This is an optimization exercise on Yosys and OpenROAD, whose aim is small area and few clock cycles, not a production implementation. At most, simulation tests tie the RTL to the original design; equivalence was not proved. Not every run is shown, and edits may drop behaviour that the tests do not exercise. For runs 2 and 3, only the layout was checked, not whether the RTL still works. No activity file was given, so power comes from the tool's default toggle rates.

## design/flow/design.v

```verilog
`timescale 1ns / 1ps
module Ctr(
	 input reset, 
    input [5:0] opCode,
    output reg regDst,
    output reg aluSrc,
    output reg memToReg,
    output reg regWrite,
    output reg memRead,
    output reg memWrite,
    output reg branch,
    output reg [1:0] aluOp,
    output reg jump
    );
	always @ (opCode or reset)
	begin
	if(reset)
	begin
				regDst = 0;
				aluSrc = 0;
				memToReg = 0;
				regWrite = 0;
				memRead = 0;
				memWrite = 0;
				branch =0;
				aluOp = 2'b00;
				jump = 0;
	end
	else
	case (opCode)
			6'b000010:
			begin
				regDst = 0;
				aluSrc = 0;
				memToReg = 0;
				regWrite = 0;
				memRead = 0;
				memWrite = 0;
				branch =0;
				aluOp = 2'b00;
				jump = 1;
			end
			6'b000000:
			begin
				regDst = 1;
				aluSrc = 0;
				memToReg = 0;
				regWrite = 1;
				memRead = 0;
				memWrite = 0;
				branch =0;
				aluOp = 2'b10;
				jump = 0;
			end
			6'b100011:
			begin
				regDst = 0;
				aluSrc = 1;
				memToReg = 1;
				regWrite = 1;
				memRead = 1;
				memWrite = 0;
				branch =0;
				aluOp = 2'b00;
				jump = 0;
			end
			6'b101011:
			begin
				regDst = 0;
				aluSrc = 1;
				memToReg = 1;
				regWrite = 0;
				memRead = 0;
				memWrite = 1;
				branch =0;
				aluOp = 2'b00;
				jump = 0;
			end
			6'b000100:
			begin
				regDst = 0;
				aluSrc = 0;
				memToReg = 1;
				regWrite = 0;
				memRead = 0;
				memWrite = 0;
				branch =1;
				aluOp = 2'b01;
				jump = 0;
			end
			default:
			begin
				regDst = 0;
				aluSrc = 0;
				memToReg = 0;
				regWrite = 0;
				memRead = 0;
				memWrite = 0;
				branch =0;
				aluOp = 2'b00;
				jump = 0;
			end
		endcase
		end
endmodule
`timescale 1ns / 1ps
module AluCtr(    
	 input reset,
	 input [1:0] aluOp,
    input [5:0] funct,
    output reg [3:0] aluCtr);
	 always @ (aluOp or funct or reset)
	 if(reset)
		aluCtr=0;
	 else
	 begin
	 casex ({aluOp, funct})
		8'b1xxx0000:aluCtr = 4'b0010;
		8'b1xxx0010:aluCtr = 4'b0110;
		8'b1xxx0100:aluCtr = 4'b0000;
		8'b1xxx0101:aluCtr = 4'b0001;
		8'b1xxx1010:aluCtr = 4'b0111;
		8'bx1xxxxxx:aluCtr = 4'b0110;
		8'b00xxxxxx:aluCtr = 4'b0010;
		default:aluCtr = 4'b1111;
	 endcase
	 end
endmodule
`timescale 1ns / 1ps
module ALU(
	 input reset,
	 input [31:0] input1,
	 input [31:0] input2,
	 input [3:0] aluCtr,
	 output reg zero,
	 output reg[31:0] aluRes);
	 always @ (input1 or input2 or aluCtr or reset)
	 begin 
			if(reset)
			begin
			zero=0;
			aluRes=0;
			end
			else if (aluCtr == 4'b0010)  
			begin
				aluRes = input1 + input2;
				if (aluRes == 0)
					zero = 1;
				else 
					zero = 0;
			end
			else if (aluCtr == 4'b0110) 
			begin
				aluRes = input1 - input2;
				if (aluRes == 0)
					zero = 1;
				else 
					zero = 0;
			end
			else if (aluCtr == 4'b0000) 
			begin
				aluRes = input1 & input2;
				if (aluRes == 0)
					zero = 1;
				else
					zero = 0;
			end
			else if (aluCtr == 4'b0001)  
			begin
				aluRes = input1 | input2;
				if (aluRes == 0)
					zero = 1;
				else 
					zero = 0;
			end
			else if (aluCtr == 4'b0111)  
			begin
				if (input1 < input2)
					aluRes = 1;
				else
					aluRes = 0;
				if (aluRes == 0)
					zero = 1;
				else 
					zero = 0;
			end
			else if (aluCtr == 4'b1100) 
			begin
				aluRes = input1 ^ input2;
				if (aluRes == 0)
					zero = 1;
				else 
					zero = 0;
			end
			else
			begin
				aluRes = 0;
				zero = 1;
			end
	end
endmodule
`timescale 1ns / 1ps
module register(
    input clock_in,
	 input reset,
    input [25:21] readReg1,
    input [20:16] readReg2,
    input [4:0] writeReg,
    input [31:0] writeData,
    input regWrite,
    output reg [31:0] readData1,
    output reg [31:0] readData2,
	 output [7:0] register1,
	 output [7:0] register2,
	 output [7:0] register3,
	 output [7:0] register4);
	 reg [31:0] regFile[15:0];
	assign register1=regFile[1][7:0];
	assign register2=regFile[2][7:0];
	assign register3=regFile[3][7:0];
	assign register4=regFile[4][7:0];
	 always @ (*)
	 begin
		if(reset)
		begin
			readData1=0;
			readData2=0;
		end
		else
		begin
				readData1 = regFile[readReg1[24:21]];
				readData2 = regFile[readReg2[19:16]];
		end
	 end
	 always @ (posedge clock_in)
	 begin
		if(reset)
		begin
		regFile[0] <= 32'b00000000000000000000000000000000;
		regFile[1] <= 32'b00000000000000000000000000000001;
		regFile[2] <= 32'b00000000000000000000000000000010;
		regFile[3] <= 32'b00000000000000000000000000000011;
		regFile[4] <= 32'b00000000000000000000000000000100;
		regFile[5] <= 32'b00000000000000000000000000000101;
		regFile[6] <= 32'b00000000000000000000000000000110;
		regFile[7] <= 32'b00000000000000000000000000000111;	 
		regFile[8] <= 32'b00000000000000000000000000001000;
		regFile[9] <= 32'b00000000000000000000000000001001;
		regFile[10] <= 32'b00000000000000000000000000001010;
		regFile[11] <= 32'b00000000000000000000000000001011;
		regFile[12] <= 32'b00000000000000000000000000001100;
		regFile[13] <= 32'b00000000000000000000000000001101;
		regFile[14] <= 32'b00000000000000000000000000001110;
		regFile[15] <= 32'b00000000000000000000000000001111;
		end
		else
		begin
				if(regWrite == 1)
					regFile[writeReg[3:0]] <= writeData;
		end
	 end
endmodule
`timescale 1ns / 1ps
module signext(
    input [15:0] inst,
	 input reset,
    output reg [31:0] data
    );
	always @ (inst or reset)
	begin 
	if(reset)
		data=0;
		else if (inst[15] == 0)
			data = {16'b0000000000000000,inst};
		else
			data = {16'b1111111111111111,inst};
		end
endmodule
`timescale 1ns / 1ps
module mips_top(
    input         clk,
    input         reset,
    output [31:0] imem_addr,
    input  [31:0] imem_data,
    output [31:0] dmem_addr,
    output [31:0] dmem_wdata,
    output        dmem_we,
    input  [31:0] dmem_rdata
    );
	reg  [31:0] pc;
	wire [31:0] inst = imem_data;
	wire regDst, aluSrc, memToReg, regWrite, memRead, memWrite, branch, jump;
	wire [1:0] aluOp;
	wire [3:0] aluCtr;
	wire [31:0] readData1, readData2, immExt, aluRes;
	wire zero;
	wire [7:0] r1, r2, r3, r4;
	Ctr mainCtr(
		.reset(reset), .opCode(inst[31:26]),
		.regDst(regDst), .aluSrc(aluSrc), .memToReg(memToReg),
		.regWrite(regWrite), .memRead(memRead), .memWrite(memWrite),
		.branch(branch), .aluOp(aluOp), .jump(jump));
	AluCtr aluCtrl(
		.reset(reset), .aluOp(aluOp), .funct(inst[5:0]), .aluCtr(aluCtr));
	wire [4:0]  writeReg  = regDst ? inst[15:11] : inst[20:16];
	wire [31:0] writeData = memToReg ? dmem_rdata : aluRes;
	register regs(
		.clock_in(clk), .reset(reset),
		.readReg1(inst[25:21]), .readReg2(inst[20:16]),
		.writeReg(writeReg), .writeData(writeData), .regWrite(regWrite),
		.readData1(readData1), .readData2(readData2),
		.register1(r1), .register2(r2), .register3(r3), .register4(r4));
	signext ext(.inst(inst[15:0]), .reset(reset), .data(immExt));
	ALU alu(
		.reset(reset), .input1(readData1),
		.input2(aluSrc ? immExt : readData2),
		.aluCtr(aluCtr), .zero(zero), .aluRes(aluRes));
	wire [31:0] pcPlus4  = pc + 32'd4;
	wire [31:0] pcBranch = pcPlus4 + {immExt[29:0], 2'b00};
	wire [31:0] pcJump   = {pcPlus4[31:28], inst[25:0], 2'b00};
	always @(posedge clk)
	begin
		if (reset)
			pc <= 32'd0;
		else if (jump)
			pc <= pcJump;
		else if (branch & zero)
			pc <= pcBranch;
		else
			pc <= pcPlus4;
	end
	assign imem_addr  = pc;
	assign dmem_addr  = aluRes;
	assign dmem_wdata = readData2;
	assign dmem_we    = memWrite;
endmodule
```

## design/flow/run.sh

```bash
#!/bin/bash
# synth_recipe.tcl (not shown) runs the flow's synth.tcl, then flattens the netlist and writes it again
# the make line also repeats each setting of config.mk as NAME=value (left out here)
make -C /OpenROAD-flow-scripts/flow DESIGN_CONFIG=/design/flow/config.mk WORK_HOME=/design/flow/orfs CLKGATE_MAP_FILE= SYNTH_SCRIPT=/design/flow/synth_recipe.tcl finish
```

## design/flow/config.mk

```make
export PLATFORM = sky130hd
export DESIGN_NAME = mips_top
export DESIGN_NICKNAME = mips_top
export VERILOG_FILES = /design/flow/design.v
export SDC_FILE = /design/flow/constraint.sdc
export NUM_CORES = 4
export LEC_CHECK = 0
export CAP_MARGIN = 20
export CORE_MARGIN = 2
export CORE_UTILIZATION = 40
export PLACE_DENSITY = 0.6
export SLEW_MARGIN = 20
```

## design/flow/constraint.sdc

```tcl
create_clock -name core_clock -period 8.0 [get_ports {clk}]
set_input_delay 1.6000 -clock core_clock [delete_from_list [all_inputs] [get_ports {clk}]]
set_output_delay 1.6000 -clock core_clock [all_outputs]
set_load 0.01 [all_outputs]
```

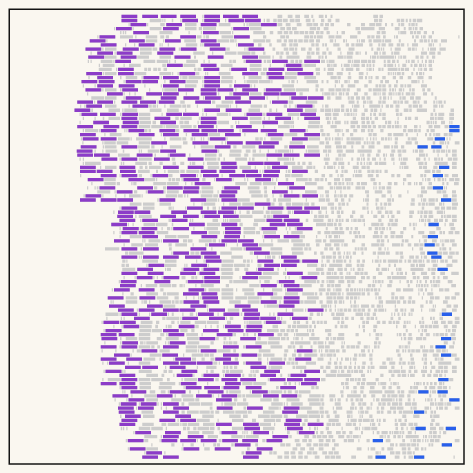
run_1/registers.png
Scale: 1.5 px per um. Other cells in grey.
| colour | netlist name | placed flops |
|---|---|---|
| blue | `pc` | 30 |
| purple | `regs.regFile` | 512 |
Seq area share: 35.6%
Register Area: 0.0160 mm2

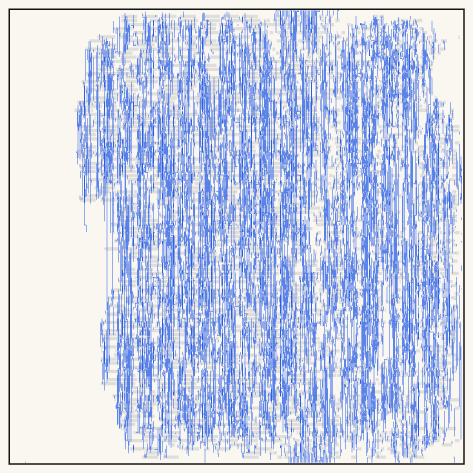
run_1/met2.png
Scale: 1.5 px per um.
main direction: vertical
wire length on this layer: 63.0 mm
final WL: 133000 um
via count: 29.1k

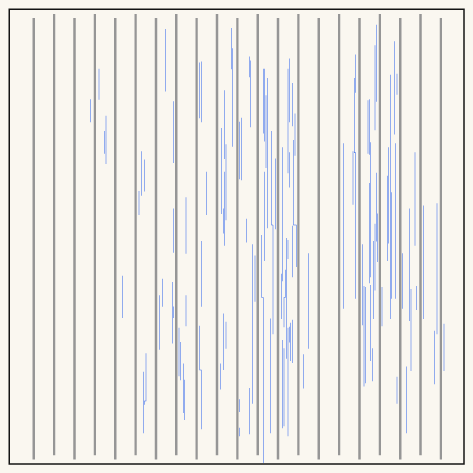
run_1/met4.png
Scale: 1.5 px per um. Supply wires on this layer in grey.
share of all routed wire: 4.0%
main direction: vertical
wire length on this layer: 5360 um
nets with wire on the layer: 70
longest straight run: 163 um

==> impl_metrics.json, run 1 <==
{
  "min_to": "pc[31]",
  "grt_util_met1_pct": 37.6,
  "grt_overflow": 0,
  "grt_pass1_wl_um": 191000,
  "maxCapViolCount": 0,
  "die-area_mm2": 0.0913,
  "run_status": "finished clean",
  "finalMaxSlewViolations": 0,
  "layout.nonclk_buf_share_pct": 14.1,
  "reg2reg_depth": 22,
  "syn_inst": 3068,
  "power_leader": "sequential cells",
  "start_util_pct": 40.3,
  "grt_max_degree": 49,
  "met2_usage_pct": 47.6,
  "max-slew-margin-rel_pct": 24.6,
  "synth_top_family_by_area": "multiplexers",
  "multi_input_comb_cells": 2165,
  "antenna_found_initial": 1,
  "slowest_stage": "mux4_2",
  "cp-start-kind": "input port",
  "cts.sinks": 542,
  "avgSynthCellArea_um2": 11.6,
  "dr_wl_met2_um": 63000,
  "pg_clk_mw": 2.73,
  "wire_per_inst_um": 27.6,
  "fmax_mhz": 126,
  "cts_tree": "done",
  "worstHoldStart": "pc[31]",
  "cp_max_fo": 13,
  "grt_util_all_layers_pct": 28.6,
  "yosysTopAreaCell": "edfxtp_1",
  "top_layer": "met4",
  "required_ns": 6.40,
  "endpoint": "dmem_addr[31]",
  "power_mw": 8.02,
  "ctsResizeCount": 82,
  "seq_area_frac_synth_pct": 44.9,
  "nFlopsAndLatches": 542,
  "hold_viol": 0,
  "cts.htree.levels": 2,
  "layout_setup_ws_ns": 0.0788,
  "hold_path_class": "register to register",
  "crit_path_cell_trace": "buf_16 > buf_4 > mux4_2 > mux4_2 > nor2b_1 > mux2i_2 > ha_1 > buf_4 > nor4_2 > buf_4 > nand2_1 > nor3_4 > o31a_1 > o21ai_2 > o211a_4 > o31a_1 > a311oi_2 > a221oi_2 > buf_4 > dlymetal6s2s_1",
  "cts-root-buf": "clkbuf_16",
  "grt.busiest_layer": "met2",
  "clkbuf_count": 62,
  "netSwitchingPower_mw": 2.37,
  "layout_common_cells": "nor2_1 (626), buf_4 (523), edfxtp_1 (512)",
  "place_congestion": 0.977,
  "fin_util_pct": 50.8,
  "cts_setup_buffers": 27,
  "stdcell_count": 4814,
  "grt_use_met3_pct": 5.04,
  "first_iter_violations": 3452
}
Testbench counts for the RTL of run 1, summed over its fixed seeds: cycles 74,808.
==> run 2: changes to the inputs <==
==> design/flow/design.v (replaced) <==
`timescale 1ns / 1ps
module rf_aoi222(input a0, a1, b0, b1, c0, c1, output y);
	assign y = ~((a0 & a1) | (b0 & b1) | (c0 & c1));
endmodule
module rf_nand2(input a, b, output y);
	assign y = ~(a & b);
endmodule
module rf_nand6(input [5:0] a, output y);
	assign y = ~(&a);
endmodule
module rf_sel16(input [15:0] d, input [15:0] s, output y);
	wire [5:0] n;
	rf_aoi222 g0(d[0],  s[0],  d[1],  s[1],  d[2],  s[2],  n[0]);
	rf_aoi222 g1(d[3],  s[3],  d[4],  s[4],  d[5],  s[5],  n[1]);
	rf_aoi222 g2(d[6],  s[6],  d[7],  s[7],  d[8],  s[8],  n[2]);
	rf_aoi222 g3(d[9],  s[9],  d[10], s[10], d[11], s[11], n[3]);
	rf_aoi222 g4(d[12], s[12], d[13], s[13], d[14], s[14], n[4]);
	rf_nand2  g5(d[15], s[15], n[5]);
	rf_nand6  g6(n, y);
endmodule
module rf_read(input [3:0] sel, input [511:0] q, output [31:0] y);
	wire [15:0] oh = 16'd1 << sel;
	genvar i, j;
	generate
		for (j = 0; j < 32; j = j + 1) begin : bit_
			wire [15:0] col;
			for (i = 0; i < 16; i = i + 1) begin : reg_
				assign col[i] = q[32*i + j];
			end
			rf_sel16 m(.d(col), .s(oh), .y(y[j]));
		end
	endgenerate
endmodule
`timescale 1ns / 1ps
module mips_top(
    input         clk,
    input         reset,
    output [31:0] imem_addr,
    input  [31:0] imem_data,
    output [31:0] dmem_addr,
    output [31:0] dmem_wdata,
    output        dmem_we,
    input  [31:0] dmem_rdata
    );
	wire [31:0] inst = imem_data;
	wire [5:0]  op   = inst[31:26];
	wire [3:0]  fn   = inst[3:0];
	wire isR   = (op == 6'b000000);
	wire isLW  = (op == 6'b100011);
	wire isSW  = (op == 6'b101011);
	wire isBEQ = (op == 6'b000100);
	wire isJ   = (op == 6'b000010);
	reg  [31:2] pc;
	reg  [31:0] rf [0:15];
	wire [511:0] q;
	genvar gi;
	generate
		for (gi = 0; gi < 16; gi = gi + 1) begin : rfq
			assign q[32*gi +: 32] = rf[gi];
		end
	endgenerate
	wire [31:0] a, b;
	rf_read rda(.sel(inst[24:21]), .q(q), .y(a));
	rf_read rdb(.sel(inst[19:16]), .q(q), .y(b));
	wire [31:0] imm = {{16{inst[15]}}, inst[15:0]};
	wire        sub  = ~op[5] & (op[2] | fn[1]);
	wire [31:0] bop  = op[5] ? imm : b;
	wire [32:0] sum  = {1'b0, a} + {1'b0, bop ^ {32{sub}}} + {32'd0, sub};
	wire        ltu  = ~sum[32];
	wire        eq   = (sum[31:0] == 32'd0);
	reg  [31:0] rres;
	always @(*) begin
		case (fn)
			4'b0000, 4'b0010: rres = sum[31:0];
			4'b0100:          rres = a & b;
			4'b0101:          rres = a | b;
			4'b1010:          rres = {31'd0, ltu};
			default:          rres = 32'd0;
		endcase
	end
	wire        we   = isR | isLW;
	wire [3:0]  wreg = isR ? inst[14:11] : inst[19:16];
	wire [31:0] wd   = isLW ? dmem_rdata : rres;
	wire [31:0] wd0  = reset ? 32'd0 : wd;
	wire [3:0]  wd1  = reset ? 4'hf : wd[3:0];
	integer k, i;
	always @(posedge clk) begin
		for (k = 0; k < 16; k = k + 1)
			if (reset | (we & (wreg == k))) begin
				rf[k][31:4] <= wd0[31:4];
				for (i = 0; i < 4; i = i + 1)
					rf[k][i] <= ((k >> i) & 1) ? wd1[i] : wd0[i];
			end
	end
	wire [31:2] pc4 = pc + 30'd1;
	wire [31:2] pcb = pc4 + imm[29:0];
	always @(posedge clk) begin
		if (reset)
			pc <= 30'd0;
		else if (isJ)
			pc <= {pc4[31:28], inst[25:0]};
		else if (isBEQ & eq)
			pc <= pcb;
		else
			pc <= pc4;
	end
	assign imem_addr  = {pc, 2'b00};
	assign dmem_addr  = sum[31:0];
	assign dmem_wdata = b;
	assign dmem_we    = isSW & ~reset;
endmodule
--- a/design/flow/config.mk
+++ b/design/flow/config.mk
@@ -12 +12,2 @@
 export SLEW_MARGIN = 20
+export SYNTH_HIERARCHICAL = 1
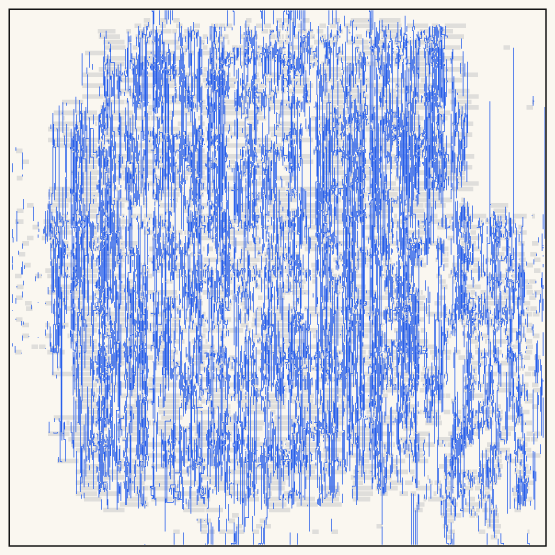
run_2/met2.png
Scale: 2 px per um.
longest straight run: 92.6 um
nets with wire on the layer: 2488
share of all routed wire: 45%
wire length on this layer: 50.2 mm
main direction: vertical
final WL: 112000 um
met2 GRT Util: 48.1%
via count: 24.7k

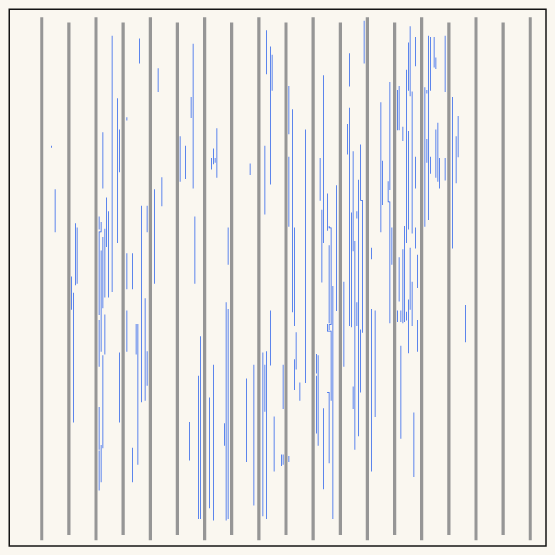
run_2/met4.png
Scale: 2 px per um. Supply wires on this layer in grey.
main direction: vertical
share of all routed wire: 5.1%
longest straight run: 128 um

==> impl_metrics.json, run 2 <==
{
  "layout_setup_ws_ns": 0.123,
  "antenna_found_initial": 2,
  "first_iter_violations": 5215,
  "place_congestion": 0.953,
  "run_status": "finished clean",
  "cp_max_fo": 12,
  "ctsResizeCount": 43,
  "power_leader": "sequential cells",
  "reg2reg_depth": 19,
  "grt_overflow": 0,
  "required_ns": 6.40,
  "min_to": "pc[31]",
  "grt_util_met1_pct": 40.3,
  "maxCapViolCount": 0,
  "layout.nonclk_buf_share_pct": 13.1,
  "syn_inst": 2151,
  "grt_util_all_layers_pct": 30.6,
  "multi_input_comb_cells": 1510,
  "die-area_mm2": 0.0716,
  "grt_max_degree": 50,
  "nFlopsAndLatches": 542,
  "seq_area_mm2": 0.0160,
  "cts.htree.levels": 2,
  "yosysTopAreaCell": "edfxtp_1",
  "wire_per_inst_um": 30.8,
  "cp-start-kind": "input port",
  "grt_use_met3_pct": 6.41,
  "start_util_pct": 40.5,
  "dr_wl_met2_um": 50200,
  "clkbuf_count": 69,
  "layout_common_cells": "edfxtp_1 (512), a222oi_1 (321), buf_4 (310)",
  "synth_top_family_by_area": "compound AO/OA/AOI/OAI gates",
  "slowest_stage": "o311ai_1",
  "hold_viol": 0,
  "seq_share_pct": 45.0
}
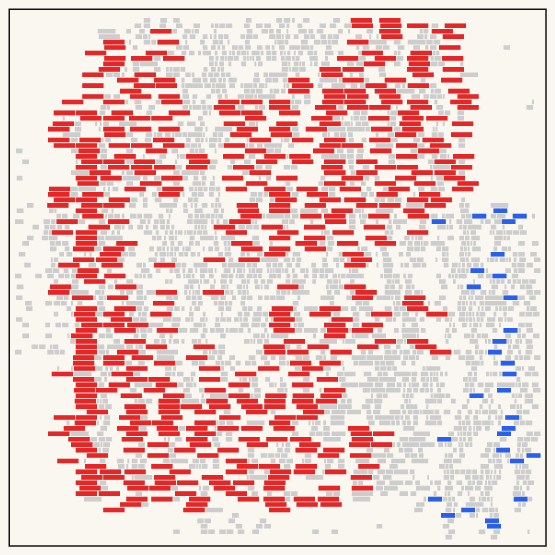
run_2/registers.png
Scale: 2 px per um. Other cells in grey.
| colour | netlist name | placed flops |
|---|---|---|
| blue | `pc` | 30 |
| red | `rf` | 512 |
sequential-cell power consumption: 3.36 mW
Core Util, Final: 51.7%

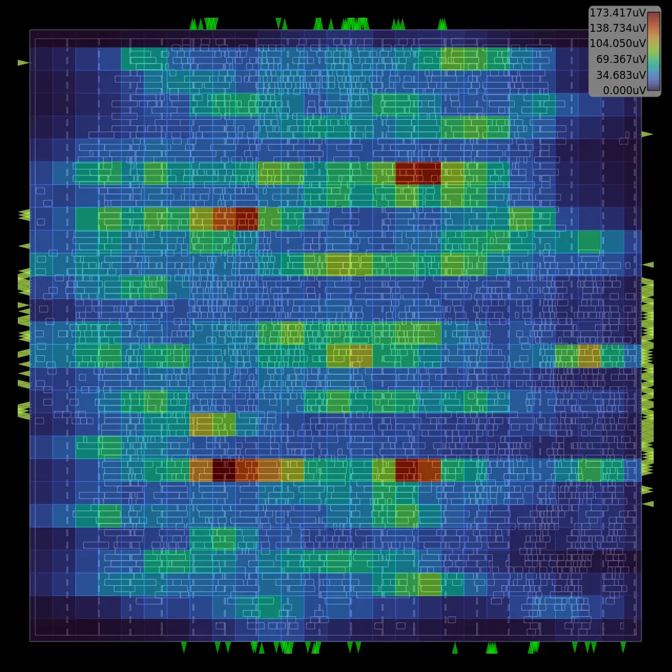
run_2/final_ir_drop.png
Switch Pwr: 2.34 mW
internal power: 5.59 mW
Pwr Density: 224 mW/mm2
total power: 7.94 mW

==> run 3: changes to the inputs <==
--- a/design/flow/config.mk
+++ b/design/flow/config.mk
@@ -9,4 +9,5 @@
 export CORE_MARGIN = 2
-export CORE_UTILIZATION = 40
-export PLACE_DENSITY = 0.6
+export CORE_UTILIZATION = 65
+export GPL_TIMING_DRIVEN = 0
+export PLACE_DENSITY = 0.75
 export SLEW_MARGIN = 20
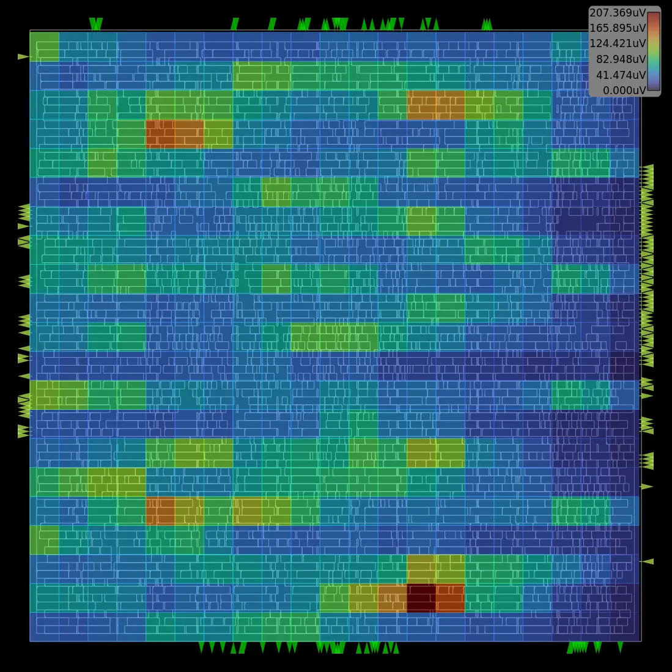
run_3/final_ir_drop.png
Switch Pwr: 2.34 mW
internal power: 5.51 mW

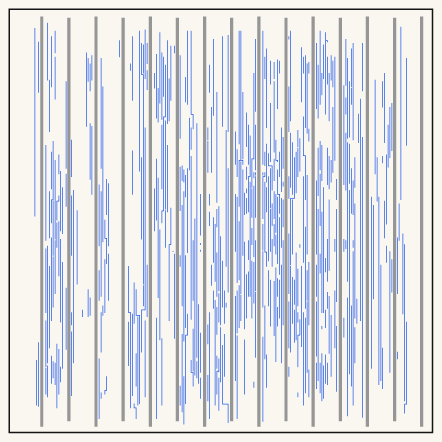
run_3/met4.png
Scale: 2 px per um. Supply wires on this layer in grey.
main direction: vertical
longest straight run: 140 um
wire length on this layer: 11900 um
share of all routed wire: 10%
via count: 26.3k
final WL: 119000 um

==> impl_metrics.json, run 3 <==
{
  "run_status": "complete, but fails checks",
  "failed_layout_checks": "setup timing",
  "die-area_mm2": 0.0444,
  "worstHoldStart": "pc[31]",
  "seq_area_mm2": 0.0160,
  "power_leader": "sequential cells",
  "finalSetupViolCount": 4,
  "layout_common_cells": "edfxtp_1 (512), a222oi_1 (321), clkdlybuf4s50_1 (139)",
  "grt_max_degree": 33,
  "maxCapViolCount": 0,
  "dr_wl_met2_um": 48600,
  "grt_overflow": 0,
  "grt_util_all_layers_pct": 52.8,
  "avgSynthCellArea_um2": 12.9,
  "cts.sinks": 542,
  "start_util_pct": 66.1,
  "grt_util_met1_pct": 61.6,
  "cp_max_fo": 11,
  "hold_path_class": "register to register",
  "layout.nonclk_buf_share_pct": 10.3,
  "layout_setup_ws_ns": -0.110,
  "cts.htree.levels": 2,
  "finalMaxSlewViolations": 0,
  "stdcell_count": 3077,
  "grt.busiest_layer": "met2",
  "pg_clk_mw": 2.69,
  "synth_top_family_by_area": "compound AO/OA/AOI/OAI gates",
  "fin_util_pct": 81.4,
  "hold_viol": 0,
  "syn_inst": 2151,
  "powerDensity_mw_per_mm2": 229,
  "seq_area_frac_synth_pct": 57.5,
  "fmax_mhz": 123,
  "min_to": "pc[31]",
  "grt_use_met3_pct": 26.4
}
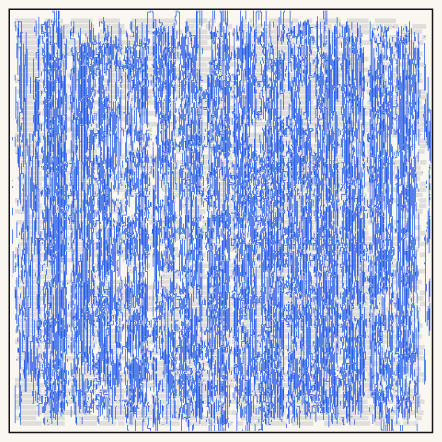
run_3/met2.png
Scale: 2 px per um.
share of all routed wire: 41%
main direction: vertical
wire length on this layer: 48.6 mm
met2 GRT Util: 74.0%

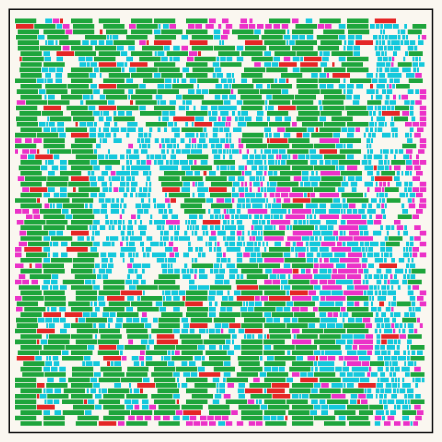
run_3/cell_classes.png
Scale: 2 px per um.
| colour | class | cells |
|---|---|---|
| magenta | other buffers and delay cells | 336 |
| red | clock drivers and dummy loads | 102 |
| cyan | all other logic | 1548 |
| green | flip-flops | 542 |
Seq area share: 46.7%
Core Box Area: 0.0420 mm2
Cell Rows: 75
post-route cell area: 0.0342 mm2

--- run 4 (changed files replaced; the others as in run 3) ---
==> design/flow/design.v <==
`timescale 1ns / 1ps
module nextpc(
	input         reset,
	input  [31:0] inst,
	input  [29:0] pc,
	input         eq,
	output [29:0] pcn);
	wire sJ, sT, sN, selH, selI, selD, selH2, selI2;
	wire cL, cB;
	wire [15:0] p4;
	wire [16:0] ic;
	assign ic[1] = pc[0];
	c_inv i0(pc[0], p4[0]);
	genvar i;
	generate
		for (i = 1; i < 16; i = i + 1) begin : inc_lo
			c_ha u(pc[i], ic[i], p4[i], ic[i+1]);
		end
	endgenerate
	assign cL = ic[16];
	wire [15:0] pb;
	pc_add16 ab(.a(pc[15:0]), .b(inst[15:0]), .s(pb), .cout(cB));
	wire [13:0] h = pc[29:16];
	wire [13:0] hi, hd;
	wire [14:0] hc;
	assign hc[1] = h[0];
	c_inv i1(h[0], hi[0]);
	generate
		for (i = 1; i < 14; i = i + 1) begin : inc_hi
			c_ha u(h[i], hc[i], hi[i], hc[i+1]);
		end
	endgenerate
	pc_dec14 dc(.h(h), .d(hd));
	nextpc_ctl ctl(.reset(reset), .inst(inst), .eq(eq), .cL(cL), .cB(cB),
		.sJ(sJ), .sT(sT), .sN(sN), .selH(selH), .selI(selI), .selD(selD),
		.selH2(selH2), .selI2(selI2));
	generate
		for (i = 0; i < 30; i = i + 1) begin : nb
			wire x, y;
			if (i < 16) begin : lo
				c_a222oi m(sJ, inst[i], sT, pb[i], sN, p4[i], x);
				c_inv    o(x, pcn[i]);
			end else if (i < 26) begin : mid
				c_a222oi m(h[i-16], selH, hi[i-16], selI, hd[i-16], selD, x);
				c_nand2  n(inst[i], sJ, y);
				c_nand2  o(x, y, pcn[i]);
			end else begin : top
				c_a222oi m(h[i-16], selH2, hi[i-16], selI2, hd[i-16], selD, x);
				c_inv    o(x, pcn[i]);
			end
		end
	endgenerate
endmodule
module nextpc_ctl(
	input  reset,
	input  [31:0] inst,
	input  eq, cL, cB,
	output sJ, sT, sN, selH, selI, selD, selH2, selI2);
	wire [5:0] op = inst[31:26];
	wire s    = inst[15];
	wire isJ  = (op == 6'b000010);
	wire take = (op == 6'b000100) & eq;
	assign sJ = isJ & ~reset;
	assign sT = take & ~reset;
	assign sN = ~isJ & ~take & ~reset;
	wire   sNJ = ~take & ~reset;
	assign selH  = (sN & ~cL) | (sT & (cB == s));
	assign selI  = (sN & cL)  | (sT & cB & ~s);
	assign selD  = sT & ~cB & s;
	assign selH2 = (sNJ & ~cL) | (sT & (cB == s));
	assign selI2 = (sNJ & cL)  | (sT & cB & ~s);
endmodule
module pc_dec14(input [13:0] h, output [13:0] d);
	wire [14:0] bw;    
	wire [14:0] bwn;
	c_inv i0(h[0], d[0]);
	assign bw[1] = d[0];
	genvar i;
	generate
		for (i = 1; i < 14; i = i + 1) begin : st
			if (i % 2 == 1) begin : p
				c_xor2   x(h[i], bw[i], d[i]);
				c_nand2b n(h[i], bw[i], bwn[i+1]);
			end else begin : n
				c_xnor2  x(h[i], bwn[i], d[i]);
				c_nor2   n(bwn[i], h[i], bw[i+1]);
			end
		end
	endgenerate
endmodule
`timescale 1ns / 1ps
module exec(
	input         reset,
	input  [31:0] inst,
	input  [31:0] a,
	input  [31:0] b,
	input  [31:0] rdata,
	output [31:0] addr,
	output        eq,
	output [31:0] wd,
	output [15:0] wen);
	wire en, sub, s_sum, s_ld, s_lt, s_aon, s_orn;
	exec_ctl ctl(.reset(reset), .inst(inst), .en(en), .sub(sub),
		.s_sum(s_sum), .s_ld(s_ld), .s_lt(s_lt), .s_aon(s_aon), .s_orn(s_orn),
		.wen(wen));
	wire [31:0] t;
	wire        th;
	c_a21o th_(inst[31], inst[15], sub, th);
	wire [31:0] k;
	genvar i;
	generate
		for (i = 0; i < 32; i = i + 1) begin : kb
			wire bn;
			if (i < 16) begin : lo
				c_a21o  t_(inst[31], inst[i], sub, t[i]);
			end else begin : hi
				assign t[i] = th;
			end
			c_nand2 g(b[i], en, bn);
			c_xnor2 x(bn, t[i], k[i]);
		end
	endgenerate
	wire [31:0] sum, pn, gn;
	wire        cout;
	alu_add add(.a(a), .k(k), .cin(sub), .sum(sum), .pn(pn), .gn(gn), .cout(cout));
	assign addr = sum;
	exec_eq cmp(.pn(pn), .eq(eq));
	generate
		for (i = 0; i < 32; i = i + 1) begin : rb
			wire x;
			if (i == 0) begin : b0
				exec_r0 m(s_aon, gn[0], s_orn, pn[0], s_lt, cout, x);
			end else begin : bn
				c_o22ai m(s_aon, gn[i], s_orn, pn[i], x);
			end
			c_a221o o(s_ld, rdata[i], s_sum, sum[i], x, wd[i]);
		end
	endgenerate
endmodule
module exec_r0(input s_aon, gn, s_orn, pn, s_lt, cout, output y);
	assign y = ~((s_aon | gn) & (s_orn | pn)) | (s_lt & ~cout);
endmodule
module exec_eq(input [31:0] pn, output eq);
	assign eq = &pn;
endmodule
module exec_ctl(
	input         reset,
	input  [31:0] inst,
	output        en, sub, s_sum, s_ld, s_lt, s_aon, s_orn,
	output [15:0] wen);
	wire [5:0] op = inst[31:26];
	wire [3:0] fn = inst[3:0];
	wire isR  = (op == 6'b000000);
	wire isLW = (op == 6'b100011);
	wire r    = isR & ~reset;
	assign en    = ~op[5];
	assign sub   = ~op[5] & ~op[2] & fn[1];
	assign s_sum = r & (fn[3:2] == 2'b00) & ~fn[0];
	assign s_ld  = isLW & ~reset;
	assign s_lt  = r & (fn == 4'b1010);
	assign s_aon = ~(r & (fn[3:1] == 3'b010));
	assign s_orn = ~(r & (fn == 4'b0101));
	wire [3:0] lo, hi;
	exec_wpre pre(.inst(inst), .isR(isR), .isLW(isLW), .lo(lo), .hi(hi));
	genvar i, j;
	generate
		for (i = 0; i < 4; i = i + 1) begin : h_
			for (j = 0; j < 4; j = j + 1) begin : l_
				c_a21o g(hi[i], lo[j], reset, wen[4*i + j]);
			end
		end
	endgenerate
endmodule
module exec_wpre(input [31:0] inst, input isR, isLW, output [3:0] lo, hi);
	wire       we   = isR | isLW;
	wire [3:0] wreg = isR ? inst[14:11] : inst[19:16];
	assign lo = {4{we}} & (4'd1 << wreg[1:0]);
	assign hi = 4'd1 << wreg[3:2];
endmodule
`timescale 1ns / 1ps
module alu_add(input [31:0] a, input [31:0] k, input cin,
	output [31:0] sum, output [31:0] pn, output [31:0] gn, output cout);
	wire n1;
	wire n2;
	wire n3;
	wire n4;
	wire n5;
	wire n6;
	wire n7;
	wire n8;
	wire n9;
	wire n10;
	wire n11;
	wire n12;
	wire n13;
	wire n14;
	wire n15;
	wire n16;
	wire n17;
	wire n18;
	wire n19;
	wire n20;
	wire n21;
	wire n22;
	wire n23;
	wire n24;
	wire n25;
	wire n26;
	wire n27;
	wire n28;
	wire n29;
	wire n30;
	wire n31;
	wire n32;
	wire n33;
	wire n34;
	wire n35;
	wire n36;
	wire n37;
	wire n38;
	wire n39;
	wire n40;
	wire n41;
	wire n42;
	wire n43;
	wire n44;
	wire n45;
	wire n46;
	wire n47;
	wire n48;
	wire n49;
	wire n50;
	wire n51;
	wire n52;
	wire n53;
	wire n54;
	wire n55;
	wire n56;
	wire n57;
	wire n58;
	wire n59;
	wire n60;
	wire n61;
	wire n62;
	wire n63;
	wire n64;
	wire n65;
	wire n66;
	wire n67;
	wire n68;
	wire n69;
	wire n70;
	wire n71;
	wire n72;
	wire n73;
	wire n74;
	wire n75;
	wire n76;
	wire n77;
	wire n78;
	wire n79;
	wire n80;
	wire n81;
	wire n82;
	wire n83;
	wire n84;
	wire n85;
	wire n86;
	wire n87;
	wire n88;
	wire n89;
	wire n90;
	wire n91;
	wire n92;
	wire n93;
	wire n94;
	wire n95;
	wire n96;
	wire n97;
	wire n98;
	wire n99;
	wire n100;
	wire n101;
	wire n102;
	wire n103;
	wire n104;
	wire n105;
	wire n106;
	wire n107;
	wire n108;
	wire n109;
	wire n110;
	wire n111;
	wire n112;
	wire n113;
	wire n114;
	wire n115;
	wire n116;
	wire n117;
	wire n118;
	wire n119;
	wire n120;
	wire n121;
	wire n122;
	wire n123;
	wire n124;
	wire n125;
	wire n126;
	wire n127;
	wire n128;
	wire n129;
	wire n130;
	wire n131;
	wire n132;
	wire n133;
	wire n134;
	wire n135;
	wire n136;
	wire n137;
	wire n138;
	wire n139;
	wire n140;
	wire n141;
	wire n142;
	wire n143;
	wire n144;
	wire n145;
	wire n146;
	wire n147;
	wire n148;
	wire n149;
	wire n150;
	wire n151;
	wire n152;
	wire n153;
	wire n154;
	wire n155;
	wire n156;
	wire n157;
	wire n158;
	wire n159;
	wire n160;
	wire n161;
	wire n162;
	wire n163;
	wire n164;
	wire n165;
	wire n166;
	wire n167;
	wire n168;
	wire n169;
	wire n170;
	wire n171;
	wire n172;
	wire n173;
	wire n174;
	wire n175;
	wire n176;
	wire n177;
	wire n178;
	wire n179;
	wire n180;
	wire n181;
	wire n182;
	wire n183;
	wire n184;
	wire n185;
	wire n186;
	wire n187;
	wire n188;
	wire n189;
	wire n190;
	wire n191;
	c_xnor2 u1(a[0], k[0], n1);
	c_nand2 u2(a[0], k[0], n2);
	c_xnor2 u3(a[1], k[1], n3);
	c_nand2 u4(a[1], k[1], n4);
	c_xnor2 u5(a[2], k[2], n5);
	c_nand2 u6(a[2], k[2], n6);
	c_xnor2 u7(a[3], k[3], n7);
	c_nand2 u8(a[3], k[3], n8);
	c_xnor2 u9(a[4], k[4], n9);
	c_nand2 u10(a[4], k[4], n10);
	c_xnor2 u11(a[5], k[5], n11);
	c_nand2 u12(a[5], k[5], n12);
	c_xnor2 u13(a[6], k[6], n13);
	c_nand2 u14(a[6], k[6], n14);
	c_xnor2 u15(a[7], k[7], n15);
	c_nand2 u16(a[7], k[7], n16);
	c_xnor2 u17(a[8], k[8], n17);
	c_nand2 u18(a[8], k[8], n18);
	c_xnor2 u19(a[9], k[9], n19);
	c_nand2 u20(a[9], k[9], n20);
	c_xnor2 u21(a[10], k[10], n21);
	c_nand2 u22(a[10], k[10], n22);
	c_xnor2 u23(a[11], k[11], n23);
	c_nand2 u24(a[11], k[11], n24);
	c_xnor2 u25(a[12], k[12], n25);
	c_nand2 u26(a[12], k[12], n26);
	c_xnor2 u27(a[13], k[13], n27);
	c_nand2 u28(a[13], k[13], n28);
	c_xnor2 u29(a[14], k[14], n29);
	c_nand2 u30(a[14], k[14], n30);
	c_xnor2 u31(a[15], k[15], n31);
	c_nand2 u32(a[15], k[15], n32);
	c_xnor2 u33(a[16], k[16], n33);
	c_nand2 u34(a[16], k[16], n34);
	c_xnor2 u35(a[17], k[17], n35);
	c_nand2 u36(a[17], k[17], n36);
	c_xnor2 u37(a[18], k[18], n37);
	c_nand2 u38(a[18], k[18], n38);
	c_xnor2 u39(a[19], k[19], n39);
	c_nand2 u40(a[19], k[19], n40);
	c_xnor2 u41(a[20], k[20], n41);
	c_nand2 u42(a[20], k[20], n42);
	c_xnor2 u43(a[21], k[21], n43);
	c_nand2 u44(a[21], k[21], n44);
	c_xnor2 u45(a[22], k[22], n45);
	c_nand2 u46(a[22], k[22], n46);
	c_xnor2 u47(a[23], k[23], n47);
	c_nand2 u48(a[23], k[23], n48);
	c_xnor2 u49(a[24], k[24], n49);
	c_nand2 u50(a[24], k[24], n50);
	c_xnor2 u51(a[25], k[25], n51);
	c_nand2 u52(a[25], k[25], n52);
	c_xnor2 u53(a[26], k[26], n53);
	c_nand2 u54(a[26], k[26], n54);
	c_xnor2 u55(a[27], k[27], n55);
	c_nand2 u56(a[27], k[27], n56);
	c_xnor2 u57(a[28], k[28], n57);
	c_nand2 u58(a[28], k[28], n58);
	c_xnor2 u59(a[29], k[29], n59);
	c_nand2 u60(a[29], k[29], n60);
	c_xnor2 u61(a[30], k[30], n61);
	c_nand2 u62(a[30], k[30], n62);
	c_xnor2 u63(a[31], k[31], n63);
	c_nand2 u64(a[31], k[31], n64);
	c_inv u65(n1, n65);
	c_nand2 u66(n65, cin, n66);
	c_nand2 u67(n2, n66, n67);
	c_inv u68(n67, n68);
	c_o21ai u69(n3, n68, n4, n69);
	c_o21ai u70(n7, n6, n8, n70);
	c_nor2 u71(n7, n5, n71);
	c_o21ai u72(n11, n10, n12, n72);
	c_nor2 u73(n11, n9, n73);
	c_o21ai u74(n15, n14, n16, n74);
	c_nor2 u75(n15, n13, n75);
	c_o21ai u76(n19, n18, n20, n76);
	c_nor2 u77(n19, n17, n77);
	c_o21ai u78(n23, n22, n24, n78);
	c_nor2 u79(n23, n21, n79);
	c_o21ai u80(n27, n26, n28, n80);
	c_nor2 u81(n27, n25, n81);
	c_o21ai u82(n31, n30, n32, n82);
	c_nor2 u83(n31, n29, n83);
	c_o21ai u84(n35, n34, n36, n84);
	c_nor2 u85(n35, n33, n85);
	c_o21ai u86(n39, n38, n40, n86);
	c_nor2 u87(n39, n37, n87);
	c_o21ai u88(n43, n42, n44, n88);
	c_nor2 u89(n43, n41, n89);
	c_o21ai u90(n47, n46, n48, n90);
	c_nor2 u91(n47, n45, n91);
	c_o21ai u92(n51, n50, n52, n92);
	c_nor2 u93(n51, n49, n93);
	c_o21ai u94(n55, n54, n56, n94);
	c_nor2 u95(n55, n53, n95);
	c_o21ai u96(n59, n58, n60, n96);
	c_nor2 u97(n59, n57, n97);
	c_o21ai u98(n63, n62, n64, n98);
	c_nor2 u99(n63, n61, n99);
	c_a21oi u100(n71, n69, n70, n100);
	c_a21oi u101(n75, n72, n74, n101);
	c_nand2 u102(n75, n73, n102);
	c_a21oi u103(n79, n76, n78, n103);
	c_nand2 u104(n79, n77, n104);
	c_a21oi u105(n83, n80, n82, n105);
	c_nand2 u106(n83, n81, n106);
	c_a21oi u107(n87, n84, n86, n107);
	c_nand2 u108(n87, n85, n108);
	c_a21oi u109(n91, n88, n90, n109);
	c_nand2 u110(n91, n89, n110);
	c_a21oi u111(n95, n92, n94, n111);
	c_nand2 u112(n95, n93, n112);
	c_a21oi u113(n99, n96, n98, n113);
	c_nand2 u114(n99, n97, n114);
	c_o21ai u115(n102, n100, n101, n115);
	c_o21ai u116(n106, n103, n105, n116);
	c_nor2 u117(n106, n104, n117);
	c_o21ai u118(n110, n107, n109, n118);
	c_nor2 u119(n110, n108, n119);
	c_o21ai u120(n114, n111, n113, n120);
	c_nor2 u121(n114, n112, n121);
	c_a21oi u122(n117, n115, n116, n122);
	c_a21oi u123(n121, n118, n120, n123);
	c_nand2 u124(n121, n119, n124);
	c_o21ai u125(n124, n122, n123, n125);
	c_inv u126(n122, n126);
	c_a21oi u127(n119, n126, n118, n127);
	c_inv u128(n115, n128);
	c_o21ai u129(n104, n128, n103, n129);
	c_o21ai u130(n108, n122, n107, n130);
	c_o21ai u131(n112, n127, n111, n131);
	c_inv u132(n100, n132);
	c_a21oi u133(n73, n132, n72, n133);
	c_a21oi u134(n77, n115, n76, n134);
	c_a21oi u135(n81, n129, n80, n135);
	c_a21oi u136(n85, n126, n84, n136);
	c_a21oi u137(n89, n130, n88, n137);
	c_inv u138(n127, n138);
	c_a21oi u139(n93, n138, n92, n139);
	c_a21oi u140(n97, n131, n96, n140);
	c_inv u141(n69, n141);
	c_o21ai u142(n5, n141, n6, n142);
	c_o21ai u143(n9, n100, n10, n143);
	c_o21ai u144(n13, n133, n14, n144);
	c_o21ai u145(n17, n128, n18, n145);
	c_o21ai u146(n21, n134, n22, n146);
	c_inv u147(n129, n147);
	c_o21ai u148(n25, n147, n26, n148);
	c_o21ai u149(n29, n135, n30, n149);
	c_o21ai u150(n33, n122, n34, n150);
	c_o21ai u151(n37, n136, n38, n151);
	c_inv u152(n130, n152);
	c_o21ai u153(n41, n152, n42, n153);
	c_o21ai u154(n45, n137, n46, n154);
	c_o21ai u155(n49, n127, n50, n155);
	c_o21ai u156(n53, n139, n54, n156);
	c_inv u157(n131, n157);
	c_o21ai u158(n57, n157, n58, n158);
	c_o21ai u159(n61, n140, n62, n159);
	c_xnor2 u160(n1, cin, n160);
	c_xnor2 u161(n3, n67, n161);
	c_xnor2 u162(n5, n69, n162);
	c_xnor2 u163(n7, n142, n163);
	c_xor2 u164(n9, n100, n164);
	c_xnor2 u165(n11, n143, n165);
	c_xor2 u166(n13, n133, n166);
	c_xnor2 u167(n15, n144, n167);
	c_xnor2 u168(n17, n115, n168);
	c_xnor2 u169(n19, n145, n169);
	c_xor2 u170(n21, n134, n170);
	c_xnor2 u171(n23, n146, n171);
	c_xnor2 u172(n25, n129, n172);
	c_xnor2 u173(n27, n148, n173);
	c_xor2 u174(n29, n135, n174);
	c_xnor2 u175(n31, n149, n175);
	c_xor2 u176(n33, n122, n176);
	c_xnor2 u177(n35, n150, n177);
	c_xor2 u178(n37, n136, n178);
	c_xnor2 u179(n39, n151, n179);
	c_xnor2 u180(n41, n130, n180);
	c_xnor2 u181(n43, n153, n181);
	c_xor2 u182(n45, n137, n182);
	c_xnor2 u183(n47, n154, n183);
	c_xor2 u184(n49, n127, n184);
	c_xnor2 u185(n51, n155, n185);
	c_xor2 u186(n53, n139, n186);
	c_xnor2 u187(n55, n156, n187);
	c_xnor2 u188(n57, n131, n188);
	c_xnor2 u189(n59, n158, n189);
	c_xor2 u190(n61, n140, n190);
	c_xnor2 u191(n63, n159, n191);
	assign sum[0] = n160;
	assign pn[0] = n1;
	assign gn[0] = n2;
	assign sum[1] = n161;
	assign pn[1] = n3;
	assign gn[1] = n4;
	assign sum[2] = n162;
	assign pn[2] = n5;
	assign gn[2] = n6;
	assign sum[3] = n163;
	assign pn[3] = n7;
	assign gn[3] = n8;
	assign sum[4] = n164;
	assign pn[4] = n9;
	assign gn[4] = n10;
	assign sum[5] = n165;
	assign pn[5] = n11;
	assign gn[5] = n12;
	assign sum[6] = n166;
	assign pn[6] = n13;
	assign gn[6] = n14;
	assign sum[7] = n167;
	assign pn[7] = n15;
	assign gn[7] = n16;
	assign sum[8] = n168;
	assign pn[8] = n17;
	assign gn[8] = n18;
	assign sum[9] = n169;
	assign pn[9] = n19;
	assign gn[9] = n20;
	assign sum[10] = n170;
	assign pn[10] = n21;
	assign gn[10] = n22;
	assign sum[11] = n171;
	assign pn[11] = n23;
	assign gn[11] = n24;
	assign sum[12] = n172;
	assign pn[12] = n25;
	assign gn[12] = n26;
	assign sum[13] = n173;
	assign pn[13] = n27;
	assign gn[13] = n28;
	assign sum[14] = n174;
	assign pn[14] = n29;
	assign gn[14] = n30;
	assign sum[15] = n175;
	assign pn[15] = n31;
	assign gn[15] = n32;
	assign sum[16] = n176;
	assign pn[16] = n33;
	assign gn[16] = n34;
	assign sum[17] = n177;
	assign pn[17] = n35;
	assign gn[17] = n36;
	assign sum[18] = n178;
	assign pn[18] = n37;
	assign gn[18] = n38;
	assign sum[19] = n179;
	assign pn[19] = n39;
	assign gn[19] = n40;
	assign sum[20] = n180;
	assign pn[20] = n41;
	assign gn[20] = n42;
	assign sum[21] = n181;
	assign pn[21] = n43;
	assign gn[21] = n44;
	assign sum[22] = n182;
	assign pn[22] = n45;
	assign gn[22] = n46;
	assign sum[23] = n183;
	assign pn[23] = n47;
	assign gn[23] = n48;
	assign sum[24] = n184;
	assign pn[24] = n49;
	assign gn[24] = n50;
	assign sum[25] = n185;
	assign pn[25] = n51;
	assign gn[25] = n52;
	assign sum[26] = n186;
	assign pn[26] = n53;
	assign gn[26] = n54;
	assign sum[27] = n187;
	assign pn[27] = n55;
	assign gn[27] = n56;
	assign sum[28] = n188;
	assign pn[28] = n57;
	assign gn[28] = n58;
	assign sum[29] = n189;
	assign pn[29] = n59;
	assign gn[29] = n60;
	assign sum[30] = n190;
	assign pn[30] = n61;
	assign gn[30] = n62;
	assign sum[31] = n191;
	assign pn[31] = n63;
	assign gn[31] = n64;
	assign cout = n125;
endmodule
module pc_add16(input [15:0] a, input [15:0] b, output [15:0] s, output cout);
	wire n1;
	wire n2;
	wire n3;
	wire n4;
	wire n5;
	wire n6;
	wire n7;
	wire n8;
	wire n9;
	wire n10;
	wire n11;
	wire n12;
	wire n13;
	wire n14;
	wire n15;
	wire n16;
	wire n17;
	wire n18;
	wire n19;
	wire n20;
	wire n21;
	wire n22;
	wire n23;
	wire n24;
	wire n25;
	wire n26;
	wire n27;
	wire n28;
	wire n29;
	wire n30;
	wire n31;
	wire n32;
	wire n33;
	wire n34;
	wire n35;
	wire n36;
	wire n37;
	wire n38;
	wire n39;
	wire n40;
	wire n41;
	wire n42;
	wire n43;
	wire n44;
	wire n45;
	wire n46;
	wire n47;
	wire n48;
	wire n49;
	wire n50;
	wire n51;
	wire n52;
	wire n53;
	wire n54;
	wire n55;
	wire n56;
	wire n57;
	wire n58;
	wire n59;
	wire n60;
	wire n61;
	wire n62;
	wire n63;
	wire n64;
	wire n65;
	wire n66;
	wire n67;
	wire n68;
	wire n69;
	wire n70;
	wire n71;
	wire n72;
	wire n73;
	wire n74;
	wire n75;
	wire n76;
	wire n77;
	wire n78;
	wire n79;
	c_xnor2 u1(a[0], b[0], n1);
	c_nand2 u2(a[0], b[0], n2);
	c_xnor2 u3(a[1], b[1], n3);
	c_nand2 u4(a[1], b[1], n4);
	c_xnor2 u5(a[2], b[2], n5);
	c_nand2 u6(a[2], b[2], n6);
	c_xnor2 u7(a[3], b[3], n7);
	c_nand2 u8(a[3], b[3], n8);
	c_xnor2 u9(a[4], b[4], n9);
	c_nand2 u10(a[4], b[4], n10);
	c_xnor2 u11(a[5], b[5], n11);
	c_nand2 u12(a[5], b[5], n12);
	c_xnor2 u13(a[6], b[6], n13);
	c_nand2 u14(a[6], b[6], n14);
	c_xnor2 u15(a[7], b[7], n15);
	c_nand2 u16(a[7], b[7], n16);
	c_xnor2 u17(a[8], b[8], n17);
	c_nand2 u18(a[8], b[8], n18);
	c_xnor2 u19(a[9], b[9], n19);
	c_nand2 u20(a[9], b[9], n20);
	c_xnor2 u21(a[10], b[10], n21);
	c_nand2 u22(a[10], b[10], n22);
	c_xnor2 u23(a[11], b[11], n23);
	c_nand2 u24(a[11], b[11], n24);
	c_xnor2 u25(a[12], b[12], n25);
	c_nand2 u26(a[12], b[12], n26);
	c_xnor2 u27(a[13], b[13], n27);
	c_nand2 u28(a[13], b[13], n28);
	c_xnor2 u29(a[14], b[14], n29);
	c_nand2 u30(a[14], b[14], n30);
	c_xnor2 u31(a[15], b[15], n31);
	c_nand2 u32(a[15], b[15], n32);
	c_or2 u33(a[0], b[0], n33);
	c_inv u34(n33, n34);
	c_o21ai u35(n3, n34, n4, n35);
	c_inv u36(n35, n36);
	c_o21ai u37(n5, n36, n6, n37);
	c_inv u38(n37, n38);
	c_o21ai u39(n7, n38, n8, n39);
	c_inv u40(n39, n40);
	c_o21ai u41(n9, n40, n10, n41);
	c_inv u42(n41, n42);
	c_o21ai u43(n11, n42, n12, n43);
	c_inv u44(n43, n44);
	c_o21ai u45(n13, n44, n14, n45);
	c_inv u46(n45, n46);
	c_o21ai u47(n15, n46, n16, n47);
	c_inv u48(n47, n48);
	c_o21ai u49(n17, n48, n18, n49);
	c_inv u50(n49, n50);
	c_o21ai u51(n19, n50, n20, n51);
	c_inv u52(n51, n52);
	c_o21ai u53(n21, n52, n22, n53);
	c_inv u54(n53, n54);
	c_o21ai u55(n23, n54, n24, n55);
	c_inv u56(n55, n56);
	c_o21ai u57(n25, n56, n26, n57);
	c_inv u58(n57, n58);
	c_o21ai u59(n27, n58, n28, n59);
	c_inv u60(n59, n60);
	c_o21ai u61(n29, n60, n30, n61);
	c_inv u62(n61, n62);
	c_o21ai u63(n31, n62, n32, n63);
	c_inv u64(n1, n64);
	c_xnor2 u65(n3, n33, n65);
	c_xnor2 u66(n5, n35, n66);
	c_xnor2 u67(n7, n37, n67);
	c_xnor2 u68(n9, n39, n68);
	c_xnor2 u69(n11, n41, n69);
	c_xnor2 u70(n13, n43, n70);
	c_xnor2 u71(n15, n45, n71);
	c_xnor2 u72(n17, n47, n72);
	c_xnor2 u73(n19, n49, n73);
	c_xnor2 u74(n21, n51, n74);
	c_xnor2 u75(n23, n53, n75);
	c_xnor2 u76(n25, n55, n76);
	c_xnor2 u77(n27, n57, n77);
	c_xnor2 u78(n29, n59, n78);
	c_xnor2 u79(n31, n61, n79);
	assign s[0] = n1;
	assign s[1] = n65;
	assign s[2] = n66;
	assign s[3] = n67;
	assign s[4] = n68;
	assign s[5] = n69;
	assign s[6] = n70;
	assign s[7] = n71;
	assign s[8] = n72;
	assign s[9] = n73;
	assign s[10] = n74;
	assign s[11] = n75;
	assign s[12] = n76;
	assign s[13] = n77;
	assign s[14] = n78;
	assign s[15] = n79;
	assign cout = n63;
endmodule
`timescale 1ns / 1ps
module rf_sel16(input [15:0] d, input [15:0] s, output y);
	wire [5:0] n;
	c_a222oi g0(d[0],  s[0],  d[1],  s[1],  d[2],  s[2],  n[0]);
	c_a222oi g1(d[3],  s[3],  d[4],  s[4],  d[5],  s[5],  n[1]);
	c_a222oi g2(d[6],  s[6],  d[7],  s[7],  d[8],  s[8],  n[2]);
	c_a222oi g3(d[9],  s[9],  d[10], s[10], d[11], s[11], n[3]);
	c_a222oi g4(d[12], s[12], d[13], s[13], d[14], s[14], n[4]);
	c_nand2  g5(d[15], s[15], n[5]);
	rf_nand6 g6(n, y);
endmodule
module rf_nand6(input [5:0] a, output y);
	assign y = ~(&a);
endmodule
module rf_dec(input [3:0] s, output [15:0] oh);
	wire [3:0] lon, hin;
	c_or2   l0(s[1], s[0], lon[0]);
	c_nand2b l1(s[1], s[0], lon[1]);
	c_nand2b l2(s[0], s[1], lon[2]);
	c_nand2 l3(s[1], s[0], lon[3]);
	c_or2   h0(s[3], s[2], hin[0]);
	c_nand2b h1(s[3], s[2], hin[1]);
	c_nand2b h2(s[2], s[3], hin[2]);
	c_nand2 h3(s[3], s[2], hin[3]);
	genvar i, j;
	generate
		for (i = 0; i < 4; i = i + 1) begin : hi_
			for (j = 0; j < 4; j = j + 1) begin : lo_
				c_nor2 g(hin[i], lon[j], oh[4*i + j]);
			end
		end
	endgenerate
endmodule
module rf_read(input [3:0] sel, input [511:0] q, output [31:0] y);
	wire [15:0] oh;
	rf_dec dec(.s(sel), .oh(oh));
	genvar i, j;
	generate
		for (j = 0; j < 32; j = j + 1) begin : bit_
			wire [15:0] col;
			for (i = 0; i < 16; i = i + 1) begin : reg_
				assign col[i] = q[32*i + j];
			end
			rf_sel16 m(.d(col), .s(oh), .y(y[j]));
		end
	endgenerate
endmodule
`timescale 1ns / 1ps
module c_inv   (input a, output y);                 assign y = ~a;                               endmodule
module c_nand2 (input a, b, output y);              assign y = ~(a & b);                         endmodule
module c_nand2b(input an, b, output y);             assign y = ~(~an & b);                       endmodule
module c_nor2  (input a, b, output y);              assign y = ~(a | b);                         endmodule
module c_or2   (input a, b, output y);              assign y = a | b;                            endmodule
module c_xor2  (input a, b, output y);              assign y = a ^ b;                            endmodule
module c_xnor2 (input a, b, output y);              assign y = ~(a ^ b);                         endmodule
module c_a21oi (input a1, a2, b1, output y);        assign y = ~((a1 & a2) | b1);                endmodule
module c_o21ai (input a1, a2, b1, output y);        assign y = ~((a1 | a2) & b1);                endmodule
module c_a21o  (input a1, a2, b1, output y);        assign y = (a1 & a2) | b1;                   endmodule
module c_o22ai (input a1, a2, b1, b2, output y);    assign y = ~((a1 | a2) & (b1 | b2));         endmodule
module c_a222oi(input a1, a2, b1, b2, c1, c2, output y);
	assign y = ~((a1 & a2) | (b1 & b2) | (c1 & c2));
endmodule
module c_a221o (input a1, a2, b1, b2, c1, output y);
	assign y = (a1 & a2) | (b1 & b2) | c1;
endmodule
module c_ha    (input a, b, output s, output c);    assign s = a ^ b; assign c = a & b;          endmodule
`timescale 1ns / 1ps
module mips_top(
    input         clk,
    input         reset,
    output [31:0] imem_addr,
    input  [31:0] imem_data,
    output [31:0] dmem_addr,
    output [31:0] dmem_wdata,
    output        dmem_we,
    input  [31:0] dmem_rdata
    );
	wire [31:0] inst = imem_data;
	reg  [31:2] pc;
	reg  [31:0] rf [0:15];
	wire [511:0] q;
	genvar gi;
	generate
		for (gi = 0; gi < 16; gi = gi + 1) begin : rfq
			assign q[32*gi +: 32] = rf[gi];
		end
	endgenerate
	wire [31:0] a, b;
	rf_read rda(.sel(inst[24:21]), .q(q), .y(a));
	rf_read rdb(.sel(inst[19:16]), .q(q), .y(b));
	wire [31:0] wd;
	wire [15:0] wen;
	wire [31:0] addr;
	wire        eq;
	exec ex(.reset(reset), .inst(inst), .a(a), .b(b), .rdata(dmem_rdata),
		.addr(addr), .eq(eq), .wd(wd), .wen(wen));
	integer k;
	always @(posedge clk)
		for (k = 0; k < 16; k = k + 1)
			if (wen[k]) begin
				rf[k][31:4] <= wd[31:4];
				rf[k][3:0]  <= wd[3:0] | ({4{reset}} & k[3:0]);
			end
	wire [29:0] pcn;
	nextpc np(.reset(reset), .inst(inst), .pc(pc), .eq(eq), .pcn(pcn));
	always @(posedge clk)
		pc <= pcn;
	assign imem_addr  = {pc, 2'b00};
	assign dmem_addr  = addr;
	assign dmem_wdata = b;
	assign dmem_we    = (inst[31:26] == 6'b101011) & ~reset;
endmodule
==> design/flow/config.mk <==
export PLATFORM = sky130hd
export DESIGN_NAME = mips_top
export DESIGN_NICKNAME = mips_top
export VERILOG_FILES = /design/flow/design.v
export SDC_FILE = /design/flow/constraint.sdc
export NUM_CORES = 4
export LEC_CHECK = 0
export CAP_MARGIN = 20
export CORE_MARGIN = 2
export CORE_UTILIZATION = 40
export PLACE_DENSITY = 0.6
export SLEW_MARGIN = 20
export SYNTH_HIERARCHICAL = 1
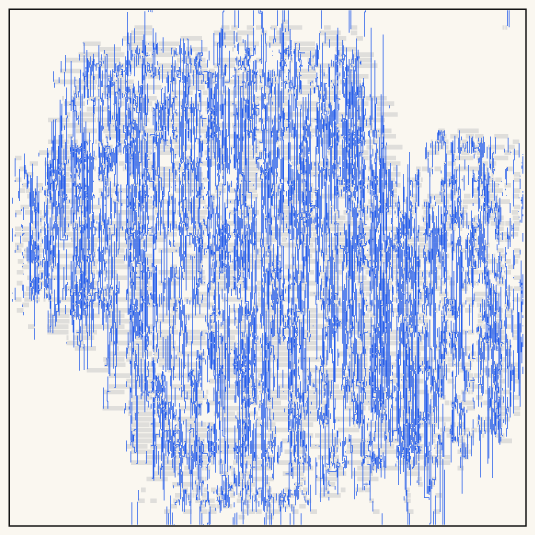
run_4/met2.png
Scale: 2 px per um.
nets with wire on the layer: 2030
main direction: vertical
wire length on this layer: 42.3 mm
share of all routed wire: 44%
longest straight run: 130 um
final WL: 97000 um
via count: 20.8k
met2 GRT Util: 42.1%

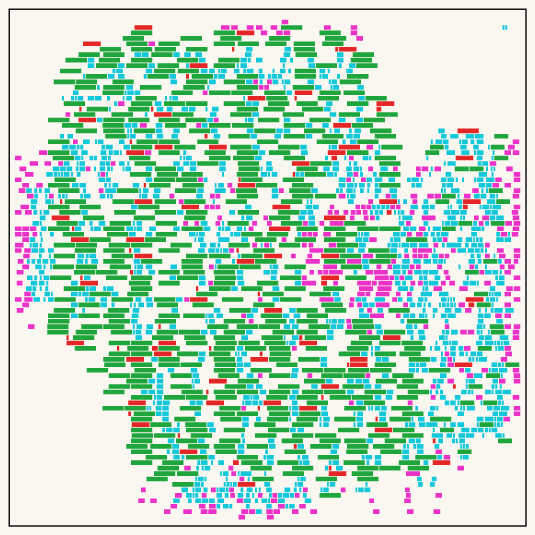
run_4/cell_classes.png
Scale: 2 px per um.
| colour | class | cells |
|---|---|---|
| cyan | all other logic | 1198 |
| magenta | other buffers and delay cells | 350 |
| red | clock drivers and dummy loads | 105 |
| green | flip-flops | 542 |
Core Box Area: 0.0633 mm2
post-route cell area: 0.0313 mm2

==> impl_metrics.json, run 4 <==
{
  "cp-start-kind": "input port",
  "pg_clk_mw": 2.55,
  "cts_setup_buffers": 7,
  "cp_max_fo": 9,
  "antenna_found_initial": 0,
  "max-slew-margin-rel_pct": 26.3,
  "grt_max_degree": 33,
  "layout_setup_ws_ns": 0.169,
  "finalMaxSlewViolations": 0,
  "place_congestion": 0.913,
  "layout.nonclk_buf_share_pct": 10.6,
  "endpoint": "dmem_addr[19]",
  "maxCapViolCount": 0,
  "cts.sinks": 542,
  "grt_util_all_layers_pct": 28.1,
  "cts-root-buf": "clkbuf_16",
  "cts.htree.levels": 2,
  "layout_common_cells": "edfxtp_1 (512), a222oi_1 (350), nand2_1 (181)",
  "start_util_pct": 40.6,
  "grt_overflow": 0,
  "wire_per_inst_um": 31.9,
  "power_leader": "sequential cells",
  "grt_pass1_wl_um": 137000,
  "run_status": "finished clean",
  "first_iter_violations": 4986,
  "cts_tree": "done"
}
Testbench counts for the RTL of run 4, summed over its fixed seeds: cycles 74,808.
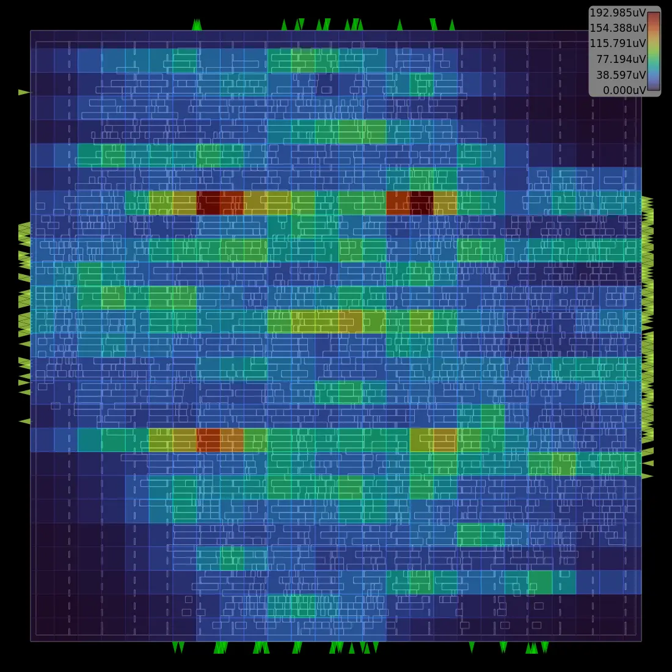
run_4/final_ir_drop.png
internal power: 5.17 mW
Pwr Density: 226 mW/mm2
Switch Pwr: 1.92 mW
total power: 7.10 mW

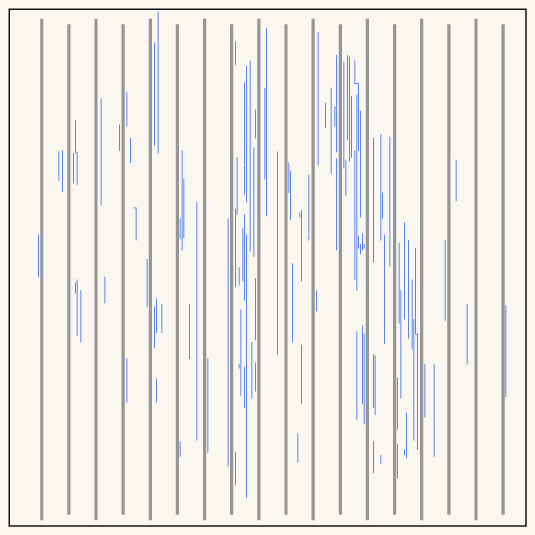
run_4/met4.png
Scale: 2 px per um. Supply wires on this layer in grey.
wire length on this layer: 3920 um
nets with wire on the layer: 70
main direction: vertical

==> run 5: changes to the inputs <==
--- a/design/flow/config.mk
+++ b/design/flow/config.mk
@@ -9,4 +9,5 @@
 export CORE_MARGIN = 2
-export CORE_UTILIZATION = 40
-export PLACE_DENSITY = 0.6
+export CORE_UTILIZATION = 48
+export GPL_TIMING_DRIVEN = 0
+export PLACE_DENSITY = 0.62
 export SLEW_MARGIN = 20
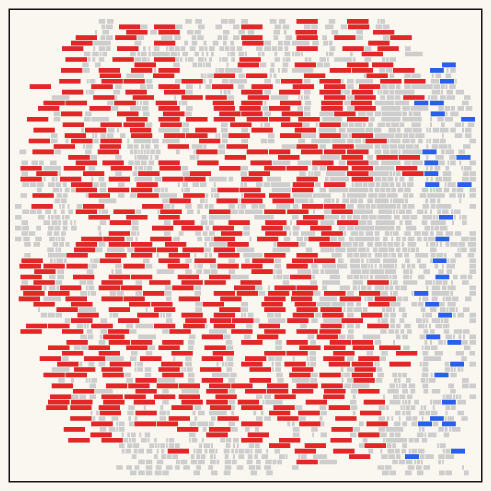
run_5/registers.png
Scale: 2 px per um. Other cells in grey.
| colour | netlist name | placed flops |
|---|---|---|
| red | `rf` | 512 |
| blue | `pc` | 30 |
Core Util, Final: 61.4%
sequential-cell power consumption: 3.26 mW
Seq area share: 49.3%

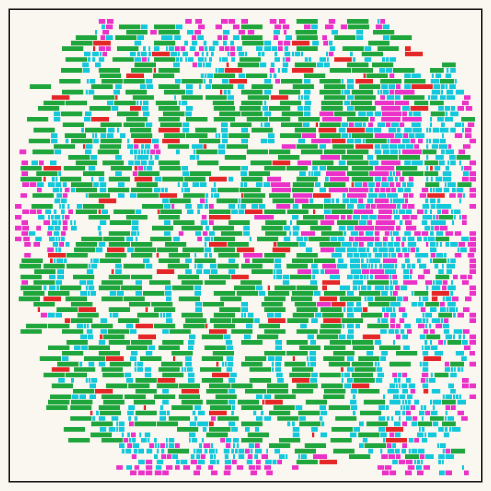
run_5/cell_classes.png
Scale: 2 px per um.
| colour | class | cells |
|---|---|---|
| magenta | other buffers and delay cells | 394 |
| green | flip-flops | 542 |
| cyan | all other logic | 1197 |
| red | clock drivers and dummy loads | 107 |
Core Box Area: 0.0528 mm2
Cell Rows: 84
post-route cell area: 0.0324 mm2

==> impl_metrics.json, run 5 <==
{
  "pg_clk_mw": 2.65,
  "finalSetupViolCount": 0,
  "grt_pass1_wl_um": 138000,
  "start_util_pct": 48.8,
  "cp-start-kind": "input port",
  "grt_max_degree": 33,
  "fmax_mhz": 127,
  "max-slew-margin-rel_pct": 22.9,
  "cts_tree": "done",
  "finalMaxSlewViolations": 0,
  "nFlopsAndLatches": 542,
  "required_ns": 6.40,
  "cp_max_fo": 15,
  "layout_common_cells": "edfxtp_1 (512), a222oi_1 (350), nand2_1 (178)",
  "ctsResizeCount": 75,
  "cts-root-buf": "clkbuf_16",
  "first_iter_violations": 4985,
  "layout_setup_ws_ns": 0.114,
  "run_status": "finished clean",
  "cts.htree.levels": 2,
  "endpoint": "dmem_addr[31]",
  "wire_per_inst_um": 33.5,
  "maxCapViolCount": 0,
  "p_int_mw": 5.37,
  "min_to": "pc[18]",
  "antenna_found_initial": 0,
  "avgSynthCellArea_um2": 13.9,
  "reg2reg_depth": 36,
  "grt_use_met3_pct": 10.6,
  "cts.sinks": 542,
  "multi_input_comb_cells": 1146
}
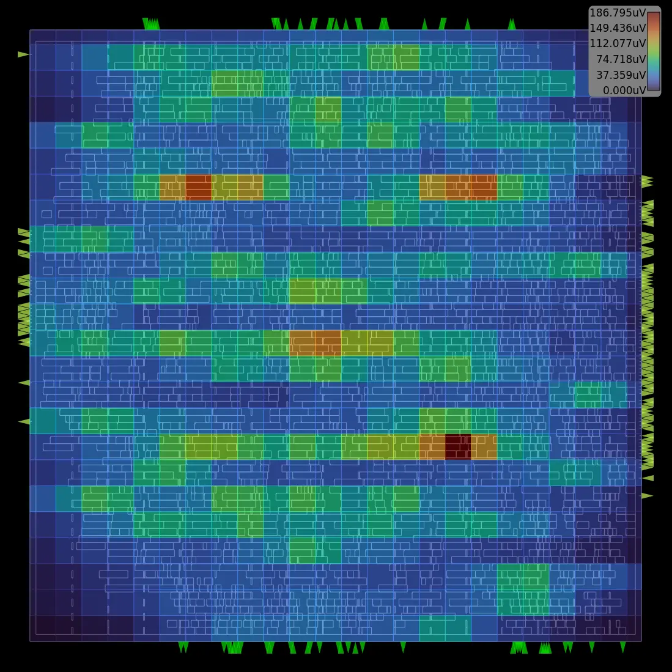
run_5/final_ir_drop.png
Switch Pwr: 1.99 mW
total power: 7.36 mW
Pwr Density: 227 mW/mm2

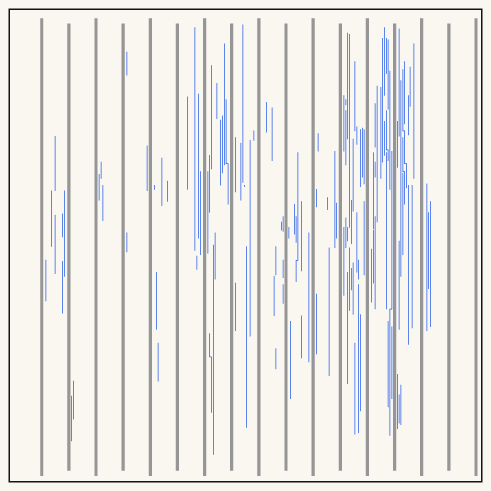
run_5/met4.png
Scale: 2 px per um. Supply wires on this layer in grey.
share of all routed wire: 4.7%
nets with wire on the layer: 90
wire length on this layer: 4580 um
longest straight run: 112 um
main direction: vertical
final WL: 98000 um
via count: 21.2k

==> run 6: too many edits to list; what changed since run 5 <==
design/flow/design.v: 951 -> 955 lines; modules unchanged: 23
  exec: edited, 48 -> 48 lines
  exec_ctl: edited, 28 -> 29 lines
  alu_add: edited, 482 -> 492 lines
  pc_add16: edited, 177 -> 163 lines
  rf_dec: edited, 19 -> 24 lines
  rf_read: edited, 14 -> 14 lines
  c_a21boi: new, 1 lines
  c_o21bai: new, 1 lines
==> module c_o21bai as of run 6 <==
module c_o21bai(input a1, a2, b1n, output y);       assign y = ~((a1 | a2) & ~b1n);              endmodule
==> module exec_ctl as of run 6 <==
module exec_ctl(
	input         reset,
	input  [31:0] inst,
	output        en, sub, subn, s_sum, s_ld, s_lt, s_aon, s_orn,
	output [15:0] wen);
	wire [5:0] op = inst[31:26];
	wire [3:0] fn = inst[3:0];
	wire isR  = (op == 6'b000000);
	wire isLW = (op == 6'b100011);
	wire r    = isR & ~reset;
	assign en    = ~op[5];
	assign sub   = ~op[5] & ~op[2] & fn[1];
	assign subn  = ~sub;
	assign s_sum = r & (fn[3:2] == 2'b00) & ~fn[0];
	assign s_ld  = isLW & ~reset;
	assign s_lt  = r & (fn == 4'b1010);
	assign s_aon = ~(r & (fn[3:1] == 3'b010));
	assign s_orn = ~(r & (fn == 4'b0101));
	wire [3:0] lo, hi;
	exec_wpre pre(.inst(inst), .isR(isR), .isLW(isLW), .lo(lo), .hi(hi));
	genvar i, j;
	generate
		for (i = 0; i < 4; i = i + 1) begin : h_
			for (j = 0; j < 4; j = j + 1) begin : l_
				c_a21o g(hi[i], lo[j], reset, wen[4*i + j]);
			end
		end
	endgenerate
endmodule
==> module rf_read as of run 6 <==
module rf_read(input [3:0] sel, input [511:0] q, output [31:0] y);
	wire [15:0] oh0, oh1;
	rf_dec dec(.s(sel), .oh0(oh0), .oh1(oh1));
	genvar i, j;
	generate
		for (j = 0; j < 32; j = j + 1) begin : bit_
			wire [15:0] col;
			for (i = 0; i < 16; i = i + 1) begin : reg_
				assign col[i] = q[32*i + j];
			end
			rf_sel16 m(.d(col), .s(j < 16 ? oh0 : oh1), .y(y[j]));
		end
	endgenerate
endmodule
==> module pc_add16 as of run 6 <==
module pc_add16(input [15:0] a, input [15:0] b, output [15:0] s, output cout);
	wire n1;
	wire n2;
	wire n3;
	wire n4;
	wire n5;
	wire n6;
	wire n7;
	wire n8;
	wire n9;
	wire n10;
	wire n11;
	wire n12;
	wire n13;
	wire n14;
	wire n15;
	wire n16;
	wire n17;
	wire n18;
	wire n19;
	wire n20;
	wire n21;
	wire n22;
	wire n23;
	wire n24;
	wire n25;
	wire n26;
	wire n27;
	wire n28;
	wire n29;
	wire n30;
	wire n31;
	wire n32;
	wire n33;
	wire n34;
	wire n35;
	wire n36;
	wire n37;
	wire n38;
	wire n39;
	wire n40;
	wire n41;
	wire n42;
	wire n43;
	wire n44;
	wire n45;
	wire n46;
	wire n47;
	wire n48;
	wire n49;
	wire n50;
	wire n51;
	wire n52;
	wire n53;
	wire n54;
	wire n55;
	wire n56;
	wire n57;
	wire n58;
	wire n59;
	wire n60;
	wire n61;
	wire n62;
	wire n63;
	wire n64;
	wire n65;
	wire n66;
	wire n67;
	wire n68;
	wire n69;
	wire n70;
	wire n71;
	wire n72;
	c_xnor2 u1(a[0], b[0], n1);
	c_nand2 u2(a[0], b[0], n2);
	c_xnor2 u3(a[1], b[1], n3);
	c_nand2 u4(a[1], b[1], n4);
	c_xnor2 u5(a[2], b[2], n5);
	c_nand2 u6(a[2], b[2], n6);
	c_xnor2 u7(a[3], b[3], n7);
	c_nand2 u8(a[3], b[3], n8);
	c_xnor2 u9(a[4], b[4], n9);
	c_nand2 u10(a[4], b[4], n10);
	c_xnor2 u11(a[5], b[5], n11);
	c_nand2 u12(a[5], b[5], n12);
	c_xnor2 u13(a[6], b[6], n13);
	c_nand2 u14(a[6], b[6], n14);
	c_xnor2 u15(a[7], b[7], n15);
	c_nand2 u16(a[7], b[7], n16);
	c_xnor2 u17(a[8], b[8], n17);
	c_nand2 u18(a[8], b[8], n18);
	c_xnor2 u19(a[9], b[9], n19);
	c_nand2 u20(a[9], b[9], n20);
	c_xnor2 u21(a[10], b[10], n21);
	c_nand2 u22(a[10], b[10], n22);
	c_xnor2 u23(a[11], b[11], n23);
	c_nand2 u24(a[11], b[11], n24);
	c_xnor2 u25(a[12], b[12], n25);
	c_nand2 u26(a[12], b[12], n26);
	c_xnor2 u27(a[13], b[13], n27);
	c_nand2 u28(a[13], b[13], n28);
	c_xnor2 u29(a[14], b[14], n29);
	c_nand2 u30(a[14], b[14], n30);
	c_xnor2 u31(a[15], b[15], n31);
	c_nand2 u32(a[15], b[15], n32);
	c_or2 u33(a[0], b[0], n33);
	c_inv u34(n3, n34);
	c_a21boi u35(n34, n33, n4, n35);
	c_o21ai u36(n5, n35, n6, n36);
	c_inv u37(n7, n37);
	c_a21boi u38(n37, n36, n8, n38);
	c_o21ai u39(n9, n38, n10, n39);
	c_inv u40(n11, n40);
	c_a21boi u41(n40, n39, n12, n41);
	c_o21ai u42(n13, n41, n14, n42);
	c_inv u43(n15, n43);
	c_a21boi u44(n43, n42, n16, n44);
	c_o21ai u45(n17, n44, n18, n45);
	c_inv u46(n19, n46);
	c_a21boi u47(n46, n45, n20, n47);
	c_o21ai u48(n21, n47, n22, n48);
	c_inv u49(n23, n49);
	c_a21boi u50(n49, n48, n24, n50);
	c_o21ai u51(n25, n50, n26, n51);
	c_inv u52(n27, n52);
	c_a21boi u53(n52, n51, n28, n53);
	c_o21ai u54(n29, n53, n30, n54);
	c_inv u55(n31, n55);
	c_a21boi u56(n55, n54, n32, n56);
	c_inv u57(n1, n57);
	c_xnor2 u58(n3, n33, n58);
	c_xor2 u59(n5, n35, n59);
	c_xnor2 u60(n7, n36, n60);
	c_xor2 u61(n9, n38, n61);
	c_xnor2 u62(n11, n39, n62);
	c_xor2 u63(n13, n41, n63);
	c_xnor2 u64(n15, n42, n64);
	c_xor2 u65(n17, n44, n65);
	c_xnor2 u66(n19, n45, n66);
	c_xor2 u67(n21, n47, n67);
	c_xnor2 u68(n23, n48, n68);
	c_xor2 u69(n25, n50, n69);
	c_xnor2 u70(n27, n51, n70);
	c_xor2 u71(n29, n53, n71);
	c_xnor2 u72(n31, n54, n72);
	assign s[0] = n1;
	assign s[1] = n58;
	assign s[2] = n59;
	assign s[3] = n60;
	assign s[4] = n61;
	assign s[5] = n62;
	assign s[6] = n63;
	assign s[7] = n64;
	assign s[8] = n65;
	assign s[9] = n66;
	assign s[10] = n67;
	assign s[11] = n68;
	assign s[12] = n69;
	assign s[13] = n70;
	assign s[14] = n71;
	assign s[15] = n72;
	assign cout = ~n56;
endmodule
==> module rf_dec as of run 6 <==
module rf_dec(input [3:0] s, output [15:0] oh0, output [15:0] oh1);
	wire [3:0] sn, lon, hin;
	c_inv n0(s[0], sn[0]);
	c_inv n1(s[1], sn[1]);
	c_inv n2(s[2], sn[2]);
	c_inv n3(s[3], sn[3]);
	c_nand2 l0(sn[1], sn[0], lon[0]);
	c_nand2 l1(sn[1], s[0],  lon[1]);
	c_nand2 l2(s[1],  sn[0], lon[2]);
	c_nand2 l3(s[1],  s[0],  lon[3]);
	c_nand2 h0(sn[3], sn[2], hin[0]);
	c_nand2 h1(sn[3], s[2],  hin[1]);
	c_nand2 h2(s[3],  sn[2], hin[2]);
	c_nand2 h3(s[3],  s[2],  hin[3]);
	genvar i, j;
	generate
		for (i = 0; i < 4; i = i + 1) begin : hi_
			for (j = 0; j < 4; j = j + 1) begin : lo_
				c_nor2 g0(hin[i], lon[j], oh0[4*i + j]);
				c_nor2 g1(hin[i], lon[j], oh1[4*i + j]);
			end
		end
	endgenerate
endmodule
==> module c_a21boi as of run 6 <==
module c_a21boi(input a1, a2, b1n, output y);       assign y = ~((a1 & a2) | ~b1n);              endmodule
==> module exec as of run 6 <==
module exec(
	input         reset,
	input  [31:0] inst,
	input  [31:0] a,
	input  [31:0] b,
	input  [31:0] rdata,
	output [31:0] addr,
	output        eq,
	output [31:0] wd,
	output [15:0] wen);
	wire en, sub, subn, s_sum, s_ld, s_lt, s_aon, s_orn;
	exec_ctl ctl(.reset(reset), .inst(inst), .en(en), .sub(sub), .subn(subn),
		.s_sum(s_sum), .s_ld(s_ld), .s_lt(s_lt), .s_aon(s_aon), .s_orn(s_orn),
		.wen(wen));
	wire [31:0] t;
	wire        th;
	c_a21o th_(inst[31], inst[15], sub, th);
	wire [31:0] k;
	genvar i;
	generate
		for (i = 0; i < 32; i = i + 1) begin : kb
			wire bn;
			if (i < 16) begin : lo
				c_a21o  t_(inst[31], inst[i], sub, t[i]);
			end else begin : hi
				assign t[i] = th;
			end
			c_nand2 g(b[i], en, bn);
			c_xnor2 x(bn, t[i], k[i]);
		end
	endgenerate
	wire [31:0] sum, pn, gn;
	wire        cout;
	alu_add add(.a(a), .k(k), .cin(sub), .cinn(subn), .sum(sum), .pn(pn), .gn(gn), .cout(cout));
	assign addr = sum;
	exec_eq cmp(.pn(pn), .eq(eq));
	generate
		for (i = 0; i < 32; i = i + 1) begin : rb
			wire x;
			if (i == 0) begin : b0
				exec_r0 m(s_aon, gn[0], s_orn, pn[0], s_lt, cout, x);
			end else begin : bn
				c_o22ai m(s_aon, gn[i], s_orn, pn[i], x);
			end
			c_a221o o(s_ld, rdata[i], s_sum, sum[i], x, wd[i]);
		end
	endgenerate
endmodule
==> design/flow/flow/run.sh (new file) <==
#!/bin/bash
# The standard layout, with two changes: the port buffers are buf_2 cells
# (the standard flow picks a slow delay cell).
set -euo pipefail
export BUFFER_PORTS_ARGS="-buffer_cell sky130_fd_sc_hd__buf_2"
bash standard.sh > standard.log 2>&1
==> design/flow/standard.sh (new file) <==
#!/bin/bash
# synth_recipe.tcl (not shown) runs the flow's synth.tcl, then flattens the netlist and writes it again
# the make line also repeats each setting of config.mk as NAME=value (left out here)
make -C /OpenROAD-flow-scripts/flow DESIGN_CONFIG=/design/flow/config.mk WORK_HOME=/design/flow/orfs CLKGATE_MAP_FILE= SYNTH_SCRIPT=/design/flow/synth_recipe.tcl "${@:-finish}"
--- a/design/flow/config.mk
+++ b/design/flow/config.mk
@@ -9,4 +9,6 @@
 export CORE_MARGIN = 2
 export CORE_UTILIZATION = 48
+export CTS_BUF_LIST = sky130_fd_sc_hd__clkbuf_8
+export CTS_CLUSTER_SIZE = 24
 export GPL_TIMING_DRIVEN = 0
 export PLACE_DENSITY = 0.62
removed: design/flow/run.sh
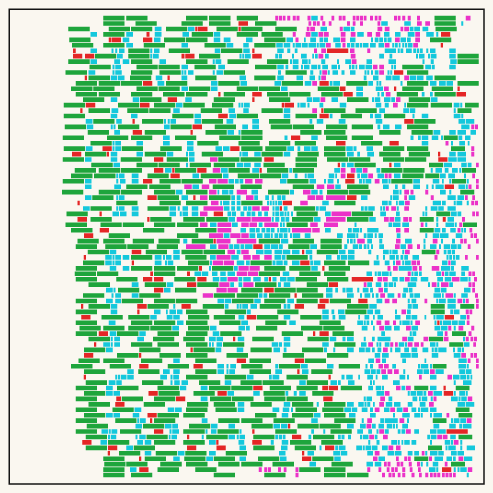
run_6/cell_classes.png
Scale: 2 px per um.
| colour | class | cells |
|---|---|---|
| cyan | all other logic | 1239 |
| red | clock drivers and dummy loads | 160 |
| magenta | other buffers and delay cells | 356 |
| green | flip-flops | 542 |
Seq area share: 52.0%
Core Util, Final: 57.2%
Cell Rows: 85
Core Box Area: 0.0537 mm2
post-route cell area: 0.0307 mm2

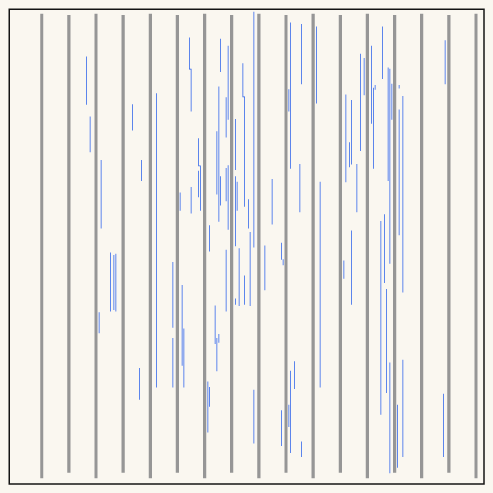
run_6/met4.png
Scale: 2 px per um. Supply wires on this layer in grey.
nets with wire on the layer: 66
share of all routed wire: 3.1%
main direction: vertical
wire length on this layer: 2790 um
via count: 21.0k
final WL: 88700 um

==> impl_metrics.json, run 6 <==
{
  "synth_top_family_by_area": "compound AO/OA/AOI/OAI gates",
  "hold_path_class": "register to register",
  "avgSynthCellArea_um2": 13.7,
  "run_status": "finished clean",
  "min_to": "pc[18]",
  "nFlopsAndLatches": 542,
  "multi_input_comb_cells": 1179,
  "die-area_mm2": 0.0560,
  "layout_setup_ws_ns": 0.169,
  "cts_tree": "done",
  "grt_util_met1_pct": 42.4,
  "fmax_mhz": 128,
  "max-slew-margin-rel_pct": 25.2,
  "grt_util_all_layers_pct": 30.7,
  "cp-start-kind": "input port",
  "grt_max_degree": 33,
  "reg2reg_depth": 16,
  "place_congestion": 0.879,
  "worstHoldStart": "pc[18]",
  "grt_overflow": 0,
  "start_util_pct": 48.4,
  "grt_use_met3_pct": 6.84,
  "required_ns": 6.40,
  "grt.busiest_layer": "met2",
  "p_int_mw": 4.89,
  "yosysTopAreaCell": "edfxtp_1",
  "finalSetupViolCount": 0,
  "antenna_found_initial": 2,
  "layout.nonclk_buf_share_pct": 9.03,
  "syn_inst": 1899,
  "hold_viol": 0,
  "power_leader": "sequential cells",
  "endpoint": "dmem_addr[31]",
  "seq_area_mm2": 0.0160,
  "clkbuf_count": 91,
  "finalMaxSlewViolations": 0,
  "seq_cell_power_mw": 3.26,
  "netSwitchingPower_mw": 1.89
}
Testbench counts for the RTL of run 6, summed over its fixed seeds: cycles 74,808.
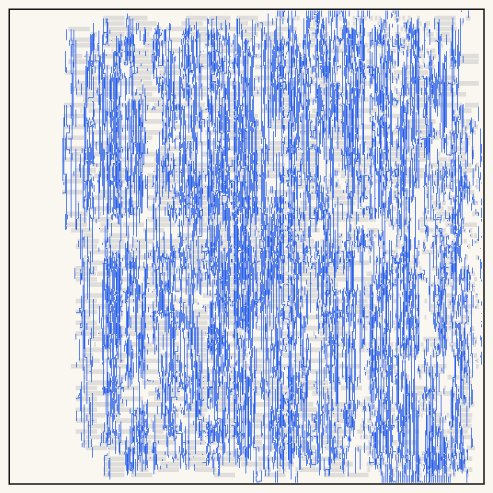
run_6/met2.png
Scale: 2 px per um.
longest straight run: 108 um
wire length on this layer: 40.1 mm
main direction: vertical
met2 GRT Util: 47.6%

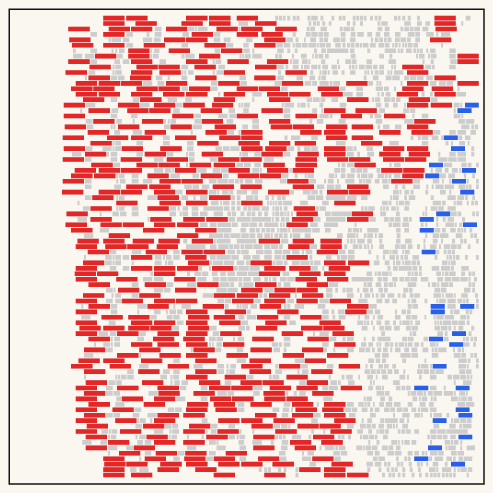
run_6/registers.png
Scale: 2 px per um. Other cells in grey.
| colour | netlist name | placed flops |
|---|---|---|
| red | `rf` | 512 |
| blue | `pc` | 30 |

==> run 7: changes to the inputs <==
==> design/flow/flow/run.sh (replaced) <==
#!/bin/bash
# The standard layout, with one change: the port buffers are buf_2 cells
# (the standard flow picks a slow delay cell).
set -euo pipefail
export BUFFER_PORTS_ARGS="-buffer_cell sky130_fd_sc_hd__buf_2"
bash standard.sh > standard.log 2>&1
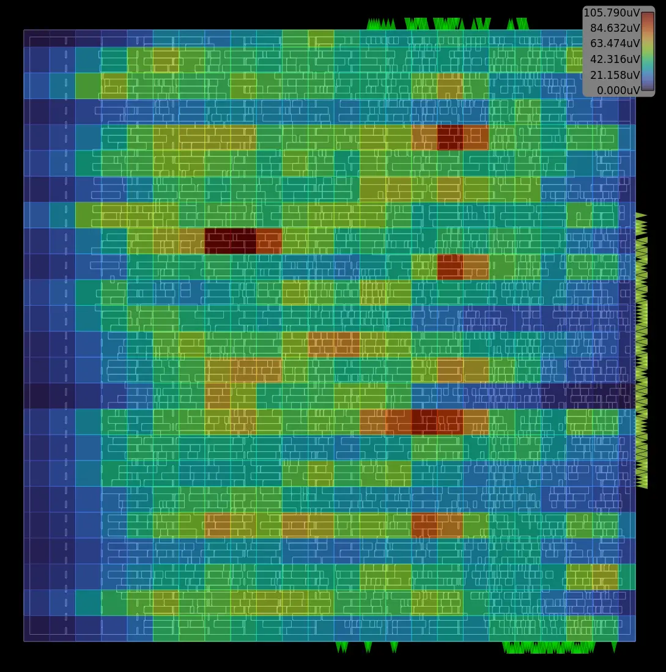
run_7/final_ir_drop.png
total power: 6.78 mW
Switch Pwr: 1.89 mW

==> impl_metrics.json, run 7 <==
{
  "crit_path_cell_trace": "buf_2 > inv_1 > nand2_4 > nor2_2 > buf_8 > a222oi_1 > and4_1 > nand3_1 > nand2_1 > xnor2_1 > xnor2_1 > o21ai_2 > a21boi_2 > o21bai_4 > a21boi_4 > o21bai_4 > a21oi_4 > o21ai_2 > a21oi_2 > o21ai_1 > xnor2_1 > buf_4 > buf_2",
  "finalSetupViolCount": 0,
  "min_to": "pc[18]",
  "placementRows": 85,
  "place_congestion": 0.879,
  "maxCapViolCount": 0,
  "grt.busiest_layer": "met2",
  "synth_top_family_by_area": "compound AO/OA/AOI/OAI gates",
  "cts_setup_buffers": 0,
  "run_status": "finished clean",
  "die-area_mm2": 0.0560,
  "cp-start-kind": "input port",
  "syn_inst": 1899,
  "wl_um": 88700,
  "worstHoldStart": "pc[18]",
  "core-area_mm2": 0.0537,
  "dr_wl_met2_um": 40100,
  "grt_util_all_layers_pct": 30.7,
  "nFlopsAndLatches": 542,
  "avgSynthCellArea_um2": 13.7,
  "endpoint": "dmem_addr[31]",
  "antenna_found_initial": 2,
  "cts-root-buf": "clkbuf_8",
  "cp_max_fo": 12,
  "grt_util_met1_pct": 42.4,
  "ctsResizeCount": 22,
  "cts_tree": "done",
  "grt_pass1_wl_um": 128000,
  "layout_common_cells": "edfxtp_1 (512), a222oi_1 (350), nand2_1 (187)",
  "vias": 21000,
  "grt_max_degree": 33,
  "layout_setup_ws_ns": 0.169,
  "fin_util_pct": 57.2,
  "met2_usage_pct": 47.6,
  "slowest_stage": "a222oi_1",
  "final_area_mm2": 0.0307,
  "clkbuf_count": 91,
  "wire_per_inst_um": 29.6,
  "seq_area_mm2": 0.0160,
  "reg2reg_depth": 16,
  "start_util_pct": 48.4,
  "hold_viol": 0,
  "grt_use_met3_pct": 6.84,
  "top_layer": "met5",
  "seq_area_frac_synth_pct": 61.5,
  "multi_input_comb_cells": 1179,
  "hold_path_class": "register to register",
  "cts.htree.levels": 3,
  "powerDensity_mw_per_mm2": 221,
  "fmax_mhz": 128
}
==> run 8: changes to the inputs <==
--- a/design/flow/config.mk
+++ b/design/flow/config.mk
@@ -10,4 +10,5 @@
 export CORE_UTILIZATION = 48
-export CTS_BUF_LIST = sky130_fd_sc_hd__clkbuf_8
-export CTS_CLUSTER_SIZE = 24
+export CTS_BUF_LIST = sky130_fd_sc_hd__clkbuf_16
+export CTS_CLUSTER_DIAMETER = 80
+export CTS_CLUSTER_SIZE = 28
 export GPL_TIMING_DRIVEN = 0
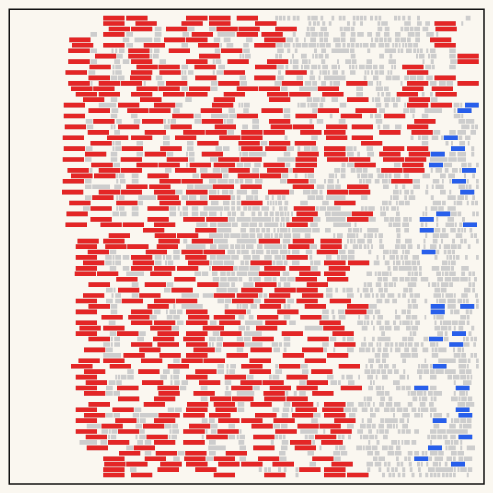
run_8/registers.png
Scale: 2 px per um. Other cells in grey.
| colour | netlist name | placed flops |
|---|---|---|
| blue | `pc` | 30 |
| red | `rf` | 512 |
Core Util, Final: 55.9%
Seq area share: 53.2%

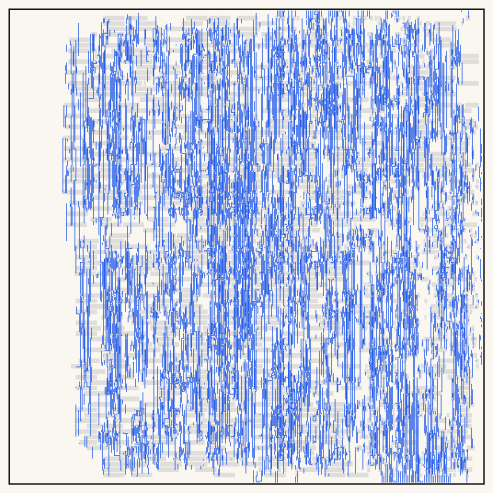
run_8/met2.png
Scale: 2 px per um.
nets with wire on the layer: 2041
share of all routed wire: 45%
wire length on this layer: 39.7 mm
main direction: vertical
via count: 20.6k
met2 GRT Util: 47.3%
final WL: 87900 um

==> impl_metrics.json, run 8 <==
{
  "run_status": "finished clean",
  "power_leader": "sequential cells",
  "nFlopsAndLatches": 542,
  "cts_setup_buffers": 0,
  "seq_area_mm2": 0.0160,
  "finalSetupViolCount": 0,
  "required_ns": 6.40,
  "grt.busiest_layer": "met2",
  "worstHoldStart": "pc[18]",
  "cts-root-buf": "clkbuf_16",
  "cp-start-kind": "input port",
  "maxCapViolCount": 0,
  "slowest_stage": "a222oi_1",
  "endpoint": "dmem_addr[31]",
  "first_iter_violations": 4383,
  "synth_top_family_by_area": "compound AO/OA/AOI/OAI gates",
  "fmax_mhz": 128,
  "antenna_found_initial": 1,
  "syn_inst": 1899,
  "avgSynthCellArea_um2": 13.7,
  "layout.nonclk_buf_share_pct": 9.23,
  "seq_area_frac_synth_pct": 61.5,
  "cts.sinks": 542,
  "dr_wl_met2_um": 39700,
  "seq_cell_power_mw": 3.26,
  "min_to": "pc[18]",
  "core-area_mm2": 0.0537,
  "crit_path_cell_trace": "buf_2 > inv_1 > nand2_4 > nor2_2 > buf_8 > a222oi_1 > and4_1 > nand3_1 > nand2_1 > xnor2_1 > xnor2_1 > o21ai_2 > a21boi_2 > o21bai_4 > a21boi_4 > o21bai_4 > a21oi_4 > o21ai_2 > a21oi_2 > o21ai_1 > xnor2_1 > buf_4 > buf_2",
  "pg_clk_mw": 1.71,
  "stdcell_count": 2884,
  "cp_max_fo": 12,
  "yosysTopAreaCell": "edfxtp_1",
  "die-area_mm2": 0.0560,
  "clkbuf_count": 29,
  "hold_path_class": "register to register",
  "grt_util_all_layers_pct": 30.2,
  "ctsResizeCount": 20,
  "layout_setup_ws_ns": 0.202,
  "placementRows": 85,
  "multi_input_comb_cells": 1179,
  "hold_viol": 0,
  "grt_use_met3_pct": 6.39,
  "start_util_pct": 48.4,
  "p_int_mw": 4.46,
  "top_layer": "met5",
  "grt_max_degree": 33,
  "layout_common_cells": "edfxtp_1 (512), a222oi_1 (350), nand2_1 (187)",
  "max-slew-margin-rel_pct": 24.9
}
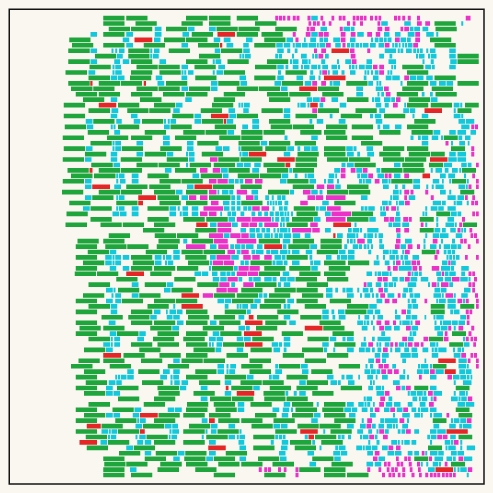
run_8/cell_classes.png
Scale: 2 px per um.
| colour | class | cells |
|---|---|---|
| green | flip-flops | 542 |
| red | clock drivers and dummy loads | 50 |
| magenta | other buffers and delay cells | 356 |
| cyan | all other logic | 1239 |
post-route cell area: 0.0300 mm2

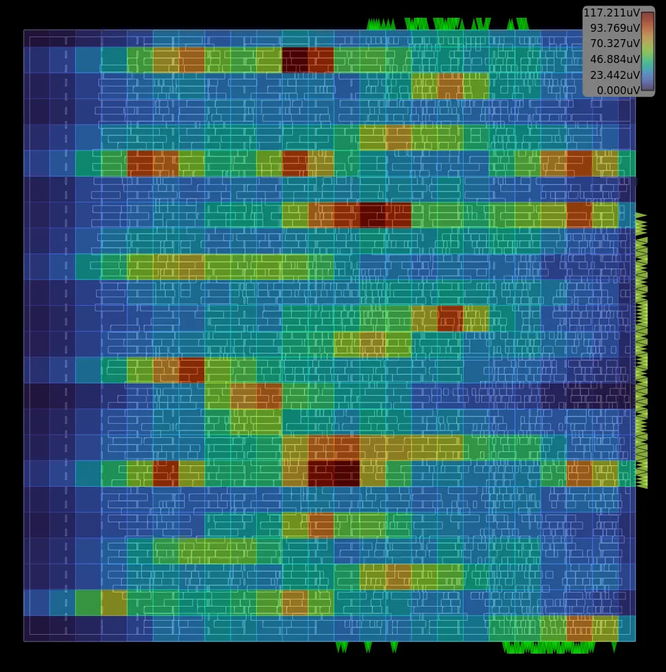
run_8/final_ir_drop.png
total power: 6.23 mW
Pwr Density: 208 mW/mm2
Switch Pwr: 1.77 mW

==> run 9: changes to the inputs <==
==> design/flow/flow/run.sh (replaced) <==
#!/bin/bash
# The standard layout, with one change: the port buffers are buf_1 cells
# (the standard flow picks a slow delay cell).
set -euo pipefail
export BUFFER_PORTS_ARGS="-buffer_cell sky130_fd_sc_hd__buf_1"
bash standard.sh > standard.log 2>&1
--- a/design/flow/config.mk
+++ b/design/flow/config.mk
@@ -11,4 +11,4 @@
 export CTS_BUF_LIST = sky130_fd_sc_hd__clkbuf_16
-export CTS_CLUSTER_DIAMETER = 80
-export CTS_CLUSTER_SIZE = 28
+export CTS_CLUSTER_DIAMETER = 60
+export CTS_CLUSTER_SIZE = 24
 export GPL_TIMING_DRIVEN = 0
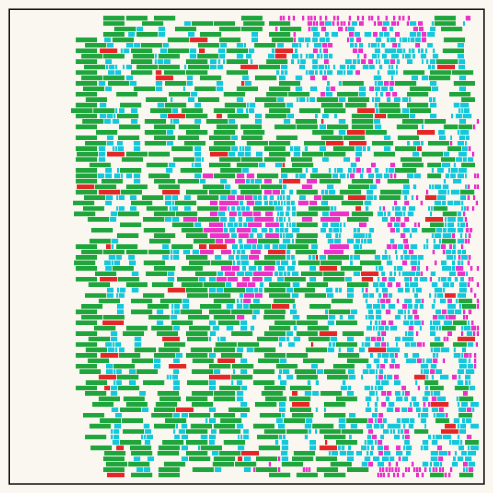
run_9/cell_classes.png
Scale: 2 px per um.
| colour | class | cells |
|---|---|---|
| cyan | all other logic | 1239 |
| green | flip-flops | 542 |
| red | clock drivers and dummy loads | 68 |
| magenta | other buffers and delay cells | 354 |
post-route cell area: 0.0302 mm2
Seq area share: 52.8%
Core Util, Final: 56.3%

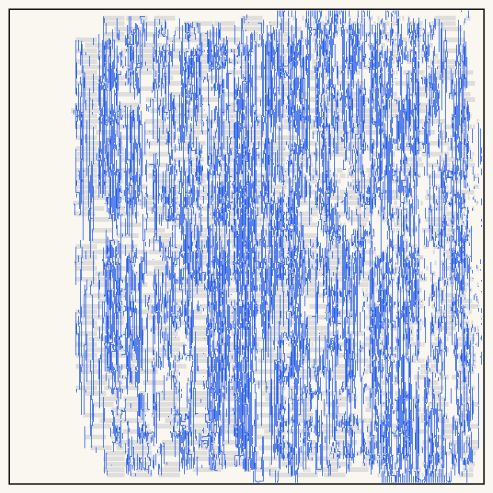
run_9/met2.png
Scale: 2 px per um.
wire length on this layer: 39.9 mm
share of all routed wire: 45%
nets with wire on the layer: 2060
final WL: 88000 um
via count: 20.5k
met2 GRT Util: 47.3%

==> impl_metrics.json, run 9 <==
{
  "slowest_stage": "nor2_2",
  "power_leader": "sequential cells",
  "worstHoldStart": "pc[18]",
  "start_util_pct": 48.4,
  "run_status": "finished clean",
  "top_layer": "met5",
  "cts.htree.levels": 2,
  "grt_util_met1_pct": 40.9,
  "grt_max_degree": 33,
  "max-slew-margin-rel_pct": 21.7,
  "endpoint": "dmem_addr[31]",
  "synth_top_family_by_area": "compound AO/OA/AOI/OAI gates",
  "layout.nonclk_buf_share_pct": 8.53,
  "wire_per_inst_um": 30.4,
  "seq_cell_power_mw": 3.26,
  "die-area_mm2": 0.0560,
  "seq_area_mm2": 0.0160,
  "placementRows": 85,
  "avgSynthCellArea_um2": 13.7,
  "finalSetupViolCount": 0,
  "grt_overflow": 0,
  "cp-start-kind": "input port",
  "hold_path_class": "register to register",
  "crit_path_cell_trace": "buf_2 > inv_1 > nand2_4 > nor2_2 > buf_8 > a222oi_1 > and4_1 > nand3_1 > nand2_1 > xnor2_1 > xnor2_2 > o21ai_2 > a21boi_2 > o21bai_4 > a21boi_4 > o21bai_4 > a21oi_4 > o21ai_2 > a21oi_2 > o21ai_1 > xnor2_1 > buf_4 > buf_1",
  "layout_setup_ws_ns": 0.197,
  "cts_setup_buffers": 0,
  "min_to": "pc[18]",
  "required_ns": 6.40,
  "place_congestion": 0.910,
  "grt_pass1_wl_um": 126000,
  "core-area_mm2": 0.0537,
  "finalMaxSlewViolations": 0,
  "cts_tree": "done"
}
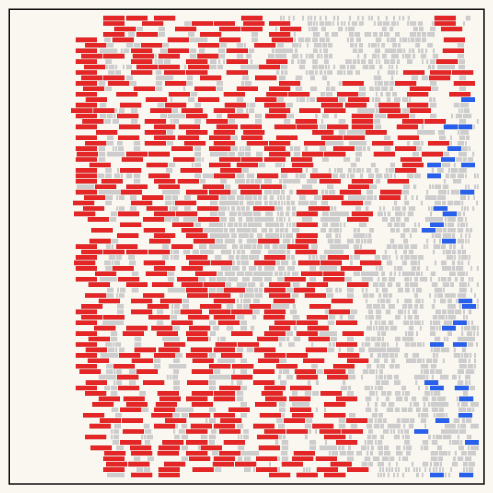
run_9/registers.png
Scale: 2 px per um. Other cells in grey.
| colour | netlist name | placed flops |
|---|---|---|
| blue | `pc` | 30 |
| red | `rf` | 512 |

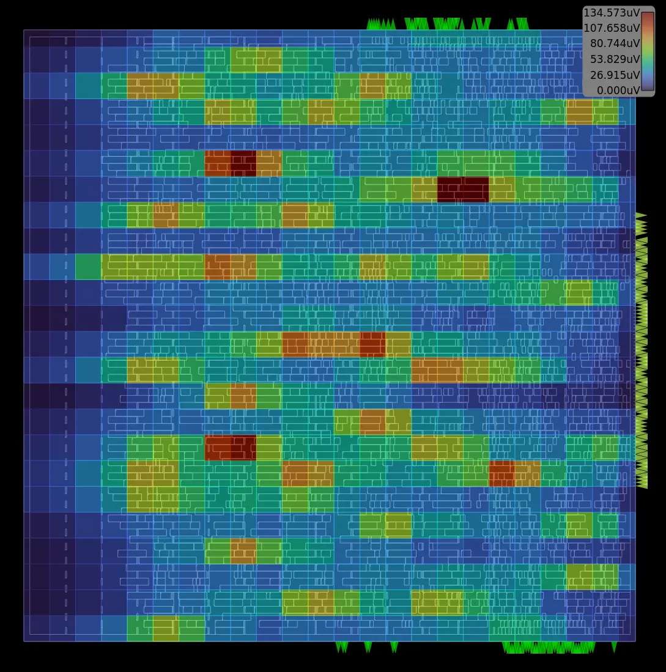
run_9/final_ir_drop.png
total power: 6.62 mW
Pwr Density: 219 mW/mm2
internal power: 4.77 mW

==> run 10: too many edits to list; what changed since run 9 <==
design/flow/design.v: 955 -> 731 lines; modules unchanged: 28
  exec: edited, 48 -> 48 lines
  alu_add: edited, 492 -> 300 lines
  pc_add16: edited, 163 -> 131 lines
==> module pc_add16 as of run 10 <==
module pc_add16(input [15:0] a, input [15:0] b, output [15:0] s, output cout);
	wire n2;
	wire n3;
	wire n4;
	wire n5;
	wire n6;
	wire n7;
	wire n8;
	wire n9;
	wire n10;
	wire n11;
	wire n12;
	wire n13;
	wire n14;
	wire n15;
	wire n16;
	wire n17;
	wire n18;
	wire n19;
	wire n20;
	wire n21;
	wire n22;
	wire n23;
	wire n24;
	wire n25;
	wire n26;
	wire n27;
	wire n28;
	wire n29;
	wire n30;
	wire n31;
	wire n32;
	wire n33;
	wire n34;
	wire n35;
	wire n36;
	wire n37;
	wire n38;
	wire n39;
	wire n40;
	wire n41;
	wire n42;
	wire n43;
	wire n44;
	wire n45;
	wire n46;
	wire n47;
	wire n48;
	wire n49;
	wire n50;
	wire n51;
	wire n52;
	wire n53;
	wire n54;
	wire n55;
	wire n56;
	wire n57;
	c_xnor2 u1(a[0], b[0], s[0]);
	c_nand2 u2(a[0], b[0], n2);
	c_xnor2 u3(a[1], b[1], n3);
	c_nand2 u4(a[1], b[1], n4);
	c_xnor2 u5(a[2], b[2], n5);
	c_nand2 u6(a[2], b[2], n6);
	c_xnor2 u7(a[3], b[3], n7);
	c_nand2 u8(a[3], b[3], n8);
	c_xnor2 u9(a[4], b[4], n9);
	c_nand2 u10(a[4], b[4], n10);
	c_xnor2 u11(a[5], b[5], n11);
	c_nand2 u12(a[5], b[5], n12);
	c_xnor2 u13(a[6], b[6], n13);
	c_nand2 u14(a[6], b[6], n14);
	c_xnor2 u15(a[7], b[7], n15);
	c_nand2 u16(a[7], b[7], n16);
	c_xnor2 u17(a[8], b[8], n17);
	c_nand2 u18(a[8], b[8], n18);
	c_xnor2 u19(a[9], b[9], n19);
	c_nand2 u20(a[9], b[9], n20);
	c_xnor2 u21(a[10], b[10], n21);
	c_nand2 u22(a[10], b[10], n22);
	c_xnor2 u23(a[11], b[11], n23);
	c_nand2 u24(a[11], b[11], n24);
	c_xnor2 u25(a[12], b[12], n25);
	c_nand2 u26(a[12], b[12], n26);
	c_xnor2 u27(a[13], b[13], n27);
	c_nand2 u28(a[13], b[13], n28);
	c_xnor2 u29(a[14], b[14], n29);
	c_nand2 u30(a[14], b[14], n30);
	c_xnor2 u31(a[15], b[15], n31);
	c_nand2 u32(a[15], b[15], n32);
	c_or2 u33(a[0], b[0], n33);
	c_inv u34(n3, n34);
	c_a21boi u35(n34, n33, n4, n35);
	c_o21ai u36(n5, n35, n6, n36);
	c_inv u37(n7, n37);
	c_a21boi u38(n37, n36, n8, n38);
	c_o21ai u39(n9, n38, n10, n39);
	c_inv u40(n11, n40);
	c_a21boi u41(n40, n39, n12, n41);
	c_o21ai u42(n13, n41, n14, n42);
	c_inv u43(n15, n43);
	c_a21boi u44(n43, n42, n16, n44);
	c_o21ai u45(n17, n44, n18, n45);
	c_inv u46(n19, n46);
	c_a21boi u47(n46, n45, n20, n47);
	c_o21ai u48(n21, n47, n22, n48);
	c_inv u49(n23, n49);
	c_a21boi u50(n49, n48, n24, n50);
	c_o21ai u51(n25, n50, n26, n51);
	c_inv u52(n27, n52);
	c_a21boi u53(n52, n51, n28, n53);
	c_o21ai u54(n29, n53, n30, n54);
	c_inv u55(n31, n55);
	c_a21boi u56(n55, n54, n32, n56);
	c_inv u57(s[0], n57);
	c_xnor2 u58(n3, n33, s[1]);
	c_xor2 u59(n5, n35, s[2]);
	c_xnor2 u60(n7, n36, s[3]);
	c_xor2 u61(n9, n38, s[4]);
	c_xnor2 u62(n11, n39, s[5]);
	c_xor2 u63(n13, n41, s[6]);
	c_xnor2 u64(n15, n42, s[7]);
	c_xor2 u65(n17, n44, s[8]);
	c_xnor2 u66(n19, n45, s[9]);
	c_xor2 u67(n21, n47, s[10]);
	c_xnor2 u68(n23, n48, s[11]);
	c_xor2 u69(n25, n50, s[12]);
	c_xnor2 u70(n27, n51, s[13]);
	c_xor2 u71(n29, n53, s[14]);
	c_xnor2 u72(n31, n54, s[15]);
	assign cout = ~n56;
endmodule
==> design/flow/flow/run.sh (replaced) <==
#!/bin/bash
# The standard layout, with one change: the port buffers are buf_2 cells
# (the standard flow picks a slow delay cell).
set -euo pipefail
export BUFFER_PORTS_ARGS="-buffer_cell sky130_fd_sc_hd__buf_2"
bash standard.sh > standard.log 2>&1
--- a/design/flow/config.mk
+++ b/design/flow/config.mk
@@ -10,6 +10,6 @@
 export CORE_UTILIZATION = 48
 export CTS_BUF_LIST = sky130_fd_sc_hd__clkbuf_16
-export CTS_CLUSTER_DIAMETER = 60
-export CTS_CLUSTER_SIZE = 24
+export CTS_CLUSTER_DIAMETER = 80
+export CTS_CLUSTER_SIZE = 28
 export GPL_TIMING_DRIVEN = 0
 export PLACE_DENSITY = 0.62
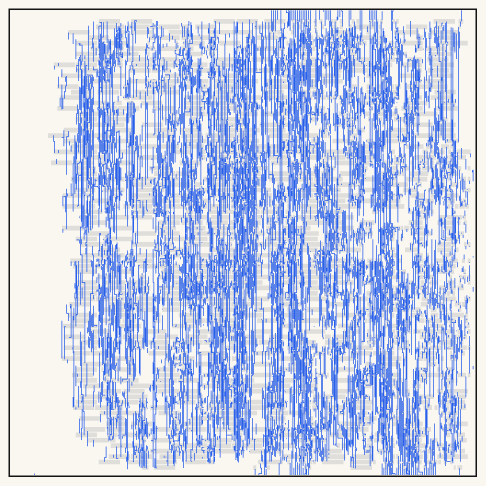
run_10/met2.png
Scale: 2 px per um.
main direction: vertical
nets with wire on the layer: 1981
via count: 20.2k
final WL: 86500 um
met2 GRT Util: 47.2%

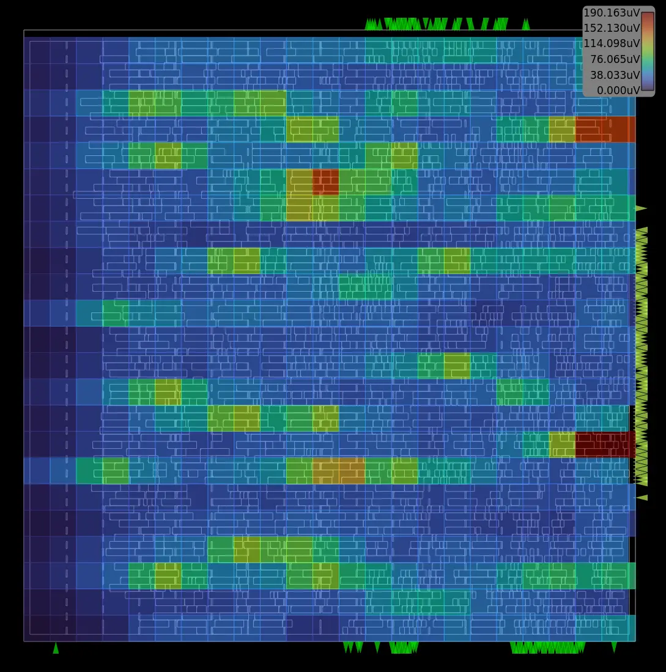
run_10/final_ir_drop.png
total power: 6.07 mW
Pwr Density: 207 mW/mm2
Switch Pwr: 1.75 mW

==> impl_metrics.json, run 10 <==
{
  "layout_setup_ws_ns": 0.112,
  "multi_input_comb_cells": 1179,
  "hold_viol": 0,
  "maxCapViolCount": 0,
  "seq_area_mm2": 0.0160,
  "dr_wl_met2_um": 38100,
  "pg_clk_mw": 1.75,
  "nFlopsAndLatches": 542,
  "cp_max_fo": 16,
  "run_status": "finished clean",
  "grt.busiest_layer": "met2",
  "antenna_found_initial": 4,
  "die-area_mm2": 0.0542,
  "max-slew-margin-rel_pct": 30.2,
  "layout.nonclk_buf_share_pct": 6.71,
  "ctsResizeCount": 28,
  "seq_area_frac_synth_pct": 63.6,
  "finalSetupViolCount": 0,
  "hold_path_class": "register to register",
  "syn_inst": 1787,
  "power_leader": "sequential cells",
  "cp-start-kind": "input port",
  "top_layer": "met5",
  "grt_use_met3_pct": 8.58,
  "grt_util_all_layers_pct": 31.2,
  "p_int_mw": 4.32,
  "grt_pass1_wl_um": 125000,
  "stdcell_count": 2763,
  "cts_setup_buffers": 3,
  "cts.sinks": 542,
  "grt_max_degree": 33,
  "min_to": "pc[18]",
  "endpoint": "dmem_addr[31]"
}
Testbench counts for the RTL of run 10, summed over its fixed seeds: cycles 74,808.
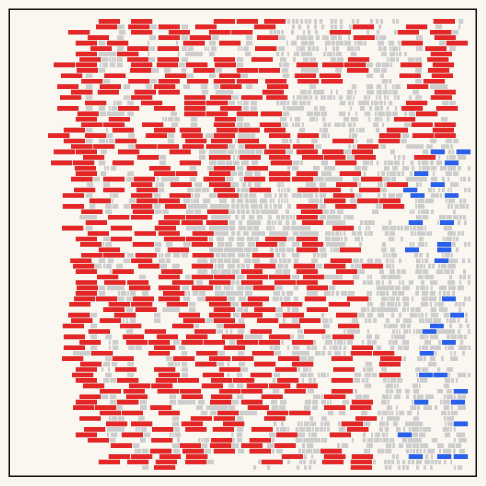
run_10/registers.png
Scale: 2 px per um. Other cells in grey.
| colour | netlist name | placed flops |
|---|---|---|
| red | `rf` | 512 |
| blue | `pc` | 30 |
Seq area share: 54.6%
Core Util, Final: 56.8%

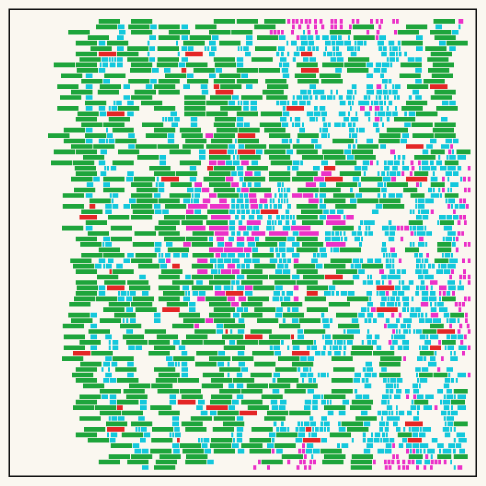
run_10/cell_classes.png
Scale: 2 px per um.
| colour | class | cells |
|---|---|---|
| green | flip-flops | 542 |
| magenta | other buffers and delay cells | 250 |
| cyan | all other logic | 1239 |
| red | clock drivers and dummy loads | 48 |
Core Box Area: 0.0515 mm2
post-route cell area: 0.0293 mm2

==> run 11: changes to the inputs <==
--- a/design/flow/design.v
+++ b/design/flow/design.v
@@ -100,3 +100,4 @@
 	output [31:0] wd,
-	output [15:0] wen);
+	output [15:0] wen0,
+	output [15:0] wen1);
 	wire en, sub, subn, s_sum, s_ld, s_lt, s_aon, s_orn;
@@ -104,3 +105,3 @@
 		.s_sum(s_sum), .s_ld(s_ld), .s_lt(s_lt), .s_aon(s_aon), .s_orn(s_orn),
-		.wen(wen));
+		.wen0(wen0), .wen1(wen1));
 	wire [31:0] t;
@@ -149,3 +150,4 @@
 	output        en, sub, subn, s_sum, s_ld, s_lt, s_aon, s_orn,
-	output [15:0] wen);
+	output [15:0] wen0,
+	output [15:0] wen1);
 	wire [5:0] op = inst[31:26];
@@ -169,3 +171,4 @@
 			for (j = 0; j < 4; j = j + 1) begin : l_
-				c_a21o g(hi[i], lo[j], reset, wen[4*i + j]);
+				c_a21o g0(hi[i], lo[j], reset, wen0[4*i + j]);
+				c_a21o g1(hi[i], lo[j], reset, wen1[4*i + j]);
 			end
@@ -710,3 +713,3 @@
 	wire [31:0] wd;
-	wire [15:0] wen;
+	wire [15:0] wen0, wen1;
 	wire [31:0] addr;
@@ -714,3 +717,3 @@
 	exec ex(.reset(reset), .inst(inst), .a(a), .b(b), .rdata(dmem_rdata),
-		.addr(addr), .eq(eq), .wd(wd), .wen(wen));
+		.addr(addr), .eq(eq), .wd(wd), .wen0(wen0), .wen1(wen1));
 	integer k;
@@ -718,6 +721,10 @@
 		for (k = 0; k < 16; k = k + 1)
-			if (wen[k]) begin
-				rf[k][31:4] <= wd[31:4];
+		begin
+			if (wen0[k]) begin
+				rf[k][15:4] <= wd[15:4];
 				rf[k][3:0]  <= wd[3:0] | ({4{reset}} & k[3:0]);
 			end
+			if (wen1[k])
+				rf[k][31:16] <= wd[31:16];
+		end
 	wire [29:0] pcn;
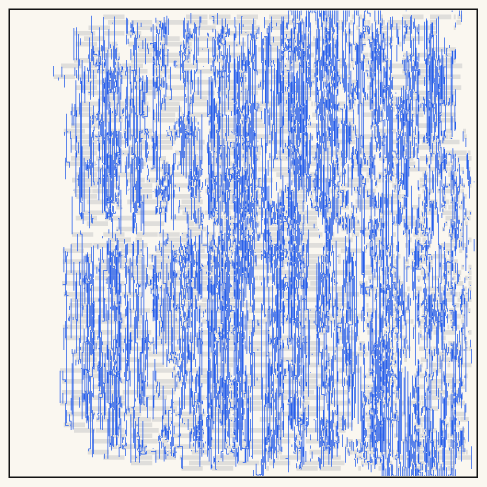
run_11/met2.png
Scale: 2 px per um.
share of all routed wire: 45%
wire length on this layer: 38.5 mm
via count: 19.8k
final WL: 84700 um

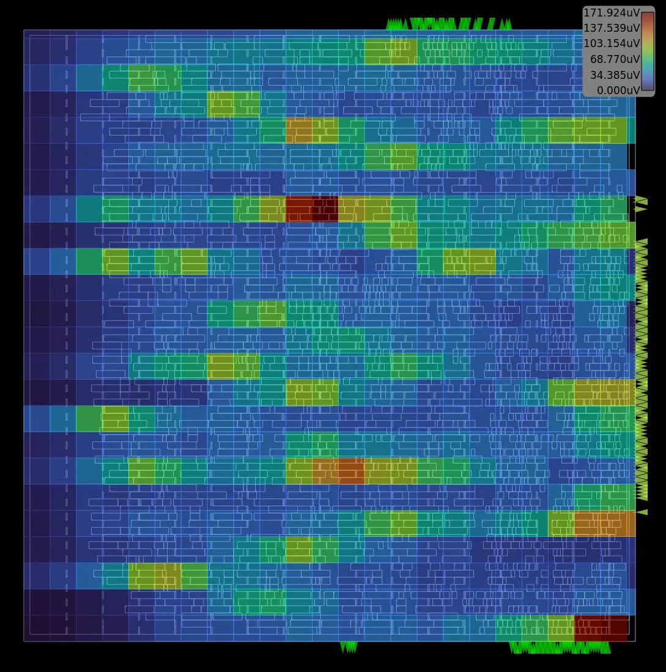
run_11/final_ir_drop.png
Switch Pwr: 1.74 mW
total power: 6.05 mW
internal power: 4.31 mW

==> impl_metrics.json, run 11 <==
{
  "layout_common_cells": "edfxtp_1 (512), a222oi_1 (350), nand2_1 (186)",
  "first_iter_violations": 4179,
  "grt_max_degree": 41,
  "die-area_mm2": 0.0544,
  "crit_path_cell_trace": "buf_2 > inv_1 > nand2_4 > nor2_4 > buf_8 > a222oi_1 > and4_1 > nand3_1 > nand2_1 > xnor2_1 > xnor2_1 > o21ai_1 > a21oi_2 > a21boi_4 > o21bai_4 > a21oi_2 > o21ai_2 > a21oi_2 > o21ai_1 > xnor2_1 > buf_2",
  "cts.sinks": 542,
  "run_status": "finished clean",
  "powerDensity_mw_per_mm2": 209,
  "cts.htree.levels": 1,
  "grt_overflow": 0,
  "finalMaxSlewViolations": 0,
  "required_ns": 6.40,
  "grt_pass1_wl_um": 121000,
  "reg2reg_depth": 14,
  "fmax_mhz": 127,
  "slowest_stage": "xnor2_1",
  "antenna_found_initial": 0,
  "grt.busiest_layer": "met2",
  "stdcell_count": 2749,
  "layout_setup_ws_ns": 0.146,
  "seq_area_mm2": 0.0160,
  "finalSetupViolCount": 0,
  "dr_wl_met2_um": 38500,
  "clkbuf_count": 29,
  "place_congestion": 0.892,
  "hold_viol": 0,
  "yosysTopAreaCell": "edfxtp_1"
}
Testbench counts for the RTL of run 11, summed over its fixed seeds: cycles 74,808.
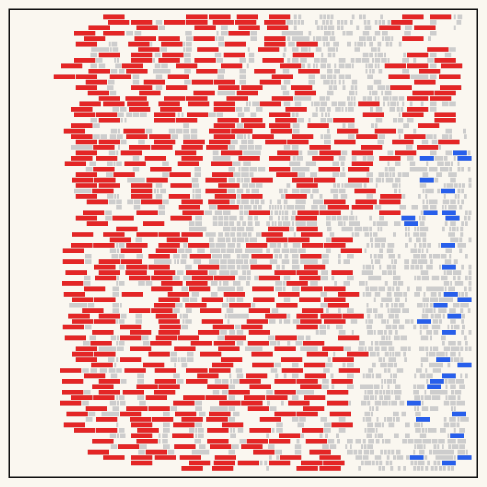
run_11/registers.png
Scale: 2 px per um. Other cells in grey.
| colour | netlist name | placed flops |
|---|---|---|
| red | `rf` | 512 |
| blue | `pc` | 30 |
Core Util, Final: 55.3%
Seq area share: 55.3%

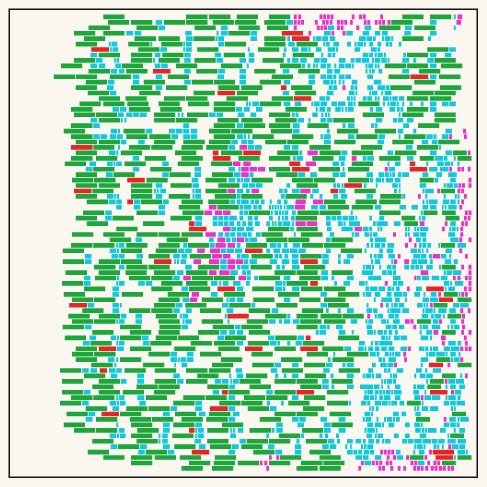
run_11/cell_classes.png
Scale: 2 px per um.
| colour | class | cells |
|---|---|---|
| cyan | all other logic | 1253 |
| red | clock drivers and dummy loads | 47 |
| green | flip-flops | 542 |
| magenta | other buffers and delay cells | 219 |
Core Box Area: 0.0522 mm2
Cell Rows: 84
post-route cell area: 0.0289 mm2

[re-timing with driven ports]
Ports are ideal in the flow. The routed layouts listed here were re-timed in OpenROAD.
Step 1 sets driving cells, clkbuf_16 on the clock port and buf_2 on the other inputs (assumed; they add their load-dependent delay and slew).
Step 2 moves the port delays by t, midway between the first and last clock arrival at a register: inputs arrive t later, outputs are due t later. That takes back most of the time a late clock gives input paths.
a / b / c = no drivers / after step 1 / after step 2; a / b = the first two.
run | t, ns | setup slack, ns | worst setup path at the end
run 1 | 0.712 | 0.079 / -0.032 / -0.244 | input to register
run 2 | 0.700 | 0.123 / 0.061 / 0.061 | input to output
run 3 | 0.703 | -0.110 / -0.155 / -0.155 | input to output
run 4 | 0.675 | 0.169 / 0.128 / 0.040 | input to register
run 5 | 0.694 | 0.114 / 0.087 / -0.038 | input to register
run 6 | 0.724 | 0.169 / 0.147 / 0.147 | input to output
run 7 | 0.724 | 0.169 / 0.147 / 0.147 | input to output
run 8 | 0.674 | 0.202 / 0.179 / 0.179 | input to output
run 9 | 0.650 | 0.197 / 0.166 / 0.166 | input to output
run 10 | 0.671 | 0.112 / 0.091 / 0.091 | input to output
run 11 | 0.667 | 0.146 / 0.120 / 0.120 | input to output
With both steps, setup timing fails in run 1 and run 5, where it was met with ideal ports. For run 1, which loses most, drivers alone change the setup slack by -0.111 ns; drivers and shift together by -0.323 ns.
